Source: an optimization exercise on an open RTL-to-GDS flow (aim: small area, a short achievable clock period and few clock cycles per item). Production flows keep margins and buffers that such runs may drop. Where RTL was checked, it was by simulation tests only, not by an equivalence proof against the original. Some runs may be left out. An edit can pass the tests and still lose a function that they never use. No functional check of the RTL was part of runs 2 to 5.

## design/flow/run.sh

```bash
#!/bin/bash
# synth_recipe.tcl (not shown) runs the flow's synth.tcl, then flattens the netlist and writes it again
# the make line also repeats each setting of config.mk as NAME=value (left out here)
make -C /OpenROAD-flow-scripts/flow DESIGN_CONFIG=/design/flow/config.mk WORK_HOME=/design/flow/orfs CLKGATE_MAP_FILE= SYNTH_SCRIPT=/design/flow/synth_recipe.tcl finish
```

## design/flow/config.mk

```make
export PLATFORM = sky130hd
export DESIGN_NAME = popcount256
export DESIGN_NICKNAME = popcount256
export VERILOG_FILES = /design/flow/design.v
export SDC_FILE = /design/flow/constraint.sdc
export NUM_CORES = 4
export LEC_CHECK = 0
export CAP_MARGIN = 20
export CORE_MARGIN = 2
export CORE_UTILIZATION = 40
export SLEW_MARGIN = 20
```

## design/flow/constraint.sdc

```tcl
create_clock -name core_clock -period 9.5 [get_ports {clk_i}]
set_input_delay 1.9000 -clock core_clock [delete_from_list [all_inputs] [get_ports {clk_i}]]
set_output_delay 1.9000 -clock core_clock [all_outputs]
set_load 0.01 [all_outputs]
```

## design/flow/design.v

```verilog
module popcount #(
    parameter int unsigned INPUT_WIDTH = 256,
    localparam int unsigned PopcountWidth = $clog2(INPUT_WIDTH)+1
) (
    input logic [INPUT_WIDTH-1:0]     data_i,
    output logic [PopcountWidth-1:0] popcount_o
);
   localparam int unsigned PaddedWidth = 1 << $clog2(INPUT_WIDTH);
   logic [PaddedWidth-1:0]           padded_input;
   logic [PopcountWidth-2:0]         left_child_result, right_child_result;
   always_comb begin
     padded_input = '0;
     padded_input[INPUT_WIDTH-1:0] = data_i;
   end
   if (INPUT_WIDTH == 1) begin : single_node
     assign left_child_result  = 1'b0;
     assign right_child_result = padded_input[0];
   end else if (INPUT_WIDTH == 2) begin : leaf_node
     assign left_child_result  = padded_input[1];
     assign right_child_result = padded_input[0];
   end else begin : non_leaf_node
     popcount #(.INPUT_WIDTH(PaddedWidth / 2))
         left_child(
                    .data_i(padded_input[PaddedWidth-1:PaddedWidth/2]),
                    .popcount_o(left_child_result));
     popcount #(.INPUT_WIDTH(PaddedWidth / 2))
         right_child(
                     .data_i(padded_input[PaddedWidth/2-1:0]),
                     .popcount_o(right_child_result));
   end
   assign popcount_o = left_child_result + right_child_result;
endmodule : popcount
module popcount256 (
  input  logic         clk_i,
  input  logic         rst_ni,
  input  logic         valid_i,
  input  logic [255:0] data_i,
  output logic         valid_o,
  output logic [8:0]   popcount_o
);
  logic [8:0] count;
  popcount #(.INPUT_WIDTH(256)) u_popcount (
    .data_i    (data_i),
    .popcount_o(count)
  );
  always_ff @(posedge clk_i or negedge rst_ni) begin
    if (!rst_ni) begin
      valid_o <= 1'b0;
    end else begin
      valid_o <= valid_i;
    end
  end
  always_ff @(posedge clk_i) begin
    popcount_o <= count;
  end
endmodule
```

==> summary.md, run 1 <==
| Metric | Value |
|---|---|
| Outcome | `finished clean` |
| Synth area leaders | `fa_1 (68%), inv_1 (19%), ha_1 (6.9%)` |
| Slew headroom | `about four fifths` |
| Worst-path maximum fanout | `2` |
| Syn Std Cell Area | `a little over 0.007 mm2` |
| Antenna cells | `0` |
| H-tree levels | `1` |
| Cts hold-fix bufs | `0` |
| WP data required | `about 9.6 ns` |
| Row Count | `48` |
| Largest family of logic cells by synthesized area | `adder cells` |
| Max Root-Sink Buffers | `2` |
| Wire length per cell | `around 12 um` |
| Synth Area in Adders | `around three quarters` |
| Height of the die | `about 140 um` |
| Most common library cells after synthesis | `inv_1 (363), fa_1 (242), ha_1 (39)` |
| Reg clk slew, reported paths | `0.04 ns` |
| WP data arrival | `9.26 ns` |
| Port Buffer Count | `roughly 270` |
| Crit path time final | `about 9.1 ns` |
| Compound-Gate Fraction of Synth Area | `less than 1%` |
| Vias per std cell | `3.97` |
| Setup ws final | `0.362 ns` |
| Synth async-reset ratio | `between 10% and 20%` |
| Most common cell after layout, fill and taps aside | `inv_1` |
| CP Launch Type | `input port` |
| Critical setup path kind | `in -> reg` |
| Post-Synth Simple-Gate Area | `less than 1%` |
| Sum Neg Setup Slack | `0 ns` |
| Post-synth net total | `around 1200` |
| Post-synthesis register bit count | `10` |
| Slew of the pin with the lowest slew margin | `0.312 ns` |
| Post-Synth XOR/XNOR Area | `less than 1%` |
| Area Growth Syn to Fin | `44.1%` |
| GRT Total Usage | `~16%` |
| Count of different cell masters after synthesis | `18` |
| Post-synthesis sequential area ratio | `roughly 2.9%` |
| Most frequent cells in the layout | `inv_1 (363), clkdlybuf4s50_1 (268), fa_1 (236), ha_1 (37), dfxtp_1 (9)` |
| Total Nets Final | `~1500` |
| Hold crit path type | `in -> async` |
| Yosys top cell area share | `68.5%` |
| IO Count | `approximately 270` |
| Max Fclk | `0.109 GHz` |
| Pin count of the biggest net entering global routing | `7` |
| GP Congestion | `approximately 0.77` |
| Multi-input logic area | `between 0.005 and 0.006 mm2` |
| Drt first pass iters | `4` |
| Die area | `~0.019 mm2` |
| Number of global-route vias before repair | `approximately 5500` |
| Max-cap violations | `0` |
| Final Cycle Share | `a little over nine tenths` |
| Final Max Slew Viols | `0` |
| GR Overflow Total | `0` |
| Post-synthesis mux area share | `0%` |
| Register area | `slightly above 200 um2` |
| Core ar. | `between 0.015 and 0.02 mm2` |
| Routed wire length | `roughly 14000 um` |
| DRC | `0` |
| Top-count cell post-synth | `inv_1` |
| CTS tree | `yes` |
| First-pass GRT wire length | `~24000 um` |
| Final Hold Fails | `0` |
| Root buffer selected by CTS | `clkbuf_16` |
| Initial antenna violation count | `0` |
| Via count | `between 4000 and 5000` |
| Final setup fails | `0` |
| Area leader, netlist | `fa_1` |
| Drt initial violations | `59` |
| Routed Antenna Nets | `0` |
| Gate Count Post-Synth | `680` |
| YS warnings | `9` |
| Share of cells above drive strength 1 | `2.30%` |
| Post-synth EDFFs | `0` |
| Top_reg_cell synth | `dfxtp_1` |
| Mean Syn Cell Area | `~10 um2` |
| Die width | `137 um` |
| Post-Place Worst Slack | `-0.133 ns` |
| Initial Utilization | `between 40% and 50%` |
| Fillers | `about 1600` |
| Num CTS Buffers | `3` |
| CP Capture Type | `flip-flop` |
| Detailed Place HPWL | `approximately 14000 um` |
Testbench counts for the RTL of run 1, summed over its fixed seeds: cycles 16,000, items 16,000.
-- run 1: logic make-up after synthesis --
group / after synthesis
buffers and inverters: 363
adder cells (fa/ha/maj): 281
AND/OR/NAND/NOR: 11
flip-flops: 10
AO/OA/AOI/OAI: 9
XOR/XNOR: 6
-- run 1: layout make-up --
cell class              count  area share [%]
clock buffers               4           0.871
inverters                 363            13.4
multi-input cells         307            54.5
flip-flops and latches     10            2.01
well taps                 225            2.76
repair buffers            271            26.5
-- run 1: critical path: stages --
cell	delay [ns]
clkdlybuf4s50_1	0.45
inv_1	0.05
fa_1	0.52
inv_1	0.05
fa_1	0.39
fa_1	0.57
fa_1	0.45
fa_2	0.57
inv_1	0.05
fa_1	0.48
inv_1	0.06
fa_1	0.54
fa_1	0.45
fa_1	0.52
fa_1	0.55
inv_1	0.06
fa_1	0.55
inv_1	0.05
ha_1	0.27
a21oi_1	0.12
nor2b_1	0.08
a311oi_2	0.29
a21oi_2	0.10
xor2_1	0.15
-- run 1: worst paths after layout --
path / from / end / slack (ns) / cells after the start
min in group core_clock: valid_i / valid_o$_DFF_PN0_ / 2.10 / 1
worst min-delay path: rst_ni / valid_o$_DFF_PN0_ / 1.80 / 1
max in group asynchronous: rst_ni / valid_o$_DFF_PN0_ / 7.60 / 1
worst max-delay path: data_i[149] / popcount_o[7]$_DFF_P_ / 0.36 / 24
-- run 1: flip-flops by register name, indices dropped and copies added (netlist names) --
signal	count
valid_o	1
popcount_o	9
-- run 1: metal layers --
| metal | global-route usage [%] | wire [um] |
|---|---|---|
| met5 | 0 | 0 |
| met3 | 2.48 | 943 |
| met2 | 28.8 | 7300 |
| met1 | 21.0 | 5720 |
| met4 | 1.78 | 156 |
-- run 1: stage by stage --
step,util [%],hold WS (ns),instance area (um2),std cells
floorplan,-,1.60,7080,680
global placement,58.2,2.05,10100,1176
detailed placement,58.2,2.05,10100,1176
CTS,58.7,1.80,10200,1180
global route,58.9,1.81,10200,1180
finish,58.9,1.80,10200,1180
-- run 1: timing repair --
item,CTS,global route
gates resized for setup,0,12
endpoints found under the setup margin,0,3
setup buffers,0,0
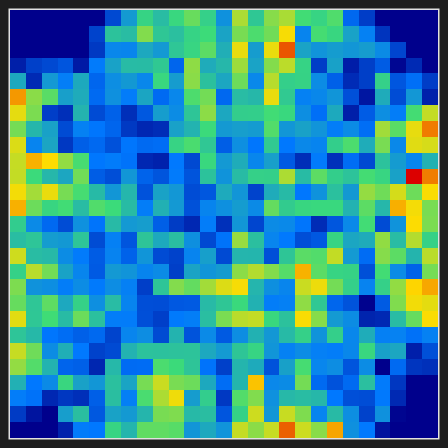
Run 1: wiring heat map
27 x 27 tiles, from dark blue (low) to red (high), scaled to the fullest tile. Values are wire area over tile area, all layers added.
nearly empty tiles: 5.9%
tiles over half the peak: 22%
mean over tiles: 0.12
fullest tile: 0.34
emptiest ninth of the die: upper left

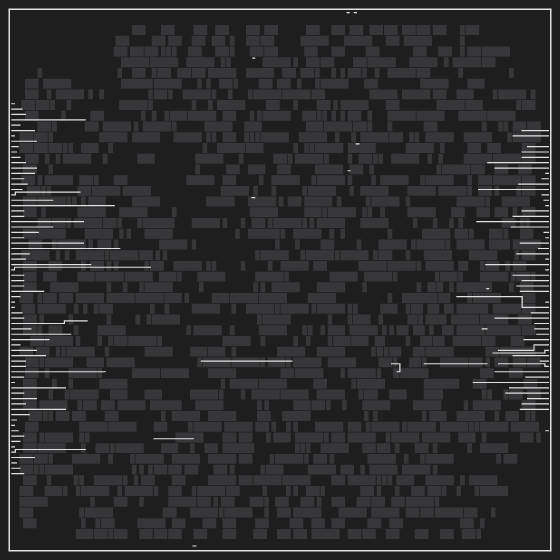
Run 1: met3 routing
Cells faint in the background.
longest straight run: 34.5 um
wire length on this layer: 944 um
nets with wire on the layer: 129
share of all routed wire: 6.7%
main direction: horizontal

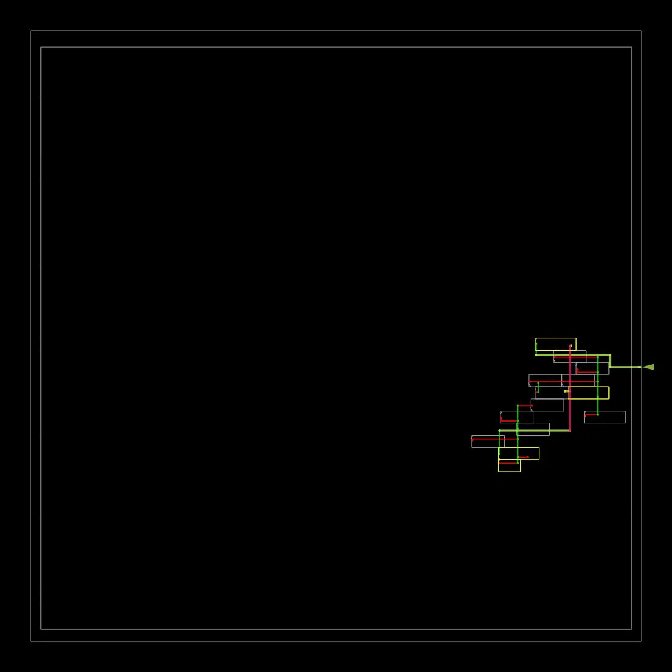
Run 1: the clock network
CTS Sinks: 10

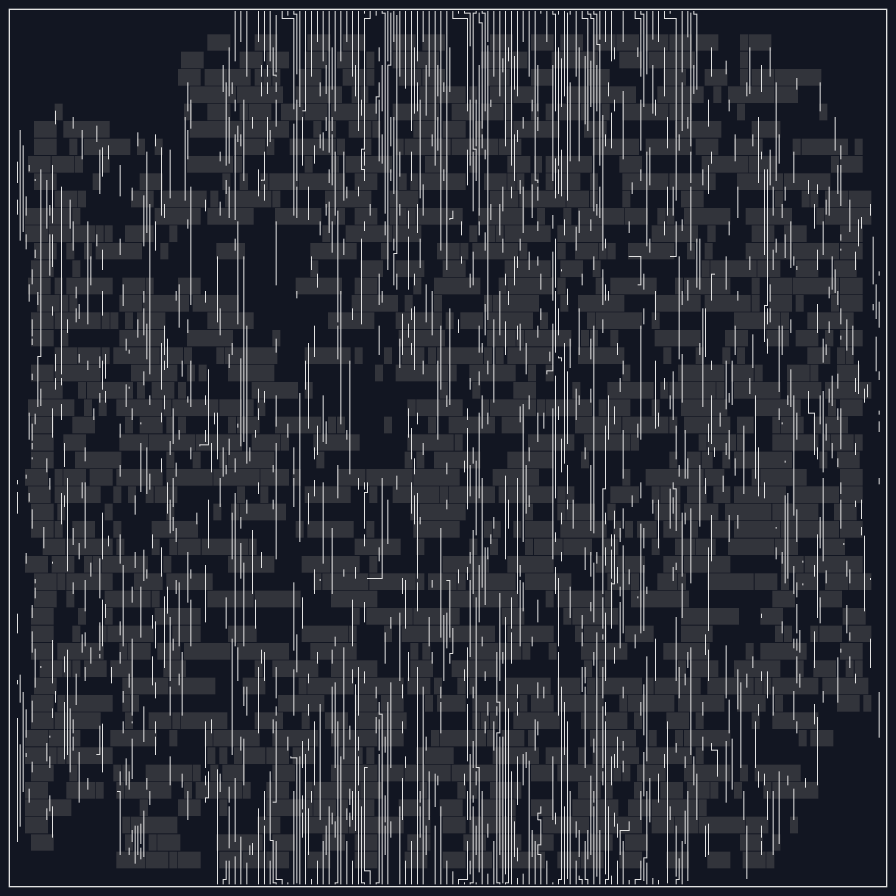
Run 1: M2 wires
Cells faint in the background.
main direction: vertical
nets with wire on the layer: 1216
longest straight run: 42.8 um

==> run 2: a larger rewrite; changed files in full <==
==> design/flow/design.v <==
module popcount_pipe (
  input  logic         clk_i,
  input  logic [255:0] data_i,
  output logic [8:0]   count_o
);
  logic s0_1;
  logic c0_2;
  logic s0_3;
  logic c0_4;
  logic s0_5;
  logic c0_6;
  logic s0_7;
  logic c0_8;
  logic s0_9;
  logic c0_10;
  logic s0_11;
  logic c0_12;
  logic s0_13;
  logic c0_14;
  logic s0_15;
  logic c0_16;
  logic s0_17;
  logic c0_18;
  logic s0_19;
  logic c0_20;
  logic s0_21;
  logic c0_22;
  logic s0_23;
  logic c0_24;
  logic s0_25;
  logic c0_26;
  logic s0_27;
  logic c0_28;
  logic s0_29;
  logic c0_30;
  logic s0_31;
  logic c0_32;
  logic s0_33;
  logic c0_34;
  logic s0_35;
  logic c0_36;
  logic s0_37;
  logic c0_38;
  logic s0_39;
  logic c0_40;
  logic s0_41;
  logic c0_42;
  logic s0_43;
  logic c0_44;
  logic s0_45;
  logic c0_46;
  logic s0_47;
  logic c0_48;
  logic s0_49;
  logic c0_50;
  logic s0_51;
  logic c0_52;
  logic s0_53;
  logic c0_54;
  logic s0_55;
  logic c0_56;
  logic s0_57;
  logic c0_58;
  logic s0_59;
  logic c0_60;
  logic s0_61;
  logic c0_62;
  logic s0_63;
  logic c0_64;
  logic s0_65;
  logic c0_66;
  logic s0_67;
  logic c0_68;
  logic s0_69;
  logic c0_70;
  logic s0_71;
  logic c0_72;
  logic s0_73;
  logic c0_74;
  logic s0_75;
  logic c0_76;
  logic s0_77;
  logic c0_78;
  logic s0_79;
  logic c0_80;
  logic s0_81;
  logic c0_82;
  logic s0_83;
  logic c0_84;
  logic s0_85;
  logic c0_86;
  logic s0_87;
  logic c0_88;
  logic s0_89;
  logic c0_90;
  logic s0_91;
  logic c0_92;
  logic s0_93;
  logic c0_94;
  logic s0_95;
  logic c0_96;
  logic s0_97;
  logic c0_98;
  logic s0_99;
  logic c0_100;
  logic s0_101;
  logic c0_102;
  logic s0_103;
  logic c0_104;
  logic s0_105;
  logic c0_106;
  logic s0_107;
  logic c0_108;
  logic s0_109;
  logic c0_110;
  logic s0_111;
  logic c0_112;
  logic s0_113;
  logic c0_114;
  logic s0_115;
  logic c0_116;
  logic s0_117;
  logic c0_118;
  logic s0_119;
  logic c0_120;
  logic s0_121;
  logic c0_122;
  logic s0_123;
  logic c0_124;
  logic s0_125;
  logic c0_126;
  logic s0_127;
  logic c0_128;
  logic s0_129;
  logic c0_130;
  logic s0_131;
  logic c0_132;
  logic s0_133;
  logic c0_134;
  logic s0_135;
  logic c0_136;
  logic s0_137;
  logic c0_138;
  logic s0_139;
  logic c0_140;
  logic s0_141;
  logic c0_142;
  logic s0_143;
  logic c0_144;
  logic s0_145;
  logic c0_146;
  logic s0_147;
  logic c0_148;
  logic s0_149;
  logic c0_150;
  logic s0_151;
  logic c0_152;
  logic s0_153;
  logic c0_154;
  logic s0_155;
  logic c0_156;
  logic s0_157;
  logic c0_158;
  logic s0_159;
  logic c0_160;
  logic s0_161;
  logic c0_162;
  logic s0_163;
  logic c0_164;
  logic s0_165;
  logic c0_166;
  logic s0_167;
  logic c0_168;
  logic s0_169;
  logic c0_170;
  logic s0_171;
  logic c0_172;
  logic s0_173;
  logic c0_174;
  logic s0_175;
  logic c0_176;
  logic s0_177;
  logic c0_178;
  logic s0_179;
  logic c0_180;
  logic s0_181;
  logic c0_182;
  logic s0_183;
  logic c0_184;
  logic s0_185;
  logic c0_186;
  logic s0_187;
  logic c0_188;
  logic s0_189;
  logic c0_190;
  logic s0_191;
  logic c0_192;
  logic s0_193;
  logic c0_194;
  logic s0_195;
  logic c0_196;
  logic s0_197;
  logic c0_198;
  logic s0_199;
  logic c0_200;
  logic s0_201;
  logic c0_202;
  logic s0_203;
  logic c0_204;
  logic s0_205;
  logic c0_206;
  logic s0_207;
  logic c0_208;
  logic s0_209;
  logic c0_210;
  logic s0_211;
  logic c0_212;
  logic s0_213;
  logic c0_214;
  logic s0_215;
  logic c0_216;
  logic s0_217;
  logic c0_218;
  logic s0_219;
  logic c0_220;
  logic s0_221;
  logic c0_222;
  logic s0_223;
  logic c0_224;
  logic s0_225;
  logic c0_226;
  logic s0_227;
  logic c0_228;
  logic s0_229;
  logic c0_230;
  logic s0_231;
  logic c0_232;
  logic s0_233;
  logic c0_234;
  logic s0_235;
  logic c0_236;
  logic s0_237;
  logic c0_238;
  logic s0_239;
  logic c0_240;
  logic s0_241;
  logic c0_242;
  logic s0_243;
  logic c0_244;
  logic s0_245;
  logic c0_246;
  logic s0_247;
  logic c0_248;
  logic s0_249;
  logic c0_250;
  logic s0_251;
  logic c0_252;
  logic s0_253;
  logic c0_254;
  logic s0_255;
  logic c0_256;
  logic s0_257;
  logic c0_258;
  logic s0_259;
  logic c0_260;
  logic s0_261;
  logic c0_262;
  logic s0_263;
  logic c0_264;
  logic s0_265;
  logic c0_266;
  logic s0_267;
  logic c0_268;
  logic s0_269;
  logic c0_270;
  logic s0_271;
  logic c0_272;
  logic s0_273;
  logic c0_274;
  logic s0_275;
  logic c0_276;
  logic s0_277;
  logic c0_278;
  logic s0_279;
  logic c0_280;
  logic s0_281;
  logic c0_282;
  logic [114:0] p0_q;
  logic s1_283;
  logic c1_284;
  logic s1_285;
  logic c1_286;
  logic s1_287;
  logic c1_288;
  logic s1_289;
  logic c1_290;
  logic s1_291;
  logic c1_292;
  logic s1_293;
  logic c1_294;
  logic s1_295;
  logic c1_296;
  logic s1_297;
  logic c1_298;
  logic s1_299;
  logic c1_300;
  logic s1_301;
  logic c1_302;
  logic s1_303;
  logic c1_304;
  logic s1_305;
  logic c1_306;
  logic s1_307;
  logic c1_308;
  logic s1_309;
  logic c1_310;
  logic s1_311;
  logic c1_312;
  logic s1_313;
  logic c1_314;
  logic s1_315;
  logic c1_316;
  logic s1_317;
  logic c1_318;
  logic s1_319;
  logic c1_320;
  logic s1_321;
  logic c1_322;
  logic s1_323;
  logic c1_324;
  logic s1_325;
  logic c1_326;
  logic s1_327;
  logic c1_328;
  logic s1_329;
  logic c1_330;
  logic s1_331;
  logic c1_332;
  logic s1_333;
  logic c1_334;
  logic s1_335;
  logic c1_336;
  logic s1_337;
  logic c1_338;
  logic s1_339;
  logic c1_340;
  logic s1_341;
  logic c1_342;
  logic s1_343;
  logic c1_344;
  logic s1_345;
  logic c1_346;
  logic s1_347;
  logic c1_348;
  logic s1_349;
  logic c1_350;
  logic s1_351;
  logic c1_352;
  logic s1_353;
  logic c1_354;
  logic s1_355;
  logic c1_356;
  logic s1_357;
  logic c1_358;
  logic s1_359;
  logic c1_360;
  logic s1_361;
  logic c1_362;
  logic s1_363;
  logic c1_364;
  logic s1_365;
  logic c1_366;
  logic s1_367;
  logic c1_368;
  logic s1_369;
  logic c1_370;
  logic s1_371;
  logic c1_372;
  logic s1_373;
  logic c1_374;
  logic s1_375;
  logic c1_376;
  logic s1_377;
  logic c1_378;
  logic s1_379;
  logic c1_380;
  logic s1_381;
  logic c1_382;
  logic s1_383;
  logic c1_384;
  logic s1_385;
  logic c1_386;
  logic s1_387;
  logic c1_388;
  logic s1_389;
  logic c1_390;
  logic s1_391;
  logic c1_392;
  logic s1_393;
  logic c1_394;
  logic s1_395;
  logic c1_396;
  logic s1_397;
  logic c1_398;
  logic s1_399;
  logic c1_400;
  logic s1_401;
  logic c1_402;
  logic s1_403;
  logic c1_404;
  logic s1_405;
  logic c1_406;
  logic s1_407;
  logic c1_408;
  logic s1_409;
  logic c1_410;
  logic s1_411;
  logic c1_412;
  logic s1_413;
  logic c1_414;
  logic s1_415;
  logic c1_416;
  logic s1_417;
  logic c1_418;
  logic s1_419;
  logic c1_420;
  logic s1_421;
  logic c1_422;
  logic s1_423;
  logic c1_424;
  logic s1_425;
  logic c1_426;
  logic s1_427;
  logic c1_428;
  logic s1_429;
  logic c1_430;
  logic s1_431;
  logic c1_432;
  logic s1_433;
  logic c1_434;
  logic s1_435;
  logic c1_436;
  logic s1_437;
  logic c1_438;
  logic s1_439;
  logic c1_440;
  logic s1_441;
  logic c1_442;
  logic s1_443;
  logic c1_444;
  logic s1_445;
  logic c1_446;
  logic s1_447;
  logic c1_448;
  logic s1_449;
  logic c1_450;
  logic s1_451;
  logic c1_452;
  logic s1_453;
  logic c1_454;
  logic s1_455;
  logic c1_456;
  logic s1_457;
  logic c1_458;
  logic s1_459;
  logic c1_460;
  logic s1_461;
  logic c1_462;
  logic s1_463;
  logic c1_464;
  logic s1_465;
  logic c1_466;
  logic s1_467;
  logic c1_468;
  logic [21:0] p1_q;
  logic s2_469;
  logic c2_470;
  logic s2_471;
  logic c2_472;
  logic s2_473;
  logic c2_474;
  logic s2_475;
  logic c2_476;
  logic s2_477;
  logic c2_478;
  logic s2_479;
  logic c2_480;
  logic s2_481;
  logic c2_482;
  logic s2_483;
  logic c2_484;
  logic s2_485;
  logic c2_486;
  logic s2_487;
  logic c2_488;
  logic s2_489;
  logic c2_490;
  logic s2_491;
  logic c2_492;
  logic [9:0] p2_q;
  logic s3_493;
  logic c3_494;
  logic [8:0] row_a, row_b;
  fa u_fa2 (.a(data_i[0]), .b(data_i[100]), .c(data_i[101]), .s(s0_1), .co(c0_2));
  fa u_fa4 (.a(data_i[102]), .b(data_i[103]), .c(data_i[104]), .s(s0_3), .co(c0_4));
  fa u_fa6 (.a(data_i[105]), .b(data_i[106]), .c(data_i[107]), .s(s0_5), .co(c0_6));
  fa u_fa8 (.a(data_i[108]), .b(data_i[109]), .c(data_i[10]), .s(s0_7), .co(c0_8));
  fa u_fa10 (.a(data_i[110]), .b(data_i[111]), .c(data_i[112]), .s(s0_9), .co(c0_10));
  fa u_fa12 (.a(data_i[113]), .b(data_i[114]), .c(data_i[115]), .s(s0_11), .co(c0_12));
  fa u_fa14 (.a(data_i[116]), .b(data_i[117]), .c(data_i[118]), .s(s0_13), .co(c0_14));
  fa u_fa16 (.a(data_i[119]), .b(data_i[11]), .c(data_i[120]), .s(s0_15), .co(c0_16));
  fa u_fa18 (.a(data_i[121]), .b(data_i[122]), .c(data_i[123]), .s(s0_17), .co(c0_18));
  fa u_fa20 (.a(data_i[124]), .b(data_i[125]), .c(data_i[126]), .s(s0_19), .co(c0_20));
  fa u_fa22 (.a(data_i[127]), .b(data_i[128]), .c(data_i[129]), .s(s0_21), .co(c0_22));
  fa u_fa24 (.a(data_i[12]), .b(data_i[130]), .c(data_i[131]), .s(s0_23), .co(c0_24));
  fa u_fa26 (.a(data_i[132]), .b(data_i[133]), .c(data_i[134]), .s(s0_25), .co(c0_26));
  fa u_fa28 (.a(data_i[135]), .b(data_i[136]), .c(data_i[137]), .s(s0_27), .co(c0_28));
  fa u_fa30 (.a(data_i[138]), .b(data_i[139]), .c(data_i[13]), .s(s0_29), .co(c0_30));
  fa u_fa32 (.a(data_i[140]), .b(data_i[141]), .c(data_i[142]), .s(s0_31), .co(c0_32));
  fa u_fa34 (.a(data_i[143]), .b(data_i[144]), .c(data_i[145]), .s(s0_33), .co(c0_34));
  fa u_fa36 (.a(data_i[146]), .b(data_i[147]), .c(data_i[148]), .s(s0_35), .co(c0_36));
  fa u_fa38 (.a(data_i[149]), .b(data_i[14]), .c(data_i[150]), .s(s0_37), .co(c0_38));
  fa u_fa40 (.a(data_i[151]), .b(data_i[152]), .c(data_i[153]), .s(s0_39), .co(c0_40));
  fa u_fa42 (.a(data_i[154]), .b(data_i[155]), .c(data_i[156]), .s(s0_41), .co(c0_42));
  fa u_fa44 (.a(data_i[157]), .b(data_i[158]), .c(data_i[159]), .s(s0_43), .co(c0_44));
  fa u_fa46 (.a(data_i[15]), .b(data_i[160]), .c(data_i[161]), .s(s0_45), .co(c0_46));
  fa u_fa48 (.a(data_i[162]), .b(data_i[163]), .c(data_i[164]), .s(s0_47), .co(c0_48));
  fa u_fa50 (.a(data_i[165]), .b(data_i[166]), .c(data_i[167]), .s(s0_49), .co(c0_50));
  fa u_fa52 (.a(data_i[168]), .b(data_i[169]), .c(data_i[16]), .s(s0_51), .co(c0_52));
  fa u_fa54 (.a(data_i[170]), .b(data_i[171]), .c(data_i[172]), .s(s0_53), .co(c0_54));
  fa u_fa56 (.a(data_i[173]), .b(data_i[174]), .c(data_i[175]), .s(s0_55), .co(c0_56));
  fa u_fa58 (.a(data_i[176]), .b(data_i[177]), .c(data_i[178]), .s(s0_57), .co(c0_58));
  fa u_fa60 (.a(data_i[179]), .b(data_i[17]), .c(data_i[180]), .s(s0_59), .co(c0_60));
  fa u_fa62 (.a(data_i[181]), .b(data_i[182]), .c(data_i[183]), .s(s0_61), .co(c0_62));
  fa u_fa64 (.a(data_i[184]), .b(data_i[185]), .c(data_i[186]), .s(s0_63), .co(c0_64));
  fa u_fa66 (.a(data_i[187]), .b(data_i[188]), .c(data_i[189]), .s(s0_65), .co(c0_66));
  fa u_fa68 (.a(data_i[18]), .b(data_i[190]), .c(data_i[191]), .s(s0_67), .co(c0_68));
  fa u_fa70 (.a(data_i[192]), .b(data_i[193]), .c(data_i[194]), .s(s0_69), .co(c0_70));
  fa u_fa72 (.a(data_i[195]), .b(data_i[196]), .c(data_i[197]), .s(s0_71), .co(c0_72));
  fa u_fa74 (.a(data_i[198]), .b(data_i[199]), .c(data_i[19]), .s(s0_73), .co(c0_74));
  fa u_fa76 (.a(data_i[1]), .b(data_i[200]), .c(data_i[201]), .s(s0_75), .co(c0_76));
  fa u_fa78 (.a(data_i[202]), .b(data_i[203]), .c(data_i[204]), .s(s0_77), .co(c0_78));
  fa u_fa80 (.a(data_i[205]), .b(data_i[206]), .c(data_i[207]), .s(s0_79), .co(c0_80));
  fa u_fa82 (.a(data_i[208]), .b(data_i[209]), .c(data_i[20]), .s(s0_81), .co(c0_82));
  fa u_fa84 (.a(data_i[210]), .b(data_i[211]), .c(data_i[212]), .s(s0_83), .co(c0_84));
  fa u_fa86 (.a(data_i[213]), .b(data_i[214]), .c(data_i[215]), .s(s0_85), .co(c0_86));
  fa u_fa88 (.a(data_i[216]), .b(data_i[217]), .c(data_i[218]), .s(s0_87), .co(c0_88));
  fa u_fa90 (.a(data_i[219]), .b(data_i[21]), .c(data_i[220]), .s(s0_89), .co(c0_90));
  fa u_fa92 (.a(data_i[221]), .b(data_i[222]), .c(data_i[223]), .s(s0_91), .co(c0_92));
  fa u_fa94 (.a(data_i[224]), .b(data_i[225]), .c(data_i[226]), .s(s0_93), .co(c0_94));
  fa u_fa96 (.a(data_i[227]), .b(data_i[228]), .c(data_i[229]), .s(s0_95), .co(c0_96));
  fa u_fa98 (.a(data_i[22]), .b(data_i[230]), .c(data_i[231]), .s(s0_97), .co(c0_98));
  fa u_fa100 (.a(data_i[232]), .b(data_i[233]), .c(data_i[234]), .s(s0_99), .co(c0_100));
  fa u_fa102 (.a(data_i[235]), .b(data_i[236]), .c(data_i[237]), .s(s0_101), .co(c0_102));
  fa u_fa104 (.a(data_i[238]), .b(data_i[239]), .c(data_i[23]), .s(s0_103), .co(c0_104));
  fa u_fa106 (.a(data_i[240]), .b(data_i[241]), .c(data_i[242]), .s(s0_105), .co(c0_106));
  fa u_fa108 (.a(data_i[243]), .b(data_i[244]), .c(data_i[245]), .s(s0_107), .co(c0_108));
  fa u_fa110 (.a(data_i[246]), .b(data_i[247]), .c(data_i[248]), .s(s0_109), .co(c0_110));
  fa u_fa112 (.a(data_i[249]), .b(data_i[24]), .c(data_i[250]), .s(s0_111), .co(c0_112));
  fa u_fa114 (.a(data_i[251]), .b(data_i[252]), .c(data_i[253]), .s(s0_113), .co(c0_114));
  fa u_fa116 (.a(data_i[254]), .b(data_i[255]), .c(data_i[25]), .s(s0_115), .co(c0_116));
  fa u_fa118 (.a(data_i[26]), .b(data_i[27]), .c(data_i[28]), .s(s0_117), .co(c0_118));
  fa u_fa120 (.a(data_i[29]), .b(data_i[2]), .c(data_i[30]), .s(s0_119), .co(c0_120));
  fa u_fa122 (.a(data_i[31]), .b(data_i[32]), .c(data_i[33]), .s(s0_121), .co(c0_122));
  fa u_fa124 (.a(data_i[34]), .b(data_i[35]), .c(data_i[36]), .s(s0_123), .co(c0_124));
  fa u_fa126 (.a(data_i[37]), .b(data_i[38]), .c(data_i[39]), .s(s0_125), .co(c0_126));
  fa u_fa128 (.a(data_i[3]), .b(data_i[40]), .c(data_i[41]), .s(s0_127), .co(c0_128));
  fa u_fa130 (.a(data_i[42]), .b(data_i[43]), .c(data_i[44]), .s(s0_129), .co(c0_130));
  fa u_fa132 (.a(data_i[45]), .b(data_i[46]), .c(data_i[47]), .s(s0_131), .co(c0_132));
  fa u_fa134 (.a(data_i[48]), .b(data_i[49]), .c(data_i[4]), .s(s0_133), .co(c0_134));
  fa u_fa136 (.a(data_i[50]), .b(data_i[51]), .c(data_i[52]), .s(s0_135), .co(c0_136));
  fa u_fa138 (.a(data_i[53]), .b(data_i[54]), .c(data_i[55]), .s(s0_137), .co(c0_138));
  fa u_fa140 (.a(data_i[56]), .b(data_i[57]), .c(data_i[58]), .s(s0_139), .co(c0_140));
  fa u_fa142 (.a(data_i[59]), .b(data_i[5]), .c(data_i[60]), .s(s0_141), .co(c0_142));
  fa u_fa144 (.a(data_i[61]), .b(data_i[62]), .c(data_i[63]), .s(s0_143), .co(c0_144));
  fa u_fa146 (.a(data_i[64]), .b(data_i[65]), .c(data_i[66]), .s(s0_145), .co(c0_146));
  fa u_fa148 (.a(data_i[67]), .b(data_i[68]), .c(data_i[69]), .s(s0_147), .co(c0_148));
  fa u_fa150 (.a(data_i[6]), .b(data_i[70]), .c(data_i[71]), .s(s0_149), .co(c0_150));
  fa u_fa152 (.a(data_i[72]), .b(data_i[73]), .c(data_i[74]), .s(s0_151), .co(c0_152));
  fa u_fa154 (.a(data_i[75]), .b(data_i[76]), .c(data_i[77]), .s(s0_153), .co(c0_154));
  fa u_fa156 (.a(data_i[78]), .b(data_i[79]), .c(data_i[7]), .s(s0_155), .co(c0_156));
  fa u_fa158 (.a(data_i[80]), .b(data_i[81]), .c(data_i[82]), .s(s0_157), .co(c0_158));
  fa u_fa160 (.a(data_i[83]), .b(data_i[84]), .c(data_i[85]), .s(s0_159), .co(c0_160));
  fa u_fa162 (.a(data_i[86]), .b(data_i[87]), .c(data_i[88]), .s(s0_161), .co(c0_162));
  fa u_fa164 (.a(data_i[89]), .b(data_i[8]), .c(data_i[90]), .s(s0_163), .co(c0_164));
  fa u_fa166 (.a(data_i[91]), .b(data_i[92]), .c(data_i[93]), .s(s0_165), .co(c0_166));
  fa u_fa168 (.a(data_i[94]), .b(data_i[95]), .c(data_i[96]), .s(s0_167), .co(c0_168));
  fa u_fa170 (.a(data_i[97]), .b(data_i[98]), .c(data_i[99]), .s(s0_169), .co(c0_170));
  fa u_fa172 (.a(data_i[9]), .b(s0_1), .c(s0_101), .s(s0_171), .co(c0_172));
  fa u_fa174 (.a(s0_103), .b(s0_105), .c(s0_107), .s(s0_173), .co(c0_174));
  fa u_fa176 (.a(s0_109), .b(s0_11), .c(s0_111), .s(s0_175), .co(c0_176));
  fa u_fa178 (.a(s0_113), .b(s0_115), .c(s0_117), .s(s0_177), .co(c0_178));
  fa u_fa180 (.a(s0_119), .b(s0_121), .c(s0_123), .s(s0_179), .co(c0_180));
  fa u_fa182 (.a(s0_125), .b(s0_127), .c(s0_129), .s(s0_181), .co(c0_182));
  fa u_fa184 (.a(s0_13), .b(s0_131), .c(s0_133), .s(s0_183), .co(c0_184));
  fa u_fa186 (.a(s0_135), .b(s0_137), .c(s0_139), .s(s0_185), .co(c0_186));
  fa u_fa188 (.a(s0_141), .b(s0_143), .c(s0_145), .s(s0_187), .co(c0_188));
  fa u_fa190 (.a(s0_147), .b(s0_149), .c(s0_15), .s(s0_189), .co(c0_190));
  fa u_fa192 (.a(s0_151), .b(s0_153), .c(s0_155), .s(s0_191), .co(c0_192));
  fa u_fa194 (.a(s0_157), .b(s0_159), .c(s0_161), .s(s0_193), .co(c0_194));
  fa u_fa196 (.a(s0_163), .b(s0_165), .c(s0_167), .s(s0_195), .co(c0_196));
  fa u_fa198 (.a(s0_169), .b(s0_17), .c(s0_19), .s(s0_197), .co(c0_198));
  fa u_fa200 (.a(s0_21), .b(s0_23), .c(s0_25), .s(s0_199), .co(c0_200));
  fa u_fa202 (.a(s0_27), .b(s0_29), .c(s0_3), .s(s0_201), .co(c0_202));
  fa u_fa204 (.a(s0_31), .b(s0_33), .c(s0_35), .s(s0_203), .co(c0_204));
  fa u_fa206 (.a(s0_37), .b(s0_39), .c(s0_41), .s(s0_205), .co(c0_206));
  fa u_fa208 (.a(s0_43), .b(s0_45), .c(s0_47), .s(s0_207), .co(c0_208));
  fa u_fa210 (.a(s0_49), .b(s0_5), .c(s0_51), .s(s0_209), .co(c0_210));
  fa u_fa212 (.a(s0_53), .b(s0_55), .c(s0_57), .s(s0_211), .co(c0_212));
  fa u_fa214 (.a(s0_59), .b(s0_61), .c(s0_63), .s(s0_213), .co(c0_214));
  fa u_fa216 (.a(s0_65), .b(s0_67), .c(s0_69), .s(s0_215), .co(c0_216));
  fa u_fa218 (.a(s0_7), .b(s0_71), .c(s0_73), .s(s0_217), .co(c0_218));
  fa u_fa220 (.a(s0_75), .b(s0_77), .c(s0_79), .s(s0_219), .co(c0_220));
  fa u_fa222 (.a(s0_81), .b(s0_83), .c(s0_85), .s(s0_221), .co(c0_222));
  fa u_fa224 (.a(s0_87), .b(s0_89), .c(s0_9), .s(s0_223), .co(c0_224));
  fa u_fa226 (.a(s0_91), .b(s0_93), .c(s0_95), .s(s0_225), .co(c0_226));
  fa u_fa228 (.a(c0_10), .b(c0_100), .c(c0_102), .s(s0_227), .co(c0_228));
  fa u_fa230 (.a(c0_104), .b(c0_106), .c(c0_108), .s(s0_229), .co(c0_230));
  fa u_fa232 (.a(c0_110), .b(c0_112), .c(c0_114), .s(s0_231), .co(c0_232));
  fa u_fa234 (.a(c0_116), .b(c0_118), .c(c0_12), .s(s0_233), .co(c0_234));
  fa u_fa236 (.a(c0_120), .b(c0_122), .c(c0_124), .s(s0_235), .co(c0_236));
  fa u_fa238 (.a(c0_126), .b(c0_128), .c(c0_130), .s(s0_237), .co(c0_238));
  fa u_fa240 (.a(c0_132), .b(c0_134), .c(c0_136), .s(s0_239), .co(c0_240));
  fa u_fa242 (.a(c0_138), .b(c0_14), .c(c0_140), .s(s0_241), .co(c0_242));
  fa u_fa244 (.a(c0_142), .b(c0_144), .c(c0_146), .s(s0_243), .co(c0_244));
  fa u_fa246 (.a(c0_148), .b(c0_150), .c(c0_152), .s(s0_245), .co(c0_246));
  fa u_fa248 (.a(c0_154), .b(c0_156), .c(c0_158), .s(s0_247), .co(c0_248));
  fa u_fa250 (.a(c0_16), .b(c0_160), .c(c0_162), .s(s0_249), .co(c0_250));
  fa u_fa252 (.a(c0_164), .b(c0_166), .c(c0_168), .s(s0_251), .co(c0_252));
  fa u_fa254 (.a(c0_170), .b(c0_18), .c(c0_2), .s(s0_253), .co(c0_254));
  fa u_fa256 (.a(c0_20), .b(c0_22), .c(c0_24), .s(s0_255), .co(c0_256));
  fa u_fa258 (.a(c0_26), .b(c0_28), .c(c0_30), .s(s0_257), .co(c0_258));
  fa u_fa260 (.a(c0_32), .b(c0_34), .c(c0_36), .s(s0_259), .co(c0_260));
  fa u_fa262 (.a(c0_38), .b(c0_4), .c(c0_40), .s(s0_261), .co(c0_262));
  fa u_fa264 (.a(c0_42), .b(c0_44), .c(c0_46), .s(s0_263), .co(c0_264));
  fa u_fa266 (.a(c0_48), .b(c0_50), .c(c0_52), .s(s0_265), .co(c0_266));
  fa u_fa268 (.a(c0_54), .b(c0_56), .c(c0_58), .s(s0_267), .co(c0_268));
  fa u_fa270 (.a(c0_6), .b(c0_60), .c(c0_62), .s(s0_269), .co(c0_270));
  fa u_fa272 (.a(c0_64), .b(c0_66), .c(c0_68), .s(s0_271), .co(c0_272));
  fa u_fa274 (.a(c0_70), .b(c0_72), .c(c0_74), .s(s0_273), .co(c0_274));
  fa u_fa276 (.a(c0_76), .b(c0_78), .c(c0_8), .s(s0_275), .co(c0_276));
  fa u_fa278 (.a(c0_80), .b(c0_82), .c(c0_84), .s(s0_277), .co(c0_278));
  fa u_fa280 (.a(c0_86), .b(c0_88), .c(c0_90), .s(s0_279), .co(c0_280));
  fa u_fa282 (.a(c0_92), .b(c0_94), .c(c0_96), .s(s0_281), .co(c0_282));
  fa u_fa284 (.a(p0_q[0]), .b(p0_q[10]), .c(p0_q[11]), .s(s1_283), .co(c1_284));
  fa u_fa286 (.a(p0_q[12]), .b(p0_q[13]), .c(p0_q[14]), .s(s1_285), .co(c1_286));
  fa u_fa288 (.a(p0_q[15]), .b(p0_q[16]), .c(p0_q[17]), .s(s1_287), .co(c1_288));
  fa u_fa290 (.a(p0_q[18]), .b(p0_q[19]), .c(p0_q[1]), .s(s1_289), .co(c1_290));
  fa u_fa292 (.a(p0_q[20]), .b(p0_q[21]), .c(p0_q[22]), .s(s1_291), .co(c1_292));
  fa u_fa294 (.a(p0_q[23]), .b(p0_q[24]), .c(p0_q[25]), .s(s1_293), .co(c1_294));
  fa u_fa296 (.a(p0_q[26]), .b(p0_q[27]), .c(p0_q[28]), .s(s1_295), .co(c1_296));
  fa u_fa298 (.a(p0_q[29]), .b(p0_q[2]), .c(p0_q[3]), .s(s1_297), .co(c1_298));
  fa u_fa300 (.a(p0_q[4]), .b(p0_q[5]), .c(p0_q[6]), .s(s1_299), .co(c1_300));
  fa u_fa302 (.a(p0_q[7]), .b(p0_q[8]), .c(p0_q[9]), .s(s1_301), .co(c1_302));
  fa u_fa304 (.a(s1_283), .b(s1_285), .c(s1_287), .s(s1_303), .co(c1_304));
  fa u_fa306 (.a(s1_289), .b(s1_291), .c(s1_293), .s(s1_305), .co(c1_306));
  fa u_fa308 (.a(s1_295), .b(s1_297), .c(s1_299), .s(s1_307), .co(c1_308));
  fa u_fa310 (.a(s1_301), .b(s1_303), .c(s1_305), .s(s1_309), .co(c1_310));
  fa u_fa312 (.a(p0_q[30]), .b(p0_q[31]), .c(p0_q[32]), .s(s1_311), .co(c1_312));
  fa u_fa314 (.a(p0_q[33]), .b(p0_q[34]), .c(p0_q[35]), .s(s1_313), .co(c1_314));
  fa u_fa316 (.a(p0_q[36]), .b(p0_q[37]), .c(p0_q[38]), .s(s1_315), .co(c1_316));
  fa u_fa318 (.a(p0_q[39]), .b(p0_q[40]), .c(p0_q[41]), .s(s1_317), .co(c1_318));
  fa u_fa320 (.a(p0_q[42]), .b(p0_q[43]), .c(p0_q[44]), .s(s1_319), .co(c1_320));
  fa u_fa322 (.a(p0_q[45]), .b(p0_q[46]), .c(p0_q[47]), .s(s1_321), .co(c1_322));
  fa u_fa324 (.a(p0_q[48]), .b(p0_q[49]), .c(p0_q[50]), .s(s1_323), .co(c1_324));
  fa u_fa326 (.a(p0_q[51]), .b(p0_q[52]), .c(p0_q[53]), .s(s1_325), .co(c1_326));
  fa u_fa328 (.a(p0_q[54]), .b(p0_q[55]), .c(p0_q[56]), .s(s1_327), .co(c1_328));
  fa u_fa330 (.a(p0_q[57]), .b(p0_q[58]), .c(p0_q[59]), .s(s1_329), .co(c1_330));
  fa u_fa332 (.a(p0_q[60]), .b(p0_q[61]), .c(p0_q[62]), .s(s1_331), .co(c1_332));
  fa u_fa334 (.a(p0_q[63]), .b(p0_q[64]), .c(p0_q[65]), .s(s1_333), .co(c1_334));
  fa u_fa336 (.a(p0_q[66]), .b(p0_q[67]), .c(p0_q[68]), .s(s1_335), .co(c1_336));
  fa u_fa338 (.a(p0_q[69]), .b(p0_q[70]), .c(p0_q[71]), .s(s1_337), .co(c1_338));
  fa u_fa340 (.a(p0_q[72]), .b(p0_q[73]), .c(p0_q[74]), .s(s1_339), .co(c1_340));
  fa u_fa342 (.a(p0_q[75]), .b(p0_q[76]), .c(p0_q[77]), .s(s1_341), .co(c1_342));
  fa u_fa344 (.a(p0_q[78]), .b(p0_q[79]), .c(p0_q[80]), .s(s1_343), .co(c1_344));
  fa u_fa346 (.a(p0_q[81]), .b(p0_q[82]), .c(p0_q[83]), .s(s1_345), .co(c1_346));
  fa u_fa348 (.a(p0_q[84]), .b(p0_q[85]), .c(p0_q[86]), .s(s1_347), .co(c1_348));
  fa u_fa350 (.a(c1_284), .b(c1_286), .c(c1_288), .s(s1_349), .co(c1_350));
  fa u_fa352 (.a(c1_290), .b(c1_292), .c(c1_294), .s(s1_351), .co(c1_352));
  fa u_fa354 (.a(c1_296), .b(c1_298), .c(c1_300), .s(s1_353), .co(c1_354));
  fa u_fa356 (.a(c1_302), .b(s1_311), .c(s1_313), .s(s1_355), .co(c1_356));
  fa u_fa358 (.a(s1_315), .b(s1_317), .c(s1_319), .s(s1_357), .co(c1_358));
  fa u_fa360 (.a(s1_321), .b(s1_323), .c(s1_325), .s(s1_359), .co(c1_360));
  fa u_fa362 (.a(s1_327), .b(s1_329), .c(s1_331), .s(s1_361), .co(c1_362));
  fa u_fa364 (.a(s1_333), .b(s1_335), .c(s1_337), .s(s1_363), .co(c1_364));
  fa u_fa366 (.a(s1_339), .b(s1_341), .c(s1_343), .s(s1_365), .co(c1_366));
  fa u_fa368 (.a(s1_345), .b(s1_347), .c(c1_304), .s(s1_367), .co(c1_368));
  fa u_fa370 (.a(c1_306), .b(c1_308), .c(s1_349), .s(s1_369), .co(c1_370));
  fa u_fa372 (.a(s1_351), .b(s1_353), .c(s1_355), .s(s1_371), .co(c1_372));
  fa u_fa374 (.a(s1_357), .b(s1_359), .c(s1_361), .s(s1_373), .co(c1_374));
  fa u_fa376 (.a(s1_363), .b(s1_365), .c(c1_310), .s(s1_375), .co(c1_376));
  fa u_fa378 (.a(s1_367), .b(s1_369), .c(s1_371), .s(s1_377), .co(c1_378));
  fa u_fa380 (.a(p0_q[100]), .b(p0_q[101]), .c(p0_q[102]), .s(s1_379), .co(c1_380));
  fa u_fa382 (.a(p0_q[103]), .b(p0_q[104]), .c(p0_q[105]), .s(s1_381), .co(c1_382));
  fa u_fa384 (.a(p0_q[106]), .b(p0_q[107]), .c(p0_q[108]), .s(s1_383), .co(c1_384));
  fa u_fa386 (.a(p0_q[109]), .b(p0_q[110]), .c(p0_q[111]), .s(s1_385), .co(c1_386));
  fa u_fa388 (.a(p0_q[112]), .b(p0_q[113]), .c(p0_q[114]), .s(s1_387), .co(c1_388));
  fa u_fa390 (.a(p0_q[87]), .b(p0_q[88]), .c(p0_q[89]), .s(s1_389), .co(c1_390));
  fa u_fa392 (.a(p0_q[90]), .b(p0_q[91]), .c(p0_q[92]), .s(s1_391), .co(c1_392));
  fa u_fa394 (.a(p0_q[93]), .b(p0_q[94]), .c(p0_q[95]), .s(s1_393), .co(c1_394));
  fa u_fa396 (.a(p0_q[96]), .b(p0_q[97]), .c(p0_q[98]), .s(s1_395), .co(c1_396));
  fa u_fa398 (.a(p0_q[99]), .b(c1_312), .c(c1_314), .s(s1_397), .co(c1_398));
  fa u_fa400 (.a(c1_316), .b(c1_318), .c(c1_320), .s(s1_399), .co(c1_400));
  fa u_fa402 (.a(c1_322), .b(c1_324), .c(c1_326), .s(s1_401), .co(c1_402));
  fa u_fa404 (.a(c1_328), .b(c1_330), .c(c1_332), .s(s1_403), .co(c1_404));
  fa u_fa406 (.a(c1_334), .b(c1_336), .c(c1_338), .s(s1_405), .co(c1_406));
  fa u_fa408 (.a(c1_340), .b(c1_342), .c(c1_344), .s(s1_407), .co(c1_408));
  fa u_fa410 (.a(c1_346), .b(c1_348), .c(s1_379), .s(s1_409), .co(c1_410));
  fa u_fa412 (.a(s1_381), .b(s1_383), .c(s1_385), .s(s1_411), .co(c1_412));
  fa u_fa414 (.a(s1_387), .b(s1_389), .c(s1_391), .s(s1_413), .co(c1_414));
  fa u_fa416 (.a(s1_393), .b(s1_395), .c(c1_350), .s(s1_415), .co(c1_416));
  fa u_fa418 (.a(c1_352), .b(c1_354), .c(c1_356), .s(s1_417), .co(c1_418));
  fa u_fa420 (.a(c1_358), .b(c1_360), .c(c1_362), .s(s1_419), .co(c1_420));
  fa u_fa422 (.a(c1_364), .b(c1_366), .c(s1_397), .s(s1_421), .co(c1_422));
  fa u_fa424 (.a(s1_399), .b(s1_401), .c(s1_403), .s(s1_423), .co(c1_424));
  fa u_fa426 (.a(s1_405), .b(s1_407), .c(s1_409), .s(s1_425), .co(c1_426));
  fa u_fa428 (.a(s1_411), .b(s1_413), .c(c1_368), .s(s1_427), .co(c1_428));
  fa u_fa430 (.a(c1_370), .b(s1_415), .c(c1_372), .s(s1_429), .co(c1_430));
  fa u_fa432 (.a(c1_374), .b(s1_417), .c(s1_419), .s(s1_431), .co(c1_432));
  fa u_fa434 (.a(s1_421), .b(s1_423), .c(s1_425), .s(s1_433), .co(c1_434));
  fa u_fa436 (.a(c1_376), .b(s1_427), .c(c1_378), .s(s1_435), .co(c1_436));
  fa u_fa438 (.a(c1_380), .b(c1_382), .c(c1_384), .s(s1_437), .co(c1_438));
  fa u_fa440 (.a(c1_386), .b(c1_388), .c(c1_390), .s(s1_439), .co(c1_440));
  fa u_fa442 (.a(c1_392), .b(c1_394), .c(c1_396), .s(s1_441), .co(c1_442));
  fa u_fa444 (.a(c1_398), .b(c1_400), .c(c1_402), .s(s1_443), .co(c1_444));
  fa u_fa446 (.a(c1_404), .b(c1_406), .c(c1_408), .s(s1_445), .co(c1_446));
  fa u_fa448 (.a(c1_410), .b(c1_412), .c(c1_414), .s(s1_447), .co(c1_448));
  fa u_fa450 (.a(s1_437), .b(s1_439), .c(s1_441), .s(s1_449), .co(c1_450));
  fa u_fa452 (.a(c1_416), .b(c1_418), .c(c1_420), .s(s1_451), .co(c1_452));
  fa u_fa454 (.a(c1_422), .b(c1_424), .c(s1_443), .s(s1_453), .co(c1_454));
  fa u_fa456 (.a(s1_445), .b(c1_426), .c(s1_447), .s(s1_455), .co(c1_456));
  fa u_fa458 (.a(s1_449), .b(c1_428), .c(c1_430), .s(s1_457), .co(c1_458));
  fa u_fa460 (.a(c1_432), .b(s1_451), .c(s1_453), .s(s1_459), .co(c1_460));
  fa u_fa462 (.a(c1_438), .b(c1_440), .c(c1_442), .s(s1_461), .co(c1_462));
  fa u_fa464 (.a(c1_444), .b(c1_446), .c(c1_448), .s(s1_463), .co(c1_464));
  fa u_fa466 (.a(c1_450), .b(s1_461), .c(c1_452), .s(s1_465), .co(c1_466));
  fa u_fa468 (.a(c1_454), .b(c1_456), .c(s1_463), .s(s1_467), .co(c1_468));
  fa u_fa470 (.a(p1_q[2]), .b(p1_q[3]), .c(p1_q[4]), .s(s2_469), .co(c2_470));
  fa u_fa472 (.a(p1_q[5]), .b(p1_q[6]), .c(p1_q[7]), .s(s2_471), .co(c2_472));
  fa u_fa474 (.a(p1_q[8]), .b(c2_470), .c(s2_471), .s(s2_473), .co(c2_474));
  fa u_fa476 (.a(p1_q[10]), .b(p1_q[11]), .c(p1_q[12]), .s(s2_475), .co(c2_476));
  fa u_fa478 (.a(p1_q[13]), .b(p1_q[9]), .c(c2_472), .s(s2_477), .co(c2_478));
  fa u_fa480 (.a(s2_475), .b(c2_474), .c(s2_477), .s(s2_479), .co(c2_480));
  fa u_fa482 (.a(p1_q[14]), .b(p1_q[15]), .c(p1_q[16]), .s(s2_481), .co(c2_482));
  fa u_fa484 (.a(p1_q[17]), .b(c2_476), .c(s2_481), .s(s2_483), .co(c2_484));
  fa u_fa486 (.a(c2_478), .b(s2_483), .c(c2_480), .s(s2_485), .co(c2_486));
  fa u_fa488 (.a(p1_q[18]), .b(p1_q[19]), .c(p1_q[20]), .s(s2_487), .co(c2_488));
  fa u_fa490 (.a(p1_q[21]), .b(c2_482), .c(s2_487), .s(s2_489), .co(c2_490));
  fa u_fa492 (.a(c2_484), .b(s2_489), .c(c2_486), .s(s2_491), .co(c2_492));
  fa u_fa494 (.a(p2_q[7]), .b(p2_q[8]), .c(p2_q[9]), .s(s3_493), .co(c3_494));
  assign row_a = {1'b0, c3_494, s3_493, p2_q[6], p2_q[5], p2_q[4], p2_q[3], p2_q[2], p2_q[0]};
  assign row_b = {1'b0, 1'b0, 1'b0, 1'b0, 1'b0, 1'b0, 1'b0, 1'b0, p2_q[1]};
  assign count_o = row_a + row_b;
  always_ff @(posedge clk_i) begin
    p0_q[0] <= s0_97;
    p0_q[1] <= s0_99;
    p0_q[2] <= s0_171;
    p0_q[3] <= s0_173;
    p0_q[4] <= s0_175;
    p0_q[5] <= s0_177;
    p0_q[6] <= s0_179;
    p0_q[7] <= s0_181;
    p0_q[8] <= s0_183;
    p0_q[9] <= s0_185;
    p0_q[10] <= s0_187;
    p0_q[11] <= s0_189;
    p0_q[12] <= s0_191;
    p0_q[13] <= s0_193;
    p0_q[14] <= s0_195;
    p0_q[15] <= s0_197;
    p0_q[16] <= s0_199;
    p0_q[17] <= s0_201;
    p0_q[18] <= s0_203;
    p0_q[19] <= s0_205;
    p0_q[20] <= s0_207;
    p0_q[21] <= s0_209;
    p0_q[22] <= s0_211;
    p0_q[23] <= s0_213;
    p0_q[24] <= s0_215;
    p0_q[25] <= s0_217;
    p0_q[26] <= s0_219;
    p0_q[27] <= s0_221;
    p0_q[28] <= s0_223;
    p0_q[29] <= s0_225;
    p0_q[30] <= c0_98;
    p0_q[31] <= c0_172;
    p0_q[32] <= c0_174;
    p0_q[33] <= c0_176;
    p0_q[34] <= c0_178;
    p0_q[35] <= c0_180;
    p0_q[36] <= c0_182;
    p0_q[37] <= c0_184;
    p0_q[38] <= c0_186;
    p0_q[39] <= c0_188;
    p0_q[40] <= c0_190;
    p0_q[41] <= c0_192;
    p0_q[42] <= c0_194;
    p0_q[43] <= c0_196;
    p0_q[44] <= c0_198;
    p0_q[45] <= c0_200;
    p0_q[46] <= c0_202;
    p0_q[47] <= c0_204;
    p0_q[48] <= c0_206;
    p0_q[49] <= c0_208;
    p0_q[50] <= c0_210;
    p0_q[51] <= c0_212;
    p0_q[52] <= c0_214;
    p0_q[53] <= c0_216;
    p0_q[54] <= c0_218;
    p0_q[55] <= c0_220;
    p0_q[56] <= c0_222;
    p0_q[57] <= c0_224;
    p0_q[58] <= c0_226;
    p0_q[59] <= s0_227;
    p0_q[60] <= s0_229;
    p0_q[61] <= s0_231;
    p0_q[62] <= s0_233;
    p0_q[63] <= s0_235;
    p0_q[64] <= s0_237;
    p0_q[65] <= s0_239;
    p0_q[66] <= s0_241;
    p0_q[67] <= s0_243;
    p0_q[68] <= s0_245;
    p0_q[69] <= s0_247;
    p0_q[70] <= s0_249;
    p0_q[71] <= s0_251;
    p0_q[72] <= s0_253;
    p0_q[73] <= s0_255;
    p0_q[74] <= s0_257;
    p0_q[75] <= s0_259;
    p0_q[76] <= s0_261;
    p0_q[77] <= s0_263;
    p0_q[78] <= s0_265;
    p0_q[79] <= s0_267;
    p0_q[80] <= s0_269;
    p0_q[81] <= s0_271;
    p0_q[82] <= s0_273;
    p0_q[83] <= s0_275;
    p0_q[84] <= s0_277;
    p0_q[85] <= s0_279;
    p0_q[86] <= s0_281;
    p0_q[87] <= c0_228;
    p0_q[88] <= c0_230;
    p0_q[89] <= c0_232;
    p0_q[90] <= c0_234;
    p0_q[91] <= c0_236;
    p0_q[92] <= c0_238;
    p0_q[93] <= c0_240;
    p0_q[94] <= c0_242;
    p0_q[95] <= c0_244;
    p0_q[96] <= c0_246;
    p0_q[97] <= c0_248;
    p0_q[98] <= c0_250;
    p0_q[99] <= c0_252;
    p0_q[100] <= c0_254;
    p0_q[101] <= c0_256;
    p0_q[102] <= c0_258;
    p0_q[103] <= c0_260;
    p0_q[104] <= c0_262;
    p0_q[105] <= c0_264;
    p0_q[106] <= c0_266;
    p0_q[107] <= c0_268;
    p0_q[108] <= c0_270;
    p0_q[109] <= c0_272;
    p0_q[110] <= c0_274;
    p0_q[111] <= c0_276;
    p0_q[112] <= c0_278;
    p0_q[113] <= c0_280;
    p0_q[114] <= c0_282;
  end
  always_ff @(posedge clk_i) begin
    p1_q[0] <= s1_307;
    p1_q[1] <= s1_309;
    p1_q[2] <= s1_373;
    p1_q[3] <= s1_375;
    p1_q[4] <= s1_377;
    p1_q[5] <= s1_429;
    p1_q[6] <= s1_431;
    p1_q[7] <= s1_433;
    p1_q[8] <= s1_435;
    p1_q[9] <= c1_434;
    p1_q[10] <= s1_455;
    p1_q[11] <= s1_457;
    p1_q[12] <= s1_459;
    p1_q[13] <= c1_436;
    p1_q[14] <= c1_458;
    p1_q[15] <= c1_460;
    p1_q[16] <= s1_465;
    p1_q[17] <= s1_467;
    p1_q[18] <= c1_462;
    p1_q[19] <= c1_464;
    p1_q[20] <= c1_466;
    p1_q[21] <= c1_468;
  end
  always_ff @(posedge clk_i) begin
    p2_q[0] <= p1_q[0];
    p2_q[1] <= p1_q[1];
    p2_q[2] <= s2_469;
    p2_q[3] <= s2_473;
    p2_q[4] <= s2_479;
    p2_q[5] <= s2_485;
    p2_q[6] <= s2_491;
    p2_q[7] <= c2_488;
    p2_q[8] <= c2_490;
    p2_q[9] <= c2_492;
  end
endmodule
module fa (
  input  logic a, b, c,
  output logic s, co
);
  assign s  = a ^ b ^ c;
  assign co = (a & b) | (c & (a ^ b));
endmodule
module popcount256 (
  input  logic         clk_i,
  input  logic         rst_ni,
  input  logic         valid_i,
  input  logic [255:0] data_i,
  output logic         valid_o,
  output logic [8:0]   popcount_o
);
  localparam int unsigned Latency = 4;
  logic [8:0] count;
  popcount_pipe u_popcount (
    .clk_i  (clk_i),
    .data_i (data_i),
    .count_o(count)
  );
  logic [Latency-1:0] valid_q;
  always_ff @(posedge clk_i or negedge rst_ni) begin
    if (!rst_ni) begin
      valid_q <= '0;
    end else begin
      valid_q <= {valid_q[Latency-2:0], valid_i};
    end
  end
  assign valid_o = valid_q[Latency-1];
  always_ff @(posedge clk_i) begin
    popcount_o <= count;
  end
endmodule
==> design/flow/config.mk <==
export PLATFORM = sky130hd
export DESIGN_NAME = popcount256
export DESIGN_NICKNAME = popcount256
export VERILOG_FILES = /design/flow/design.v
export SDC_FILE = /design/flow/constraint.sdc
export NUM_CORES = 4
export LEC_CHECK = 0
export CAP_MARGIN = 20
export CORE_MARGIN = 2
export CORE_UTILIZATION = 40
export SLEW_MARGIN = 20
export SYNTH_HIERARCHICAL = 1
==> summary.md, run 2 <==
| Metric | Value |
|---|---|
| DRC | `0` |
| IO Count | `about 270` |
| First-pass GRT wire length | `29000 um` |
| Reg clk slew, reported paths | `~0.060 ns` |
| Post-Place Worst Slack | `between 5 and 6 ns` |
| Initial antenna violation count | `0` |
| Final non-filler cell total | `between 900 and 1000` |
| Routed Antenna Nets | `0` |
| H-tree levels | `4` |
| Most frequent cells in the layout | `clkdlybuf4s50_1 (268), fa_1 (247), dfxtp_1 (156), clkbuf_16 (18), xnor2_1 (5)` |
| GR Overflow Total | `0` |
| Critical setup path kind | `in -> reg` |
| Slew of the pin with the lowest slew margin | `about 0.26 ns` |
| Most common cell after layout, fill and taps aside | `clkdlybuf4s50_1` |
| Hold crit path type | `reg -> reg` |
| CP Capture Type | `flip-flop` |
| Area Growth Syn to Fin | `44.2%` |
| Root buffer selected by CTS | `clkbuf_16` |
| Wire length per cell | `~18 um` |
| Sum Neg Setup Slack | `0 ns` |
| Synth area leaders | `fa_1 (60%), dfxtp_1 (38%), dfrtp_1 (1.2%)` |
| Row Count | `52` |
| GRT Total Usage | `between 10% and 20%` |
| Most common library cells after synthesis | `fa_1 (247), dfxtp_1 (156), xnor2_1 (5)` |
| Critical path startpoint | `data_i[0]` |
| Height of the die | `148 um` |
| Synth async-reset ratio | `about 2.5%` |
| Max Root-Sink Buffers | `2` |
| Via count | `4280` |
| Die width | `148 um` |
| Top_reg_cell synth | `dfxtp_1` |
| Routed wire length | `approximately 18000 um` |
| Max-cap violations | `0` |
| Worst reg2reg endpoint | `u_popcount.p1_q[12]$_DFF_P_` |
| Number of global-route vias before repair | `5648` |
| Placed Instances | `962` |
| Max Fclk | `0.308 GHz` |
| Clock skew | `slightly below 0.01 ns` |
| CTS tree | `yes` |
| Die area | `around 0.022 mm2` |
| Post-synthesis register bit count | `160` |
| Max reg flops | `115` |
| RR Startpoint | `u_popcount.p0_q[45]$_DFF_P_` |
| Cts hold-fix bufs | `0` |
| Hold path cells | `0` |
| Reg-to-reg setup timing slack | `about 6.6 ns` |
| Unrepaired setup endpoints after global routing | `false` |
| Port Buffer Count | `about 270` |
| Antenna cells | `0` |
| Drt initial violations | `73` |
| Syn Std Cell Area | `0.00829 mm2` |
| Vias per std cell | `4.31` |
| Yosys top cell area share | `between 50 and 60%` |
| Mean Syn Cell Area | `just under 20 um2` |
| Final Cycle Share | `between 30% and 40%` |
| Postcts setup bufs | `0` |
| HP Start | `u_popcount.p1_q[0]$_DFF_P_` |
| Hold slack final | `~0.33 ns` |
| Post-synth net total | `a little over 900` |
| Detailed Place HPWL | `16500 um` |
| Min-Delay Endpoint | `u_popcount.p2_q[0]$_DFF_P_` |
| Final Hold Fails | `0` |
| Reg with most FFs | `u_popcount.p0_q` |
| GP Congestion | `between 0.7 and 0.8` |
| WP data arrival | `3.53 ns` |
| Setup ws final | `around 6.3 ns` |
| Core Util, Final | `between 50% and 60%` |
| Pin count of the biggest net entering global routing | `17` |
| Post-CTS Resized | `0` |
| Worst R2R Path Depth | `5` |
| Worst-path maximum fanout | `1` |
| Gate Count Post-Synth | `about 420` |
| Final setup fails | `0` |
| Core ar. | `0.0203 mm2` |
| CP Launch Type | `input port` |
| Crit path time final | `approximately 3.2 ns` |
| Post-Place Cell Area | `around 0.011 mm2` |
| Share of cells above drive strength 1 | `4.42%` |
| Final Instance Area | `~0.012 mm2` |
| Initial Utilization | `between 40% and 50%` |
| Fillers | `approximately 1600` |
| Count of different cell masters after synthesis | `12` |
| Post-synthesis sequential area ratio | `approximately 39%` |
| Slew headroom | `82.8%` |
| Largest regs | `u_popcount.p0_q: 115 flops, u_popcount.p1_q: 22 flops, u_popcount.p2_q: 10 flops` |
| Total Nets Final | `around 1200` |
| CTS Sinks | `160` |
| Final Max Slew Viols | `0` |
| Top-count cell post-synth | `fa_1` |
| YS warnings | `8` |
| Drt first pass iters | `3` |
| Area leader, netlist | `fa_1` |
| WP data required | `just under 10 ns` |
| Outcome | `finished clean` |
| Post-synth EDFFs | `0` |
==> run 2: changes by cell type after synthesis, moves of 2 or more <==
cell / before / now
inv_1: 363 / 0
ha_1: 39 / 2
dfxtp_1: 9 / 156
dfrtp_1: 1 / 4
a21oi_1: 4 / 0
nor2b_1: 2 / 0
fa_1: 242 / 247
nor2_1: 4 / 1
nand3_1: 0 / 3
==> run 2: worst max path at each step <==
stage,endpoint,cells past startpoint
global placement,u_popcount.p0_q[2]$_DFF_P_,3
CTS,u_popcount.p0_q[2]$_DFF_P_,3
floorplan,u_popcount.p0_q[10]$_DFF_P_,2
global route,u_popcount.p0_q[2]$_DFF_P_,3
finish,u_popcount.p0_q[2]$_DFF_P_,3
detailed placement,u_popcount.p0_q[2]$_DFF_P_,3
==> run 2: layout make-up <==
| cell class | instances | area (um2) | share of cell area [%] |
|---|---|---|---|
| Clock buffer | 20 | 478 | 4.00 |
| Multi-Input combinational cell | 264 | 5070 | 42.4 |
| Tap cell | 270 | 338 | 2.82 |
| Sequential cell | 160 | 3220 | 26.9 |
| Timing Repair Buffer | 268 | 2680 | 22.4 |
| Clock inverter | 12 | 170 | 1.42 |
==> run 2: kinds of logic after synthesis <==
group / Yosys count / synth area share, %
xor+xnor: 6 / 0.634
fa+ha+maj: 249 / 59.9
flops: 160 / 38.9
simple gates: 9 / 0.573
==> run 2: layer usage <==
metal | up-vias | GRT usage, % | wire length [um]
li1 | 1876 | - | -
met1 | 2262 | 22.0 | 6800
met2 | 131 | 33.1 | 10200
met3 | 11 | 4.51 | 823
met4 | 0 | 3.29 | 121
met5 | - | 0 | 0
==> run 2: Yosys stat by module (local to each module, per instance) <==
module	cell area (um2)	flops+latches
popcount_pipe	3070	147
popcount256	280	13
fa	20.0	0
==> run 2: worst max-delay path, stage by stage <==
cell	delay, ns
clkdlybuf4s50_1	0.45
fa_1	0.70
fa_1	0.47
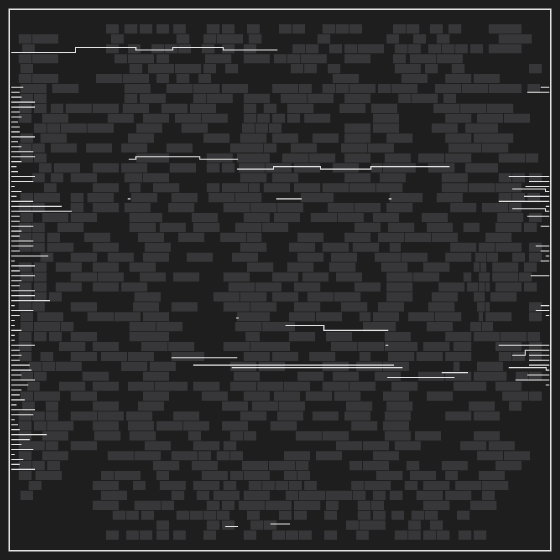
Run 2: met3 routing
Cells faint in the background.
share of all routed wire: 4.6%
wire length on this layer: 824 um
main direction: horizontal
nets with wire on the layer: 114

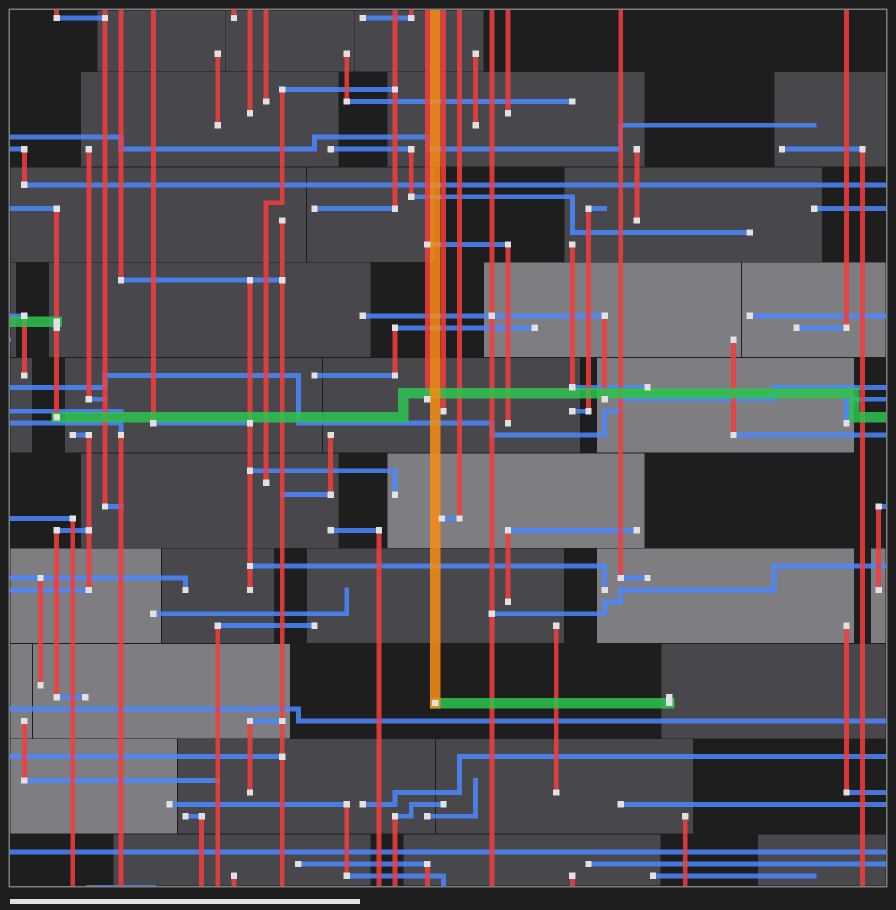
Run 2: layout detail
Scale bar: 10 um. Region (61, 91) to (86, 116) um. Cells in grey, sequential cells in the stronger grey; small squares are vias.
legend:
  green:
    layer: M3
  red:
    layer: M2
  orange:
    layer: M4
  blue:
    layer: M1
sequential cells in the window: 8
netlist names of flops here include: u_popcount.p0_q (8)
most frequent: fa_1 (11), dfxtp_1 (8), clkdlybuf4s50_1 (4)
cells with their middle in the window: 27

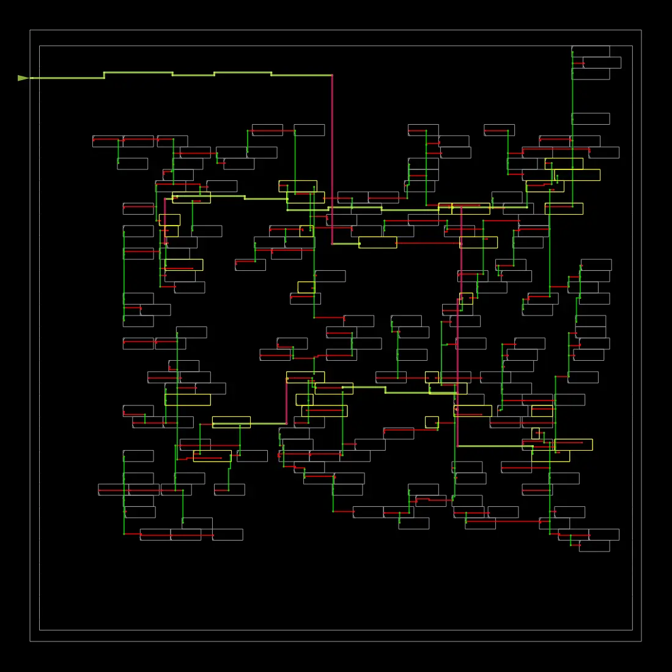
Run 2: the clock network
# clk buffers: 20
latest clock arrival within the worst-skew pair: 0.42 ns
Num CTS Buffers: 17

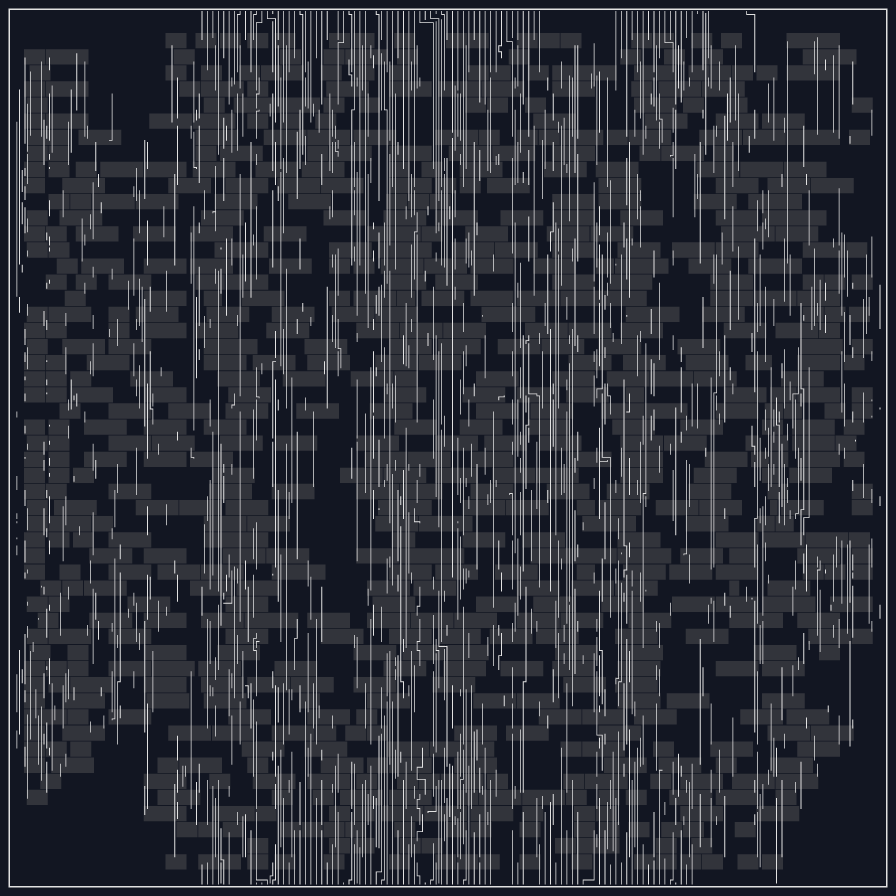
Run 2: M2 wires
Cells faint in the background.
wire length on this layer: 10200 um
share of all routed wire: 57%
longest straight run: 74.1 um
nets with wire on the layer: 1110

## Run 3: what changed since run 2
--- a/design/flow/config.mk
+++ b/design/flow/config.mk
@@ -7,6 +7,6 @@
 export LEC_CHECK = 0
 export CAP_MARGIN = 20
 export CORE_MARGIN = 2
-export CORE_UTILIZATION = 40
+export CORE_UTILIZATION = 65
 export SLEW_MARGIN = 20
 export SYNTH_HIERARCHICAL = 1
==> summary.md, run 3 <==
| Metric | Value |
|---|---|
| Outcome | `stopped before the end` |
| Fail Step | `clock tree synthesis (4_1_cts)` |
| Err | `[ERROR DPL-0033] detailed placement checks failed during check placement.` |
| Post-Place Worst Slack | `just under 6 ns` |
| Height of the die | `approximately 120 um` |
| Top_reg_cell synth | `dfxtp_1` |
| Placed Instances | `between 800 and 900` |
| GP Congestion | `0.834` |
| Cts hold-fix bufs | `0` |
| Gate Count Post-Synth | `approximately 420` |
| Syn Std Cell Area | `a little over 0.008 mm2` |
| Synth async-reset ratio | `under 10%` |
| Row Count | `41` |
| Postcts setup bufs | `0` |
| YS warnings | `8` |
| Die width | `between 100 and 150 um` |
| Post-CTS Resized | `0` |
| Post-synth net total | `932` |
| H-tree levels | `4` |
| Max Root-Sink Buffers | `2` |
| Root buffer selected by CTS | `clkbuf_16` |
| IO Count | `around 270` |
| CTS Sinks | `between 150 and 200` |
| Initial Utilization | `around 66%` |
| Post-synth EDFFs | `0` |
| Count of different cell masters after synthesis | `12` |
| Area leader, netlist | `fa_1` |
| Synth area leaders | `fa_1 (60%), dfxtp_1 (38%), dfrtp_1 (1.2%)` |
| Post-Place Cell Area | `roughly 0.011 mm2` |
| Most common library cells after synthesis | `fa_1 (247), dfxtp_1 (156), xnor2_1 (5)` |
| Detailed Place HPWL | `roughly 19000 um` |
| Top-count cell post-synth | `fa_1` |
| Num CTS Buffers | `17` |
| Port Buffer Count | `~270` |
| Mean Syn Cell Area | `between 15 and 20 um2` |
| Post-synthesis sequential area ratio | `around two fifths` |
| Yosys top cell area share | `between 50% and 60%` |
| Post-synthesis register bit count | `between 150 and 200` |
[run 3: kinds of logic after synthesis]
group	count (synthesis)	synth area share [%]
flops	160	38.9
fa+ha+maj	249	59.9
xor+xnor	6	0.634
simple gates	9	0.573
[run 3: worst max path at each step]
stage                     cells past startpoint  slack (ns)        from                     endpoint
after floorplan                               2        6.51  data_i[59]  u_popcount.p0_q[10]$_DFF_P_
after detailed placement                      3        5.88   data_i[0]   u_popcount.p0_q[2]$_DFF_P_
after global placement                        3        5.89   data_i[0]   u_popcount.p0_q[2]$_DFF_P_
[run 3: per-module statistics from Yosys, one instance, submodules excluded]
module / cells inside / area (um2) / times used / flip-flops and latches
fa: 1 / 20.0 / 247 / 0
popcount_pipe: 164 / 3070 / 1 / 147
popcount256: 13 / 280 / 1 / 13
## Run 4: what changed since run 3
--- a/design/flow/config.mk
+++ b/design/flow/config.mk
@@ -7,6 +7,8 @@
 export LEC_CHECK = 0
 export CAP_MARGIN = 20
 export CORE_MARGIN = 2
-export CORE_UTILIZATION = 65
+export CORE_UTILIZATION = 55
+export CTS_BUF_LIST = sky130_fd_sc_hd__clkbuf_8
+export CTS_CLUSTER_SIZE = 24
 export SLEW_MARGIN = 20
 export SYNTH_HIERARCHICAL = 1
==> summary.md, run 4 <==
| Metric | Value |
|---|---|
| Die width | `roughly 130 um` |
| Critical path startpoint | `popcount_o[0]$_DFF_P_` |
| Post-synth net total | `932` |
| Post-synthesis sequential area ratio | `38.9%` |
| Detailed Place HPWL | `between 15000 and 20000 um` |
| Antenna cells | `0` |
| Max reg flops | `about 120` |
| Max Root-Sink Buffers | `2` |
| Post-synth EDFFs | `0` |
| Largest regs | `u_popcount.p0_q: 115 flops, u_popcount.p1_q: 22 flops, u_popcount.p2_q: 10 flops` |
| Critical setup path kind | `reg -> out` |
| Max-cap violations | `0` |
| Pin count of the biggest net entering global routing | `17` |
| Initial antenna violation count | `0` |
| GR Overflow Total | `0` |
| WP data arrival | `1.29 ns` |
| Postcts setup bufs | `0` |
| Mean Syn Cell Area | `19.6 um2` |
| Yosys top cell area share | `59.6%` |
| Worst reg2reg endpoint | `u_popcount.p1_q[12]$_DFF_P_` |
| Routed wire length | `17200 um` |
| Slowest CP cell | `clkdlybuf4s50_1` |
| CP Capture Type | `output port` |
| Worst R2R Path Depth | `5` |
| Crit path depth | `1` |
| Post-synthesis register bit count | `160` |
| Gate Count Post-Synth | `about 420` |
| Post-Place Cell Area | `roughly 0.011 mm2` |
| Slew of the pin with the lowest slew margin | `about 0.24 ns` |
| Vias per std cell | `4.75` |
| IO Count | `between 200 and 300` |
| HP Start | `u_popcount.p1_q[1]$_DFF_P_` |
| Hold slack final | `roughly 0.33 ns` |
| Total Nets Final | `~1200` |
| CP max stage delay | `0.53 ns` |
| Wire length per cell | `about 19 um` |
| Area Growth Syn to Fin | `41.2%` |
| Max Fclk | `~0.31 GHz` |
| Sum Neg Setup Slack | `0 ns` |
| Num CTS Buffers | `17` |
| RR Startpoint | `u_popcount.p0_q[36]$_DFF_P_` |
| Hold crit path type | `reg -> reg` |
| GP Congestion | `approximately 0.81` |
| Synth area leaders | `fa_1 (60%), dfxtp_1 (38%), dfrtp_1 (1.2%)` |
| CTS tree | `yes` |
| Share of cells above drive strength 1 | `under 10%` |
| Final Instance Area | `between 0.01 and 0.015 mm2` |
| Final setup fails | `0` |
| Final Max Slew Viols | `0` |
| Cts hold-fix bufs | `0` |
| Largest family of logic cells by synthesized area | `adder cells` |
| Number of global-route vias before repair | `5564` |
| Drt first pass iters | `4` |
| Synth async-reset ratio | `about 2.5%` |
| H-tree levels | `4` |
| Drt initial violations | `around 100` |
| Reg clk slew, reported paths | `0.08 ns` |
| Height of the die | `approximately 130 um` |
| Synth Area in Adders | `roughly 60%` |
| Compound-Gate Fraction of Synth Area | `0%` |
| CP Buf/Inv Count | `1` |
| Slew headroom | `84.1%` |
| Most frequent cells in the layout | `clkdlybuf4s50_1 (268), fa_1 (247), dfxtp_1 (156), clkbuf_8 (19), bufinv_16 (7)` |
| Routed Antenna Nets | `0` |
| CTS Sinks | `160` |
| Top_reg_cell synth | `dfxtp_1` |
| First-pass GRT wire length | `roughly 28000 um` |
| Outcome | `finished clean` |
| Post-CTS Resized | `0` |
| CP Launch Type | `flip-flop` |
| Reg-to-reg setup timing slack | `around 6.5 ns` |
| Fillers | `777` |
| Post-Synth XOR/XNOR Area | `less than 1%` |
| Final Cycle Share | `approximately 34%` |
| CP Capture Point | `popcount_o[0]` |
| Kind of cell adding the most delay to the critical path | `buffers and inverters` |
| Most common cell after layout, fill and taps aside | `clkdlybuf4s50_1` |
| GRT Total Usage | `between 20% and 30%` |
| Most common library cells after synthesis | `fa_1 (247), dfxtp_1 (156), xnor2_1 (5)` |
| Area leader, netlist | `fa_1` |
| Final Hold Fails | `0` |
| WP data required | `about 7.6 ns` |
| Die area | `~0.016 mm2` |
| Post-synthesis mux area share | `0%` |
| Placed Instances | `approximately 900` |
==> run 4: cell counts after synthesis <==
No cell type changed its count.
==> run 4: how the worst min path moves through the flow <==
| stage | end | slack (ns) | depth (start not counted) |
|---|---|---|---|
| floorplan | u_popcount.p2_q[0]$_DFF_P_ | 0.31 | 0 |
| global placement | u_popcount.p2_q[1]$_DFF_P_ | 0.32 | 0 |
| detailed placement | u_popcount.p2_q[0]$_DFF_P_ | 0.31 | 0 |
| CTS | u_popcount.p2_q[0]$_DFF_P_ | 0.33 | 0 |
| global route | u_popcount.p2_q[0]$_DFF_P_ | 0.33 | 0 |
| finish | u_popcount.p2_q[1]$_DFF_P_ | 0.33 | 0 |
==> run 4: Yosys stat by module, one instance, submodules excluded <==
| module | copies in the design | flip-flops and latches |
|---|---|---|
| popcount_pipe | 1 | 147 |
| popcount256 | 1 | 13 |
| fa | 247 | 0 |
==> run 4: kinds of logic (layout without fill, tap and decap cells) <==
logic type / count (synthesis) / in the layout
xor+xnor: 6 / 6
simple gates: 9 / 9
flops: 160 / 160
fa+ha+maj: 249 / 249
buf+inv: 0 / 299
==> run 4: cell type report <==
class	count	area [um2]	share of cell area, %
clock inverters	12	239	2.04
well taps	184	230	1.97
repair buffers	268	2680	22.9
flip-flops and latches	160	3220	27.5
clock buffers	19	262	2.23
multi-input cells	264	5070	43.3
==> run 4: routing by layer <==
metal / GRT usage (%) / vias up / wire length, um
li1: - / 1869 / -
met1: 28.3 / 2264 / 6150
met2: 44.8 / 157 / 9840
met3: 5.40 / 20 / 950
met4: 6.85 / 0 / 297
met5: 0 / - / 0
==> run 4: per-stage QoR <==
| step | setup slack, ns | utilization [%] |
|---|---|---|
| floorplan | 6.51 | - |
| global placement | 5.88 | 76.5 |
| detailed placement | 5.86 | 76.5 |
| CTS | 6.27 | 79.9 |
| global route | 6.23 | 79.9 |
| finish | 6.31 | 79.9 |
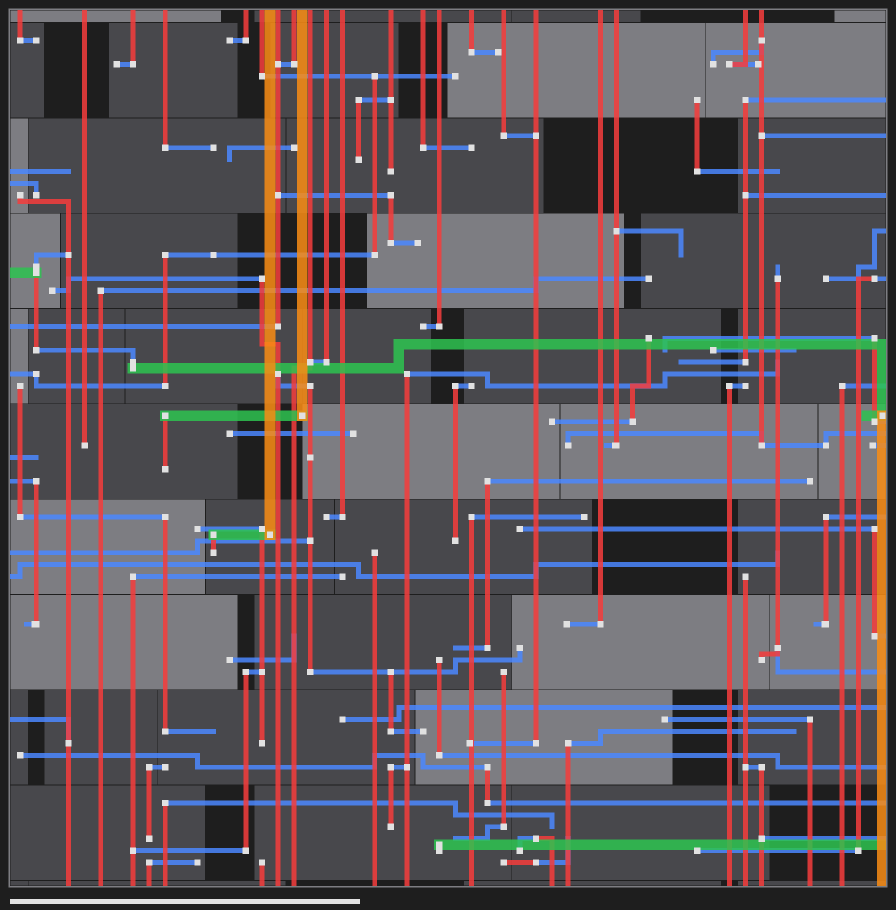
Run 4: layout detail
Scale bar: 10 um. Region (51, 76) to (76, 101) um. Cells in grey, sequential cells in the stronger grey; small squares are vias.
legend:
  green:
    layer: M3
  blue:
    layer: M1
  orange:
    layer: M4
  red:
    layer: M2
most frequent: fa_1 (15), dfxtp_1 (9), clkdlybuf4s50_1 (4)
sequential cells in the window: 9
netlist names of flops here include: u_popcount.p0_q (9)
cells with their middle in the window: 32

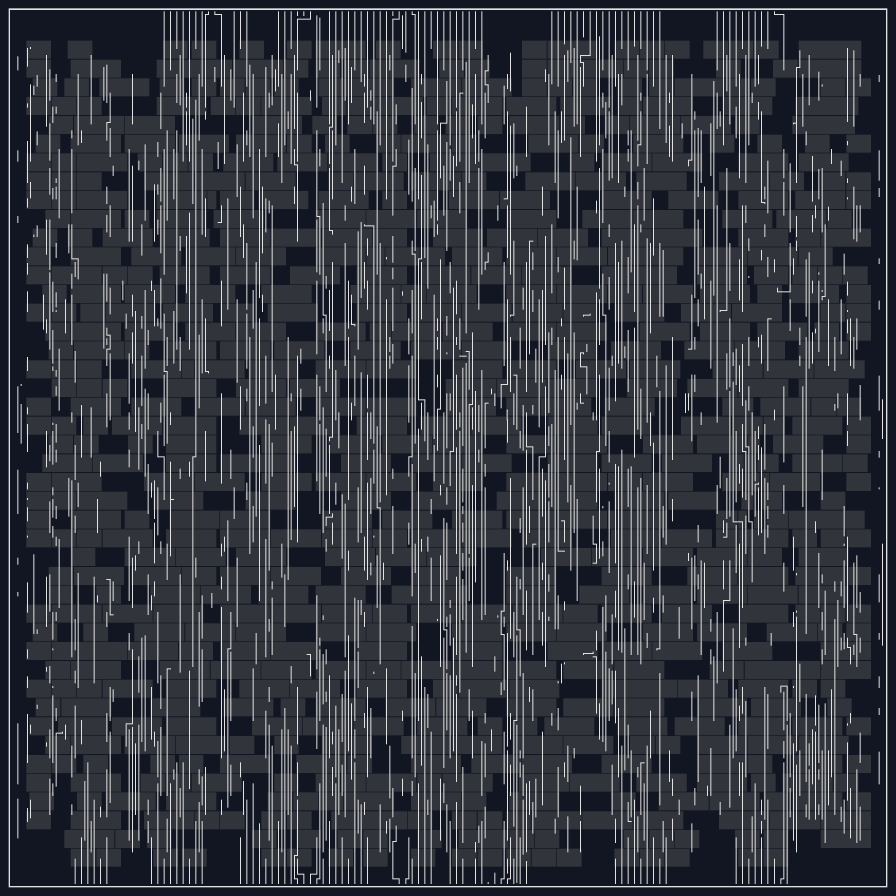
Run 4: M2 wires
Cells faint in the background.
longest straight run: 51.6 um
share of all routed wire: 57%
wire length on this layer: 9840 um

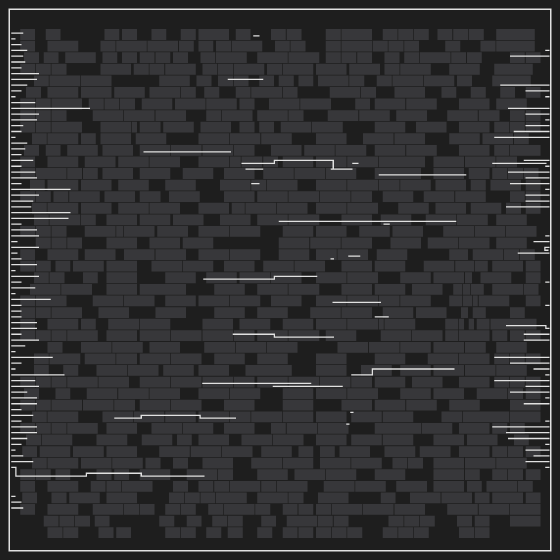
Run 4: met3 routing
Cells faint in the background.
nets with wire on the layer: 135
longest straight run: 41.4 um
main direction: horizontal
share of all routed wire: 5.5%

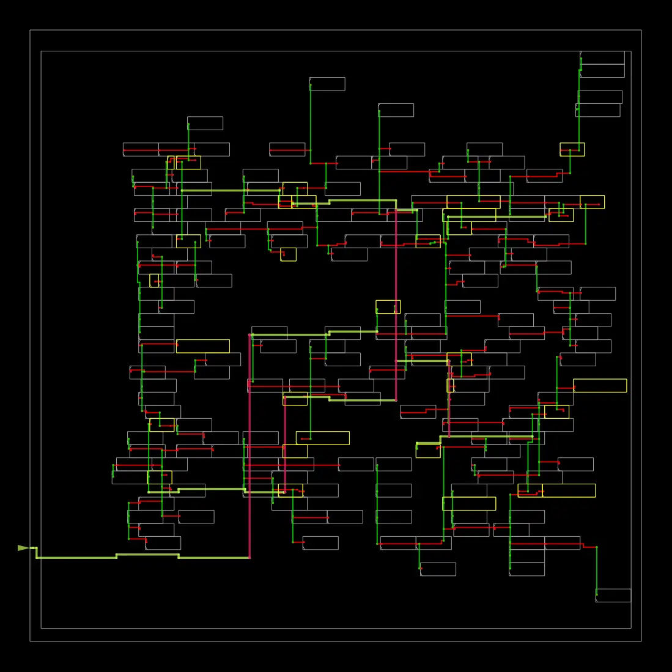
Run 4: the clock network
clock skew: 0.00764 ns
latest clock arrival within the worst-skew pair: 0.44 ns

## Run 5: what changed since run 4
==> design/flow/flow/run.sh (new file) <==
#!/bin/bash
# Own layout flow: the standard ORFS flow, with plain sky130 buf_1 cells
# as the port buffers and a clock tree without dummy balancing loads.
set -euo pipefail
cat >> config.mk <<'EOT'
export BUFFER_PORTS_ARGS = -buffer_cell sky130_fd_sc_hd__buf_1
export CTS_ARGS = -sink_clustering_enable -repair_clock_nets -dont_use_dummy_load
EOT
bash standard.sh finish > standard.log 2>&1
==> design/flow/standard.sh (new file) <==
#!/bin/bash
# synth_recipe.tcl (not shown) runs the flow's synth.tcl, then flattens the netlist and writes it again
# the make line also repeats each setting of config.mk as NAME=value (left out here)
make -C /OpenROAD-flow-scripts/flow DESIGN_CONFIG=/design/flow/config.mk WORK_HOME=/design/flow/orfs CLKGATE_MAP_FILE= SYNTH_SCRIPT=/design/flow/synth_recipe.tcl "${@:-finish}"
--- a/design/flow/config.mk
+++ b/design/flow/config.mk
@@ -7,8 +7,8 @@
 export LEC_CHECK = 0
 export CAP_MARGIN = 20
 export CORE_MARGIN = 2
-export CORE_UTILIZATION = 55
-export CTS_BUF_LIST = sky130_fd_sc_hd__clkbuf_8
-export CTS_CLUSTER_SIZE = 24
+export CORE_UTILIZATION = 50
 export SLEW_MARGIN = 20
 export SYNTH_HIERARCHICAL = 1
+export BUFFER_PORTS_ARGS = -buffer_cell sky130_fd_sc_hd__buf_1
+export CTS_ARGS = -sink_clustering_enable -repair_clock_nets -dont_use_dummy_load
removed: design/flow/run.sh
==> summary.md, run 5 <==
| Metric | Value |
|---|---|
| Core ar. | `~0.016 mm2` |
| DRC | `0` |
| Drt initial violations | `approximately 120` |
| Wire length per cell | `~17 um` |
| Routed Antenna Nets | `0` |
| Vias per std cell | `4.48` |
| Via count | `approximately 4200` |
| Post-synth EDFFs | `0` |
| Outcome | `finished clean` |
| Reg clk slew, reported paths | `~0.060 ns` |
| Total Nets Final | `between 1000 and 1500` |
| Post-synthesis sequential area ratio | `between 30 and 40%` |
| Latest clock arrival within the worst-skew pair | `roughly 0.4 ns` |
| Slew of the pin with the lowest slew margin | `0.286 ns` |
| YS warnings | `8` |
| Final Hold Fails | `0` |
| Max Fclk | `around 0.34 GHz` |
| H-tree levels | `4` |
| Final Cycle Share | `~31%` |
| Top Layer Used | `met4` |
| Max Root-Sink Buffers | `2` |
| Synth area leaders | `fa_1 (60%), dfxtp_1 (38%), dfrtp_1 (1.2%)` |
| HP Start | `u_popcount.p1_q[1]$_DFF_P_` |
| Max reg flops | `~120` |
| Post-synth net total | `a little over 900` |
| Synth async-reset ratio | `under 10%` |
| Post-synthesis register bit count | `160` |
| CTS Sinks | `160` |
| Yosys top cell area share | `59.6%` |
| Root buffer selected by CTS | `clkbuf_16` |
| Unrepaired setup endpoints after global routing | `false` |
| Mean Syn Cell Area | `19.6 um2` |
| Area Growth Syn to Fin | `20.6%` |
| Row Count | `47` |
| Gate Count Post-Synth | `around 420` |
| Hold crit path type | `reg -> reg` |
| GR Overflow Total | `0` |
| Die width | `between 100 and 150 um` |
| Final Max Slew Viols | `0` |
| Share of cells above drive strength 1 | `under 10%` |
| CP Launch Type | `flip-flop` |
| Post-CTS Resized | `0` |
| Top-count cell post-synth | `fa_1` |
| Port Buffer Count | `between 200 and 300` |
| Detailed Place HPWL | `approximately 14000 um` |
| Largest regs | `u_popcount.p0_q: 115 flops, u_popcount.p1_q: 22 flops, u_popcount.p2_q: 10 flops` |
| Core Util, Final | `60.9%` |
| Height of the die | `133 um` |
| CTS tree | `yes` |
| GRT Total Usage | `about a fifth` |
| Cts hold-fix bufs | `0` |
| Wire length on met3 | `881 um` |
| Drt first pass iters | `4` |
| Final setup fails | `0` |
| Slew headroom | `between 80% and 90%` |
| Syn Std Cell Area | `0.00829 mm2` |
| Max-cap violations | `0` |
| M1 WL | `roughly 6000 um` |
| GP Congestion | `0.764` |
| Worst-path maximum fanout | `1` |
| Die area | `roughly 0.018 mm2` |
| Routed wire length | `15500 um` |
| Antenna cells | `0` |
| Initial Utilization | `roughly 51%` |
| Clock skew | `0.0183 ns` |
| Multi-input logic area | `~0.005 mm2` |
| First-pass GRT wire length | `~26000 um` |
| WP data required | `9.78 ns` |
| Postcts setup bufs | `0` |
| Reg with most FFs | `u_popcount.p0_q` |
| Most frequent cells in the layout | `buf_1 (268), fa_1 (247), dfxtp_1 (156), clkbuf_16 (17), xnor2_1 (5)` |
| Most common cell after layout, fill and taps aside | `buf_1` |
| CP Capture Type | `flip-flop` |
| Top_reg_cell synth | `dfxtp_1` |
| Sum Neg Setup Slack | `0 ns` |
| Pin count of the biggest net entering global routing | `17` |
| Crit path time final | `approximately 3 ns` |
| Met2 WL post-DR | `between 8000 and 9000 um` |
| Number of global-route vias before repair | `between 5000 and 6000` |
| WP data arrival | `3.25 ns` |
| Num CTS Buffers | `17` |
| RR Startpoint | `u_popcount.p0_q[36]$_DFF_P_` |
| Initial antenna violation count | `0` |
run 5: cell count changes in the layout (fill, tap and decap cells not counted), sizes merged:
cell	previous run	this run
bufinv	7	0
clkbuf	19	17
clkinv	2	0
buf	0	268
inv	2	0
clkinvlp	1	0
clkdlybuf4s50	268	0
run 5: critical path, stage by stage (launching register included):
cell and delay, ns:
dfxtp_1 0.32, fa_1 0.54, fa_1 0.56, fa_1 0.46, fa_1 0.46, fa_1 0.49
run 5: layer usage:
layer / vias up / global-route usage (%)
li1: 1855 / -
met1: 2117 / 24.4
met2: 172 / 35.5
met3: 18 / 4.37
met4: 0 / 6.75
met5: - / 0
run 5: logic make-up (layout without fill, tap and decap cells):
group / Yosys count / in the layout / share of synthesized area, %
flops: 160 / 160 / 38.9
fa+ha+maj: 249 / 249 / 59.9
buf+inv: 0 / 285 / 0
simple gates: 9 / 9 / 0.573
xor+xnor: 6 / 6 / 0.634
run 5: area by class of cell:
type | count | area share, %
tap | 220 | 2.75
sequential | 160 | 32.2
timing repair buffer | 268 | 10.1
multi-input combinational | 264 | 50.7
clock buffer | 17 | 4.25
run 5: final timing paths:
| kind | to | slack [ns] | cells past startpoint |
|---|---|---|---|
| min in group asynchronous | valid_q[3]$_DFF_PN0_ | 1.30 | 1 |
| max in group asynchronous | valid_q[1]$_DFF_PN0_ | 8.03 | 1 |
| worst max-delay path | u_popcount.p1_q[12]$_DFF_P_ | 6.53 | 5 |
| worst min register to register | u_popcount.p2_q[1]$_DFF_P_ | 0.32 | 0 |
| worst min-delay path | u_popcount.p2_q[1]$_DFF_P_ | 0.32 | 0 |
| worst max register to register | u_popcount.p1_q[12]$_DFF_P_ | 6.53 | 5 |
run 5: through the flow:
stage / worst slack [ns] / hold WS [ns] / cells / instance area, um2
after CTS: 6.51 / 0.322 / 929 / 10000
after global routing: 6.44 / 0.317 / 929 / 10000
final: 6.53 / 0.321 / 929 / 10000
after detailed placement: 6.16 / 0.315 / 912 / 9570
after global placement: 6.20 / 0.317 / 912 / 9570
after floorplan: 6.51 / 0.310 / 424 / 8290
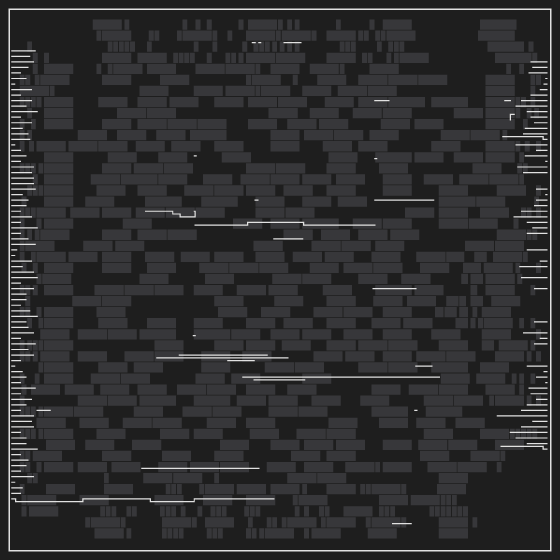
Run 5: met3 routing
Cells faint in the background.
wire length on this layer: 881 um
nets with wire on the layer: 150
main direction: horizontal
longest straight run: 48.3 um
share of all routed wire: 5.7%

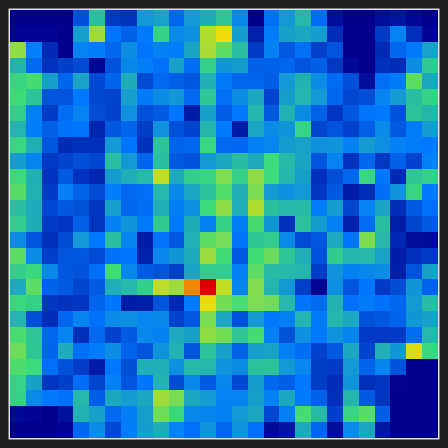
Run 5: wiring heat map
27 x 27 tiles, from dark blue (low) to red (high), scaled to the fullest tile. Values are wire area over tile area, all layers added.
tiles over half the peak: 7.1%
nearly empty tiles: 6.0%
mean over tiles: 0.14
fullest tile: 0.51
densest ninth of the die: centre

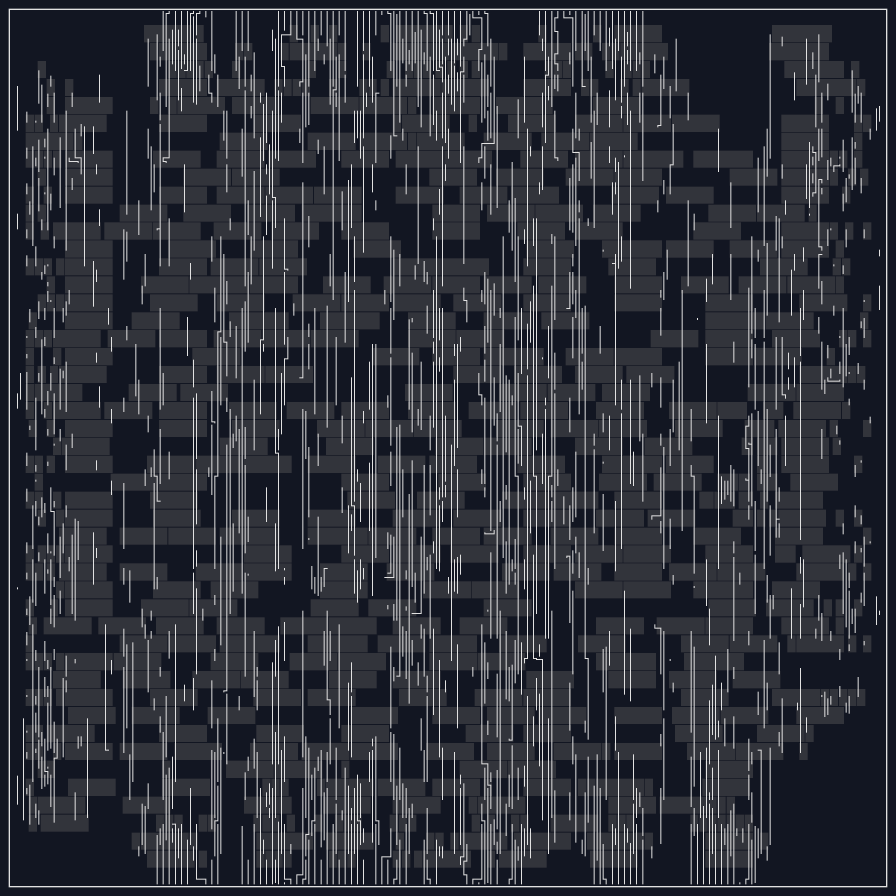
Run 5: M2 wires
Cells faint in the background.
nets with wire on the layer: 1066
longest straight run: 53.4 um
wire length on this layer: 8280 um

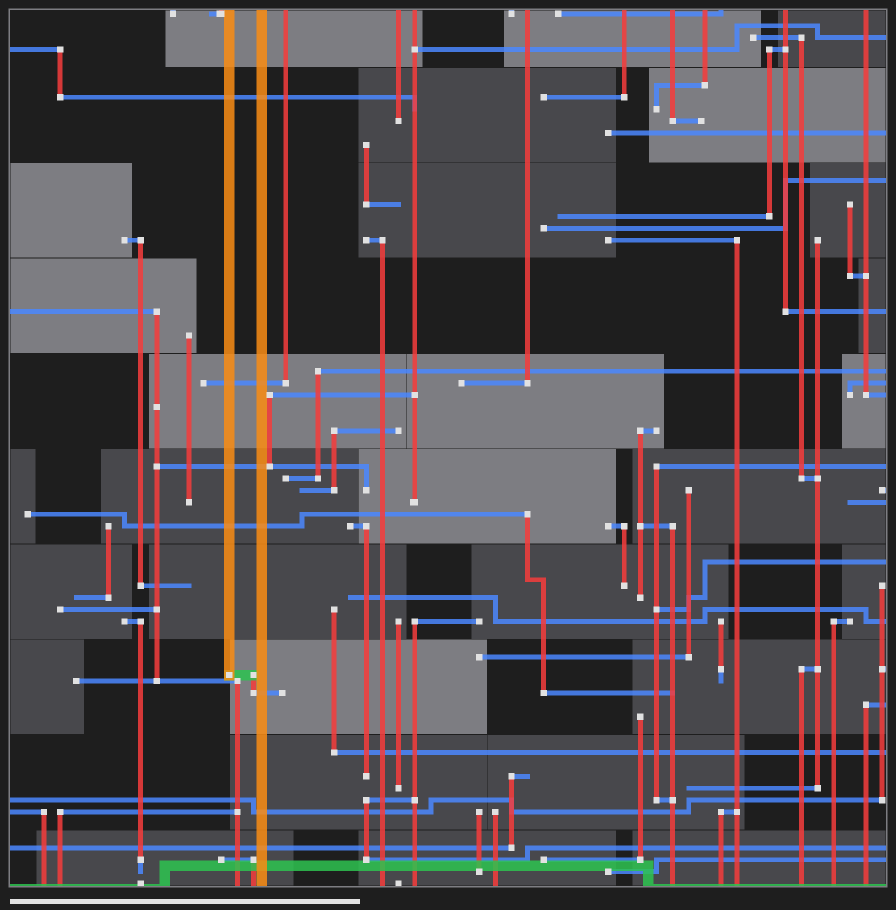
Run 5: layout detail
Scale bar: 10 um. Region (54, 80) to (79, 105) um. Cells in grey, sequential cells in the stronger grey; small squares are vias.
legend:
  red:
    layer: M2
  orange:
    layer: M4
  blue:
    layer: M1
  green:
    layer: M3
most frequent: fa_1 (11), dfxtp_1 (8), clkbuf_16 (1)
sequential cells in the window: 8
cells with their middle in the window: 20
netlist names of flops here include: u_popcount.p0_q (8)

-- afterwards: timing with drivers on the ports --
In the flow no input, the clock included, has a driving cell. The finished layouts below were timed again as built, in two steps. Step 1 sets driving cells, clkbuf_16 on the clock port and buf_2 on the other inputs (assumed; they add their load-dependent delay and slew). Step 2 adds t to the input delays and takes it off the output delays; t is the mean of the earliest and latest rising clock arrival at the registers after step 1. Input paths then give back, and output paths get back, about the clock's delay inside the block. a / b / c = no drivers / after step 1 / after step 2; a / b = the first two.
run	t (ns)	slack for setup (ns)	pins driven straight from the clock port
run 1	0.261	0.362 / 0.365 / 0.104	1
run 2	0.457	6.252 / 6.272 / 5.815	1
run 4	0.480	6.308 / 6.267 / 5.904	1
run 5	0.447	6.534 / 6.534 / 6.158	1
After both steps setup and hold are still met in every run listed. For run 2, which loses most, drivers alone change the setup slack by +0.020 ns; drivers and shift together by -0.437 ns.
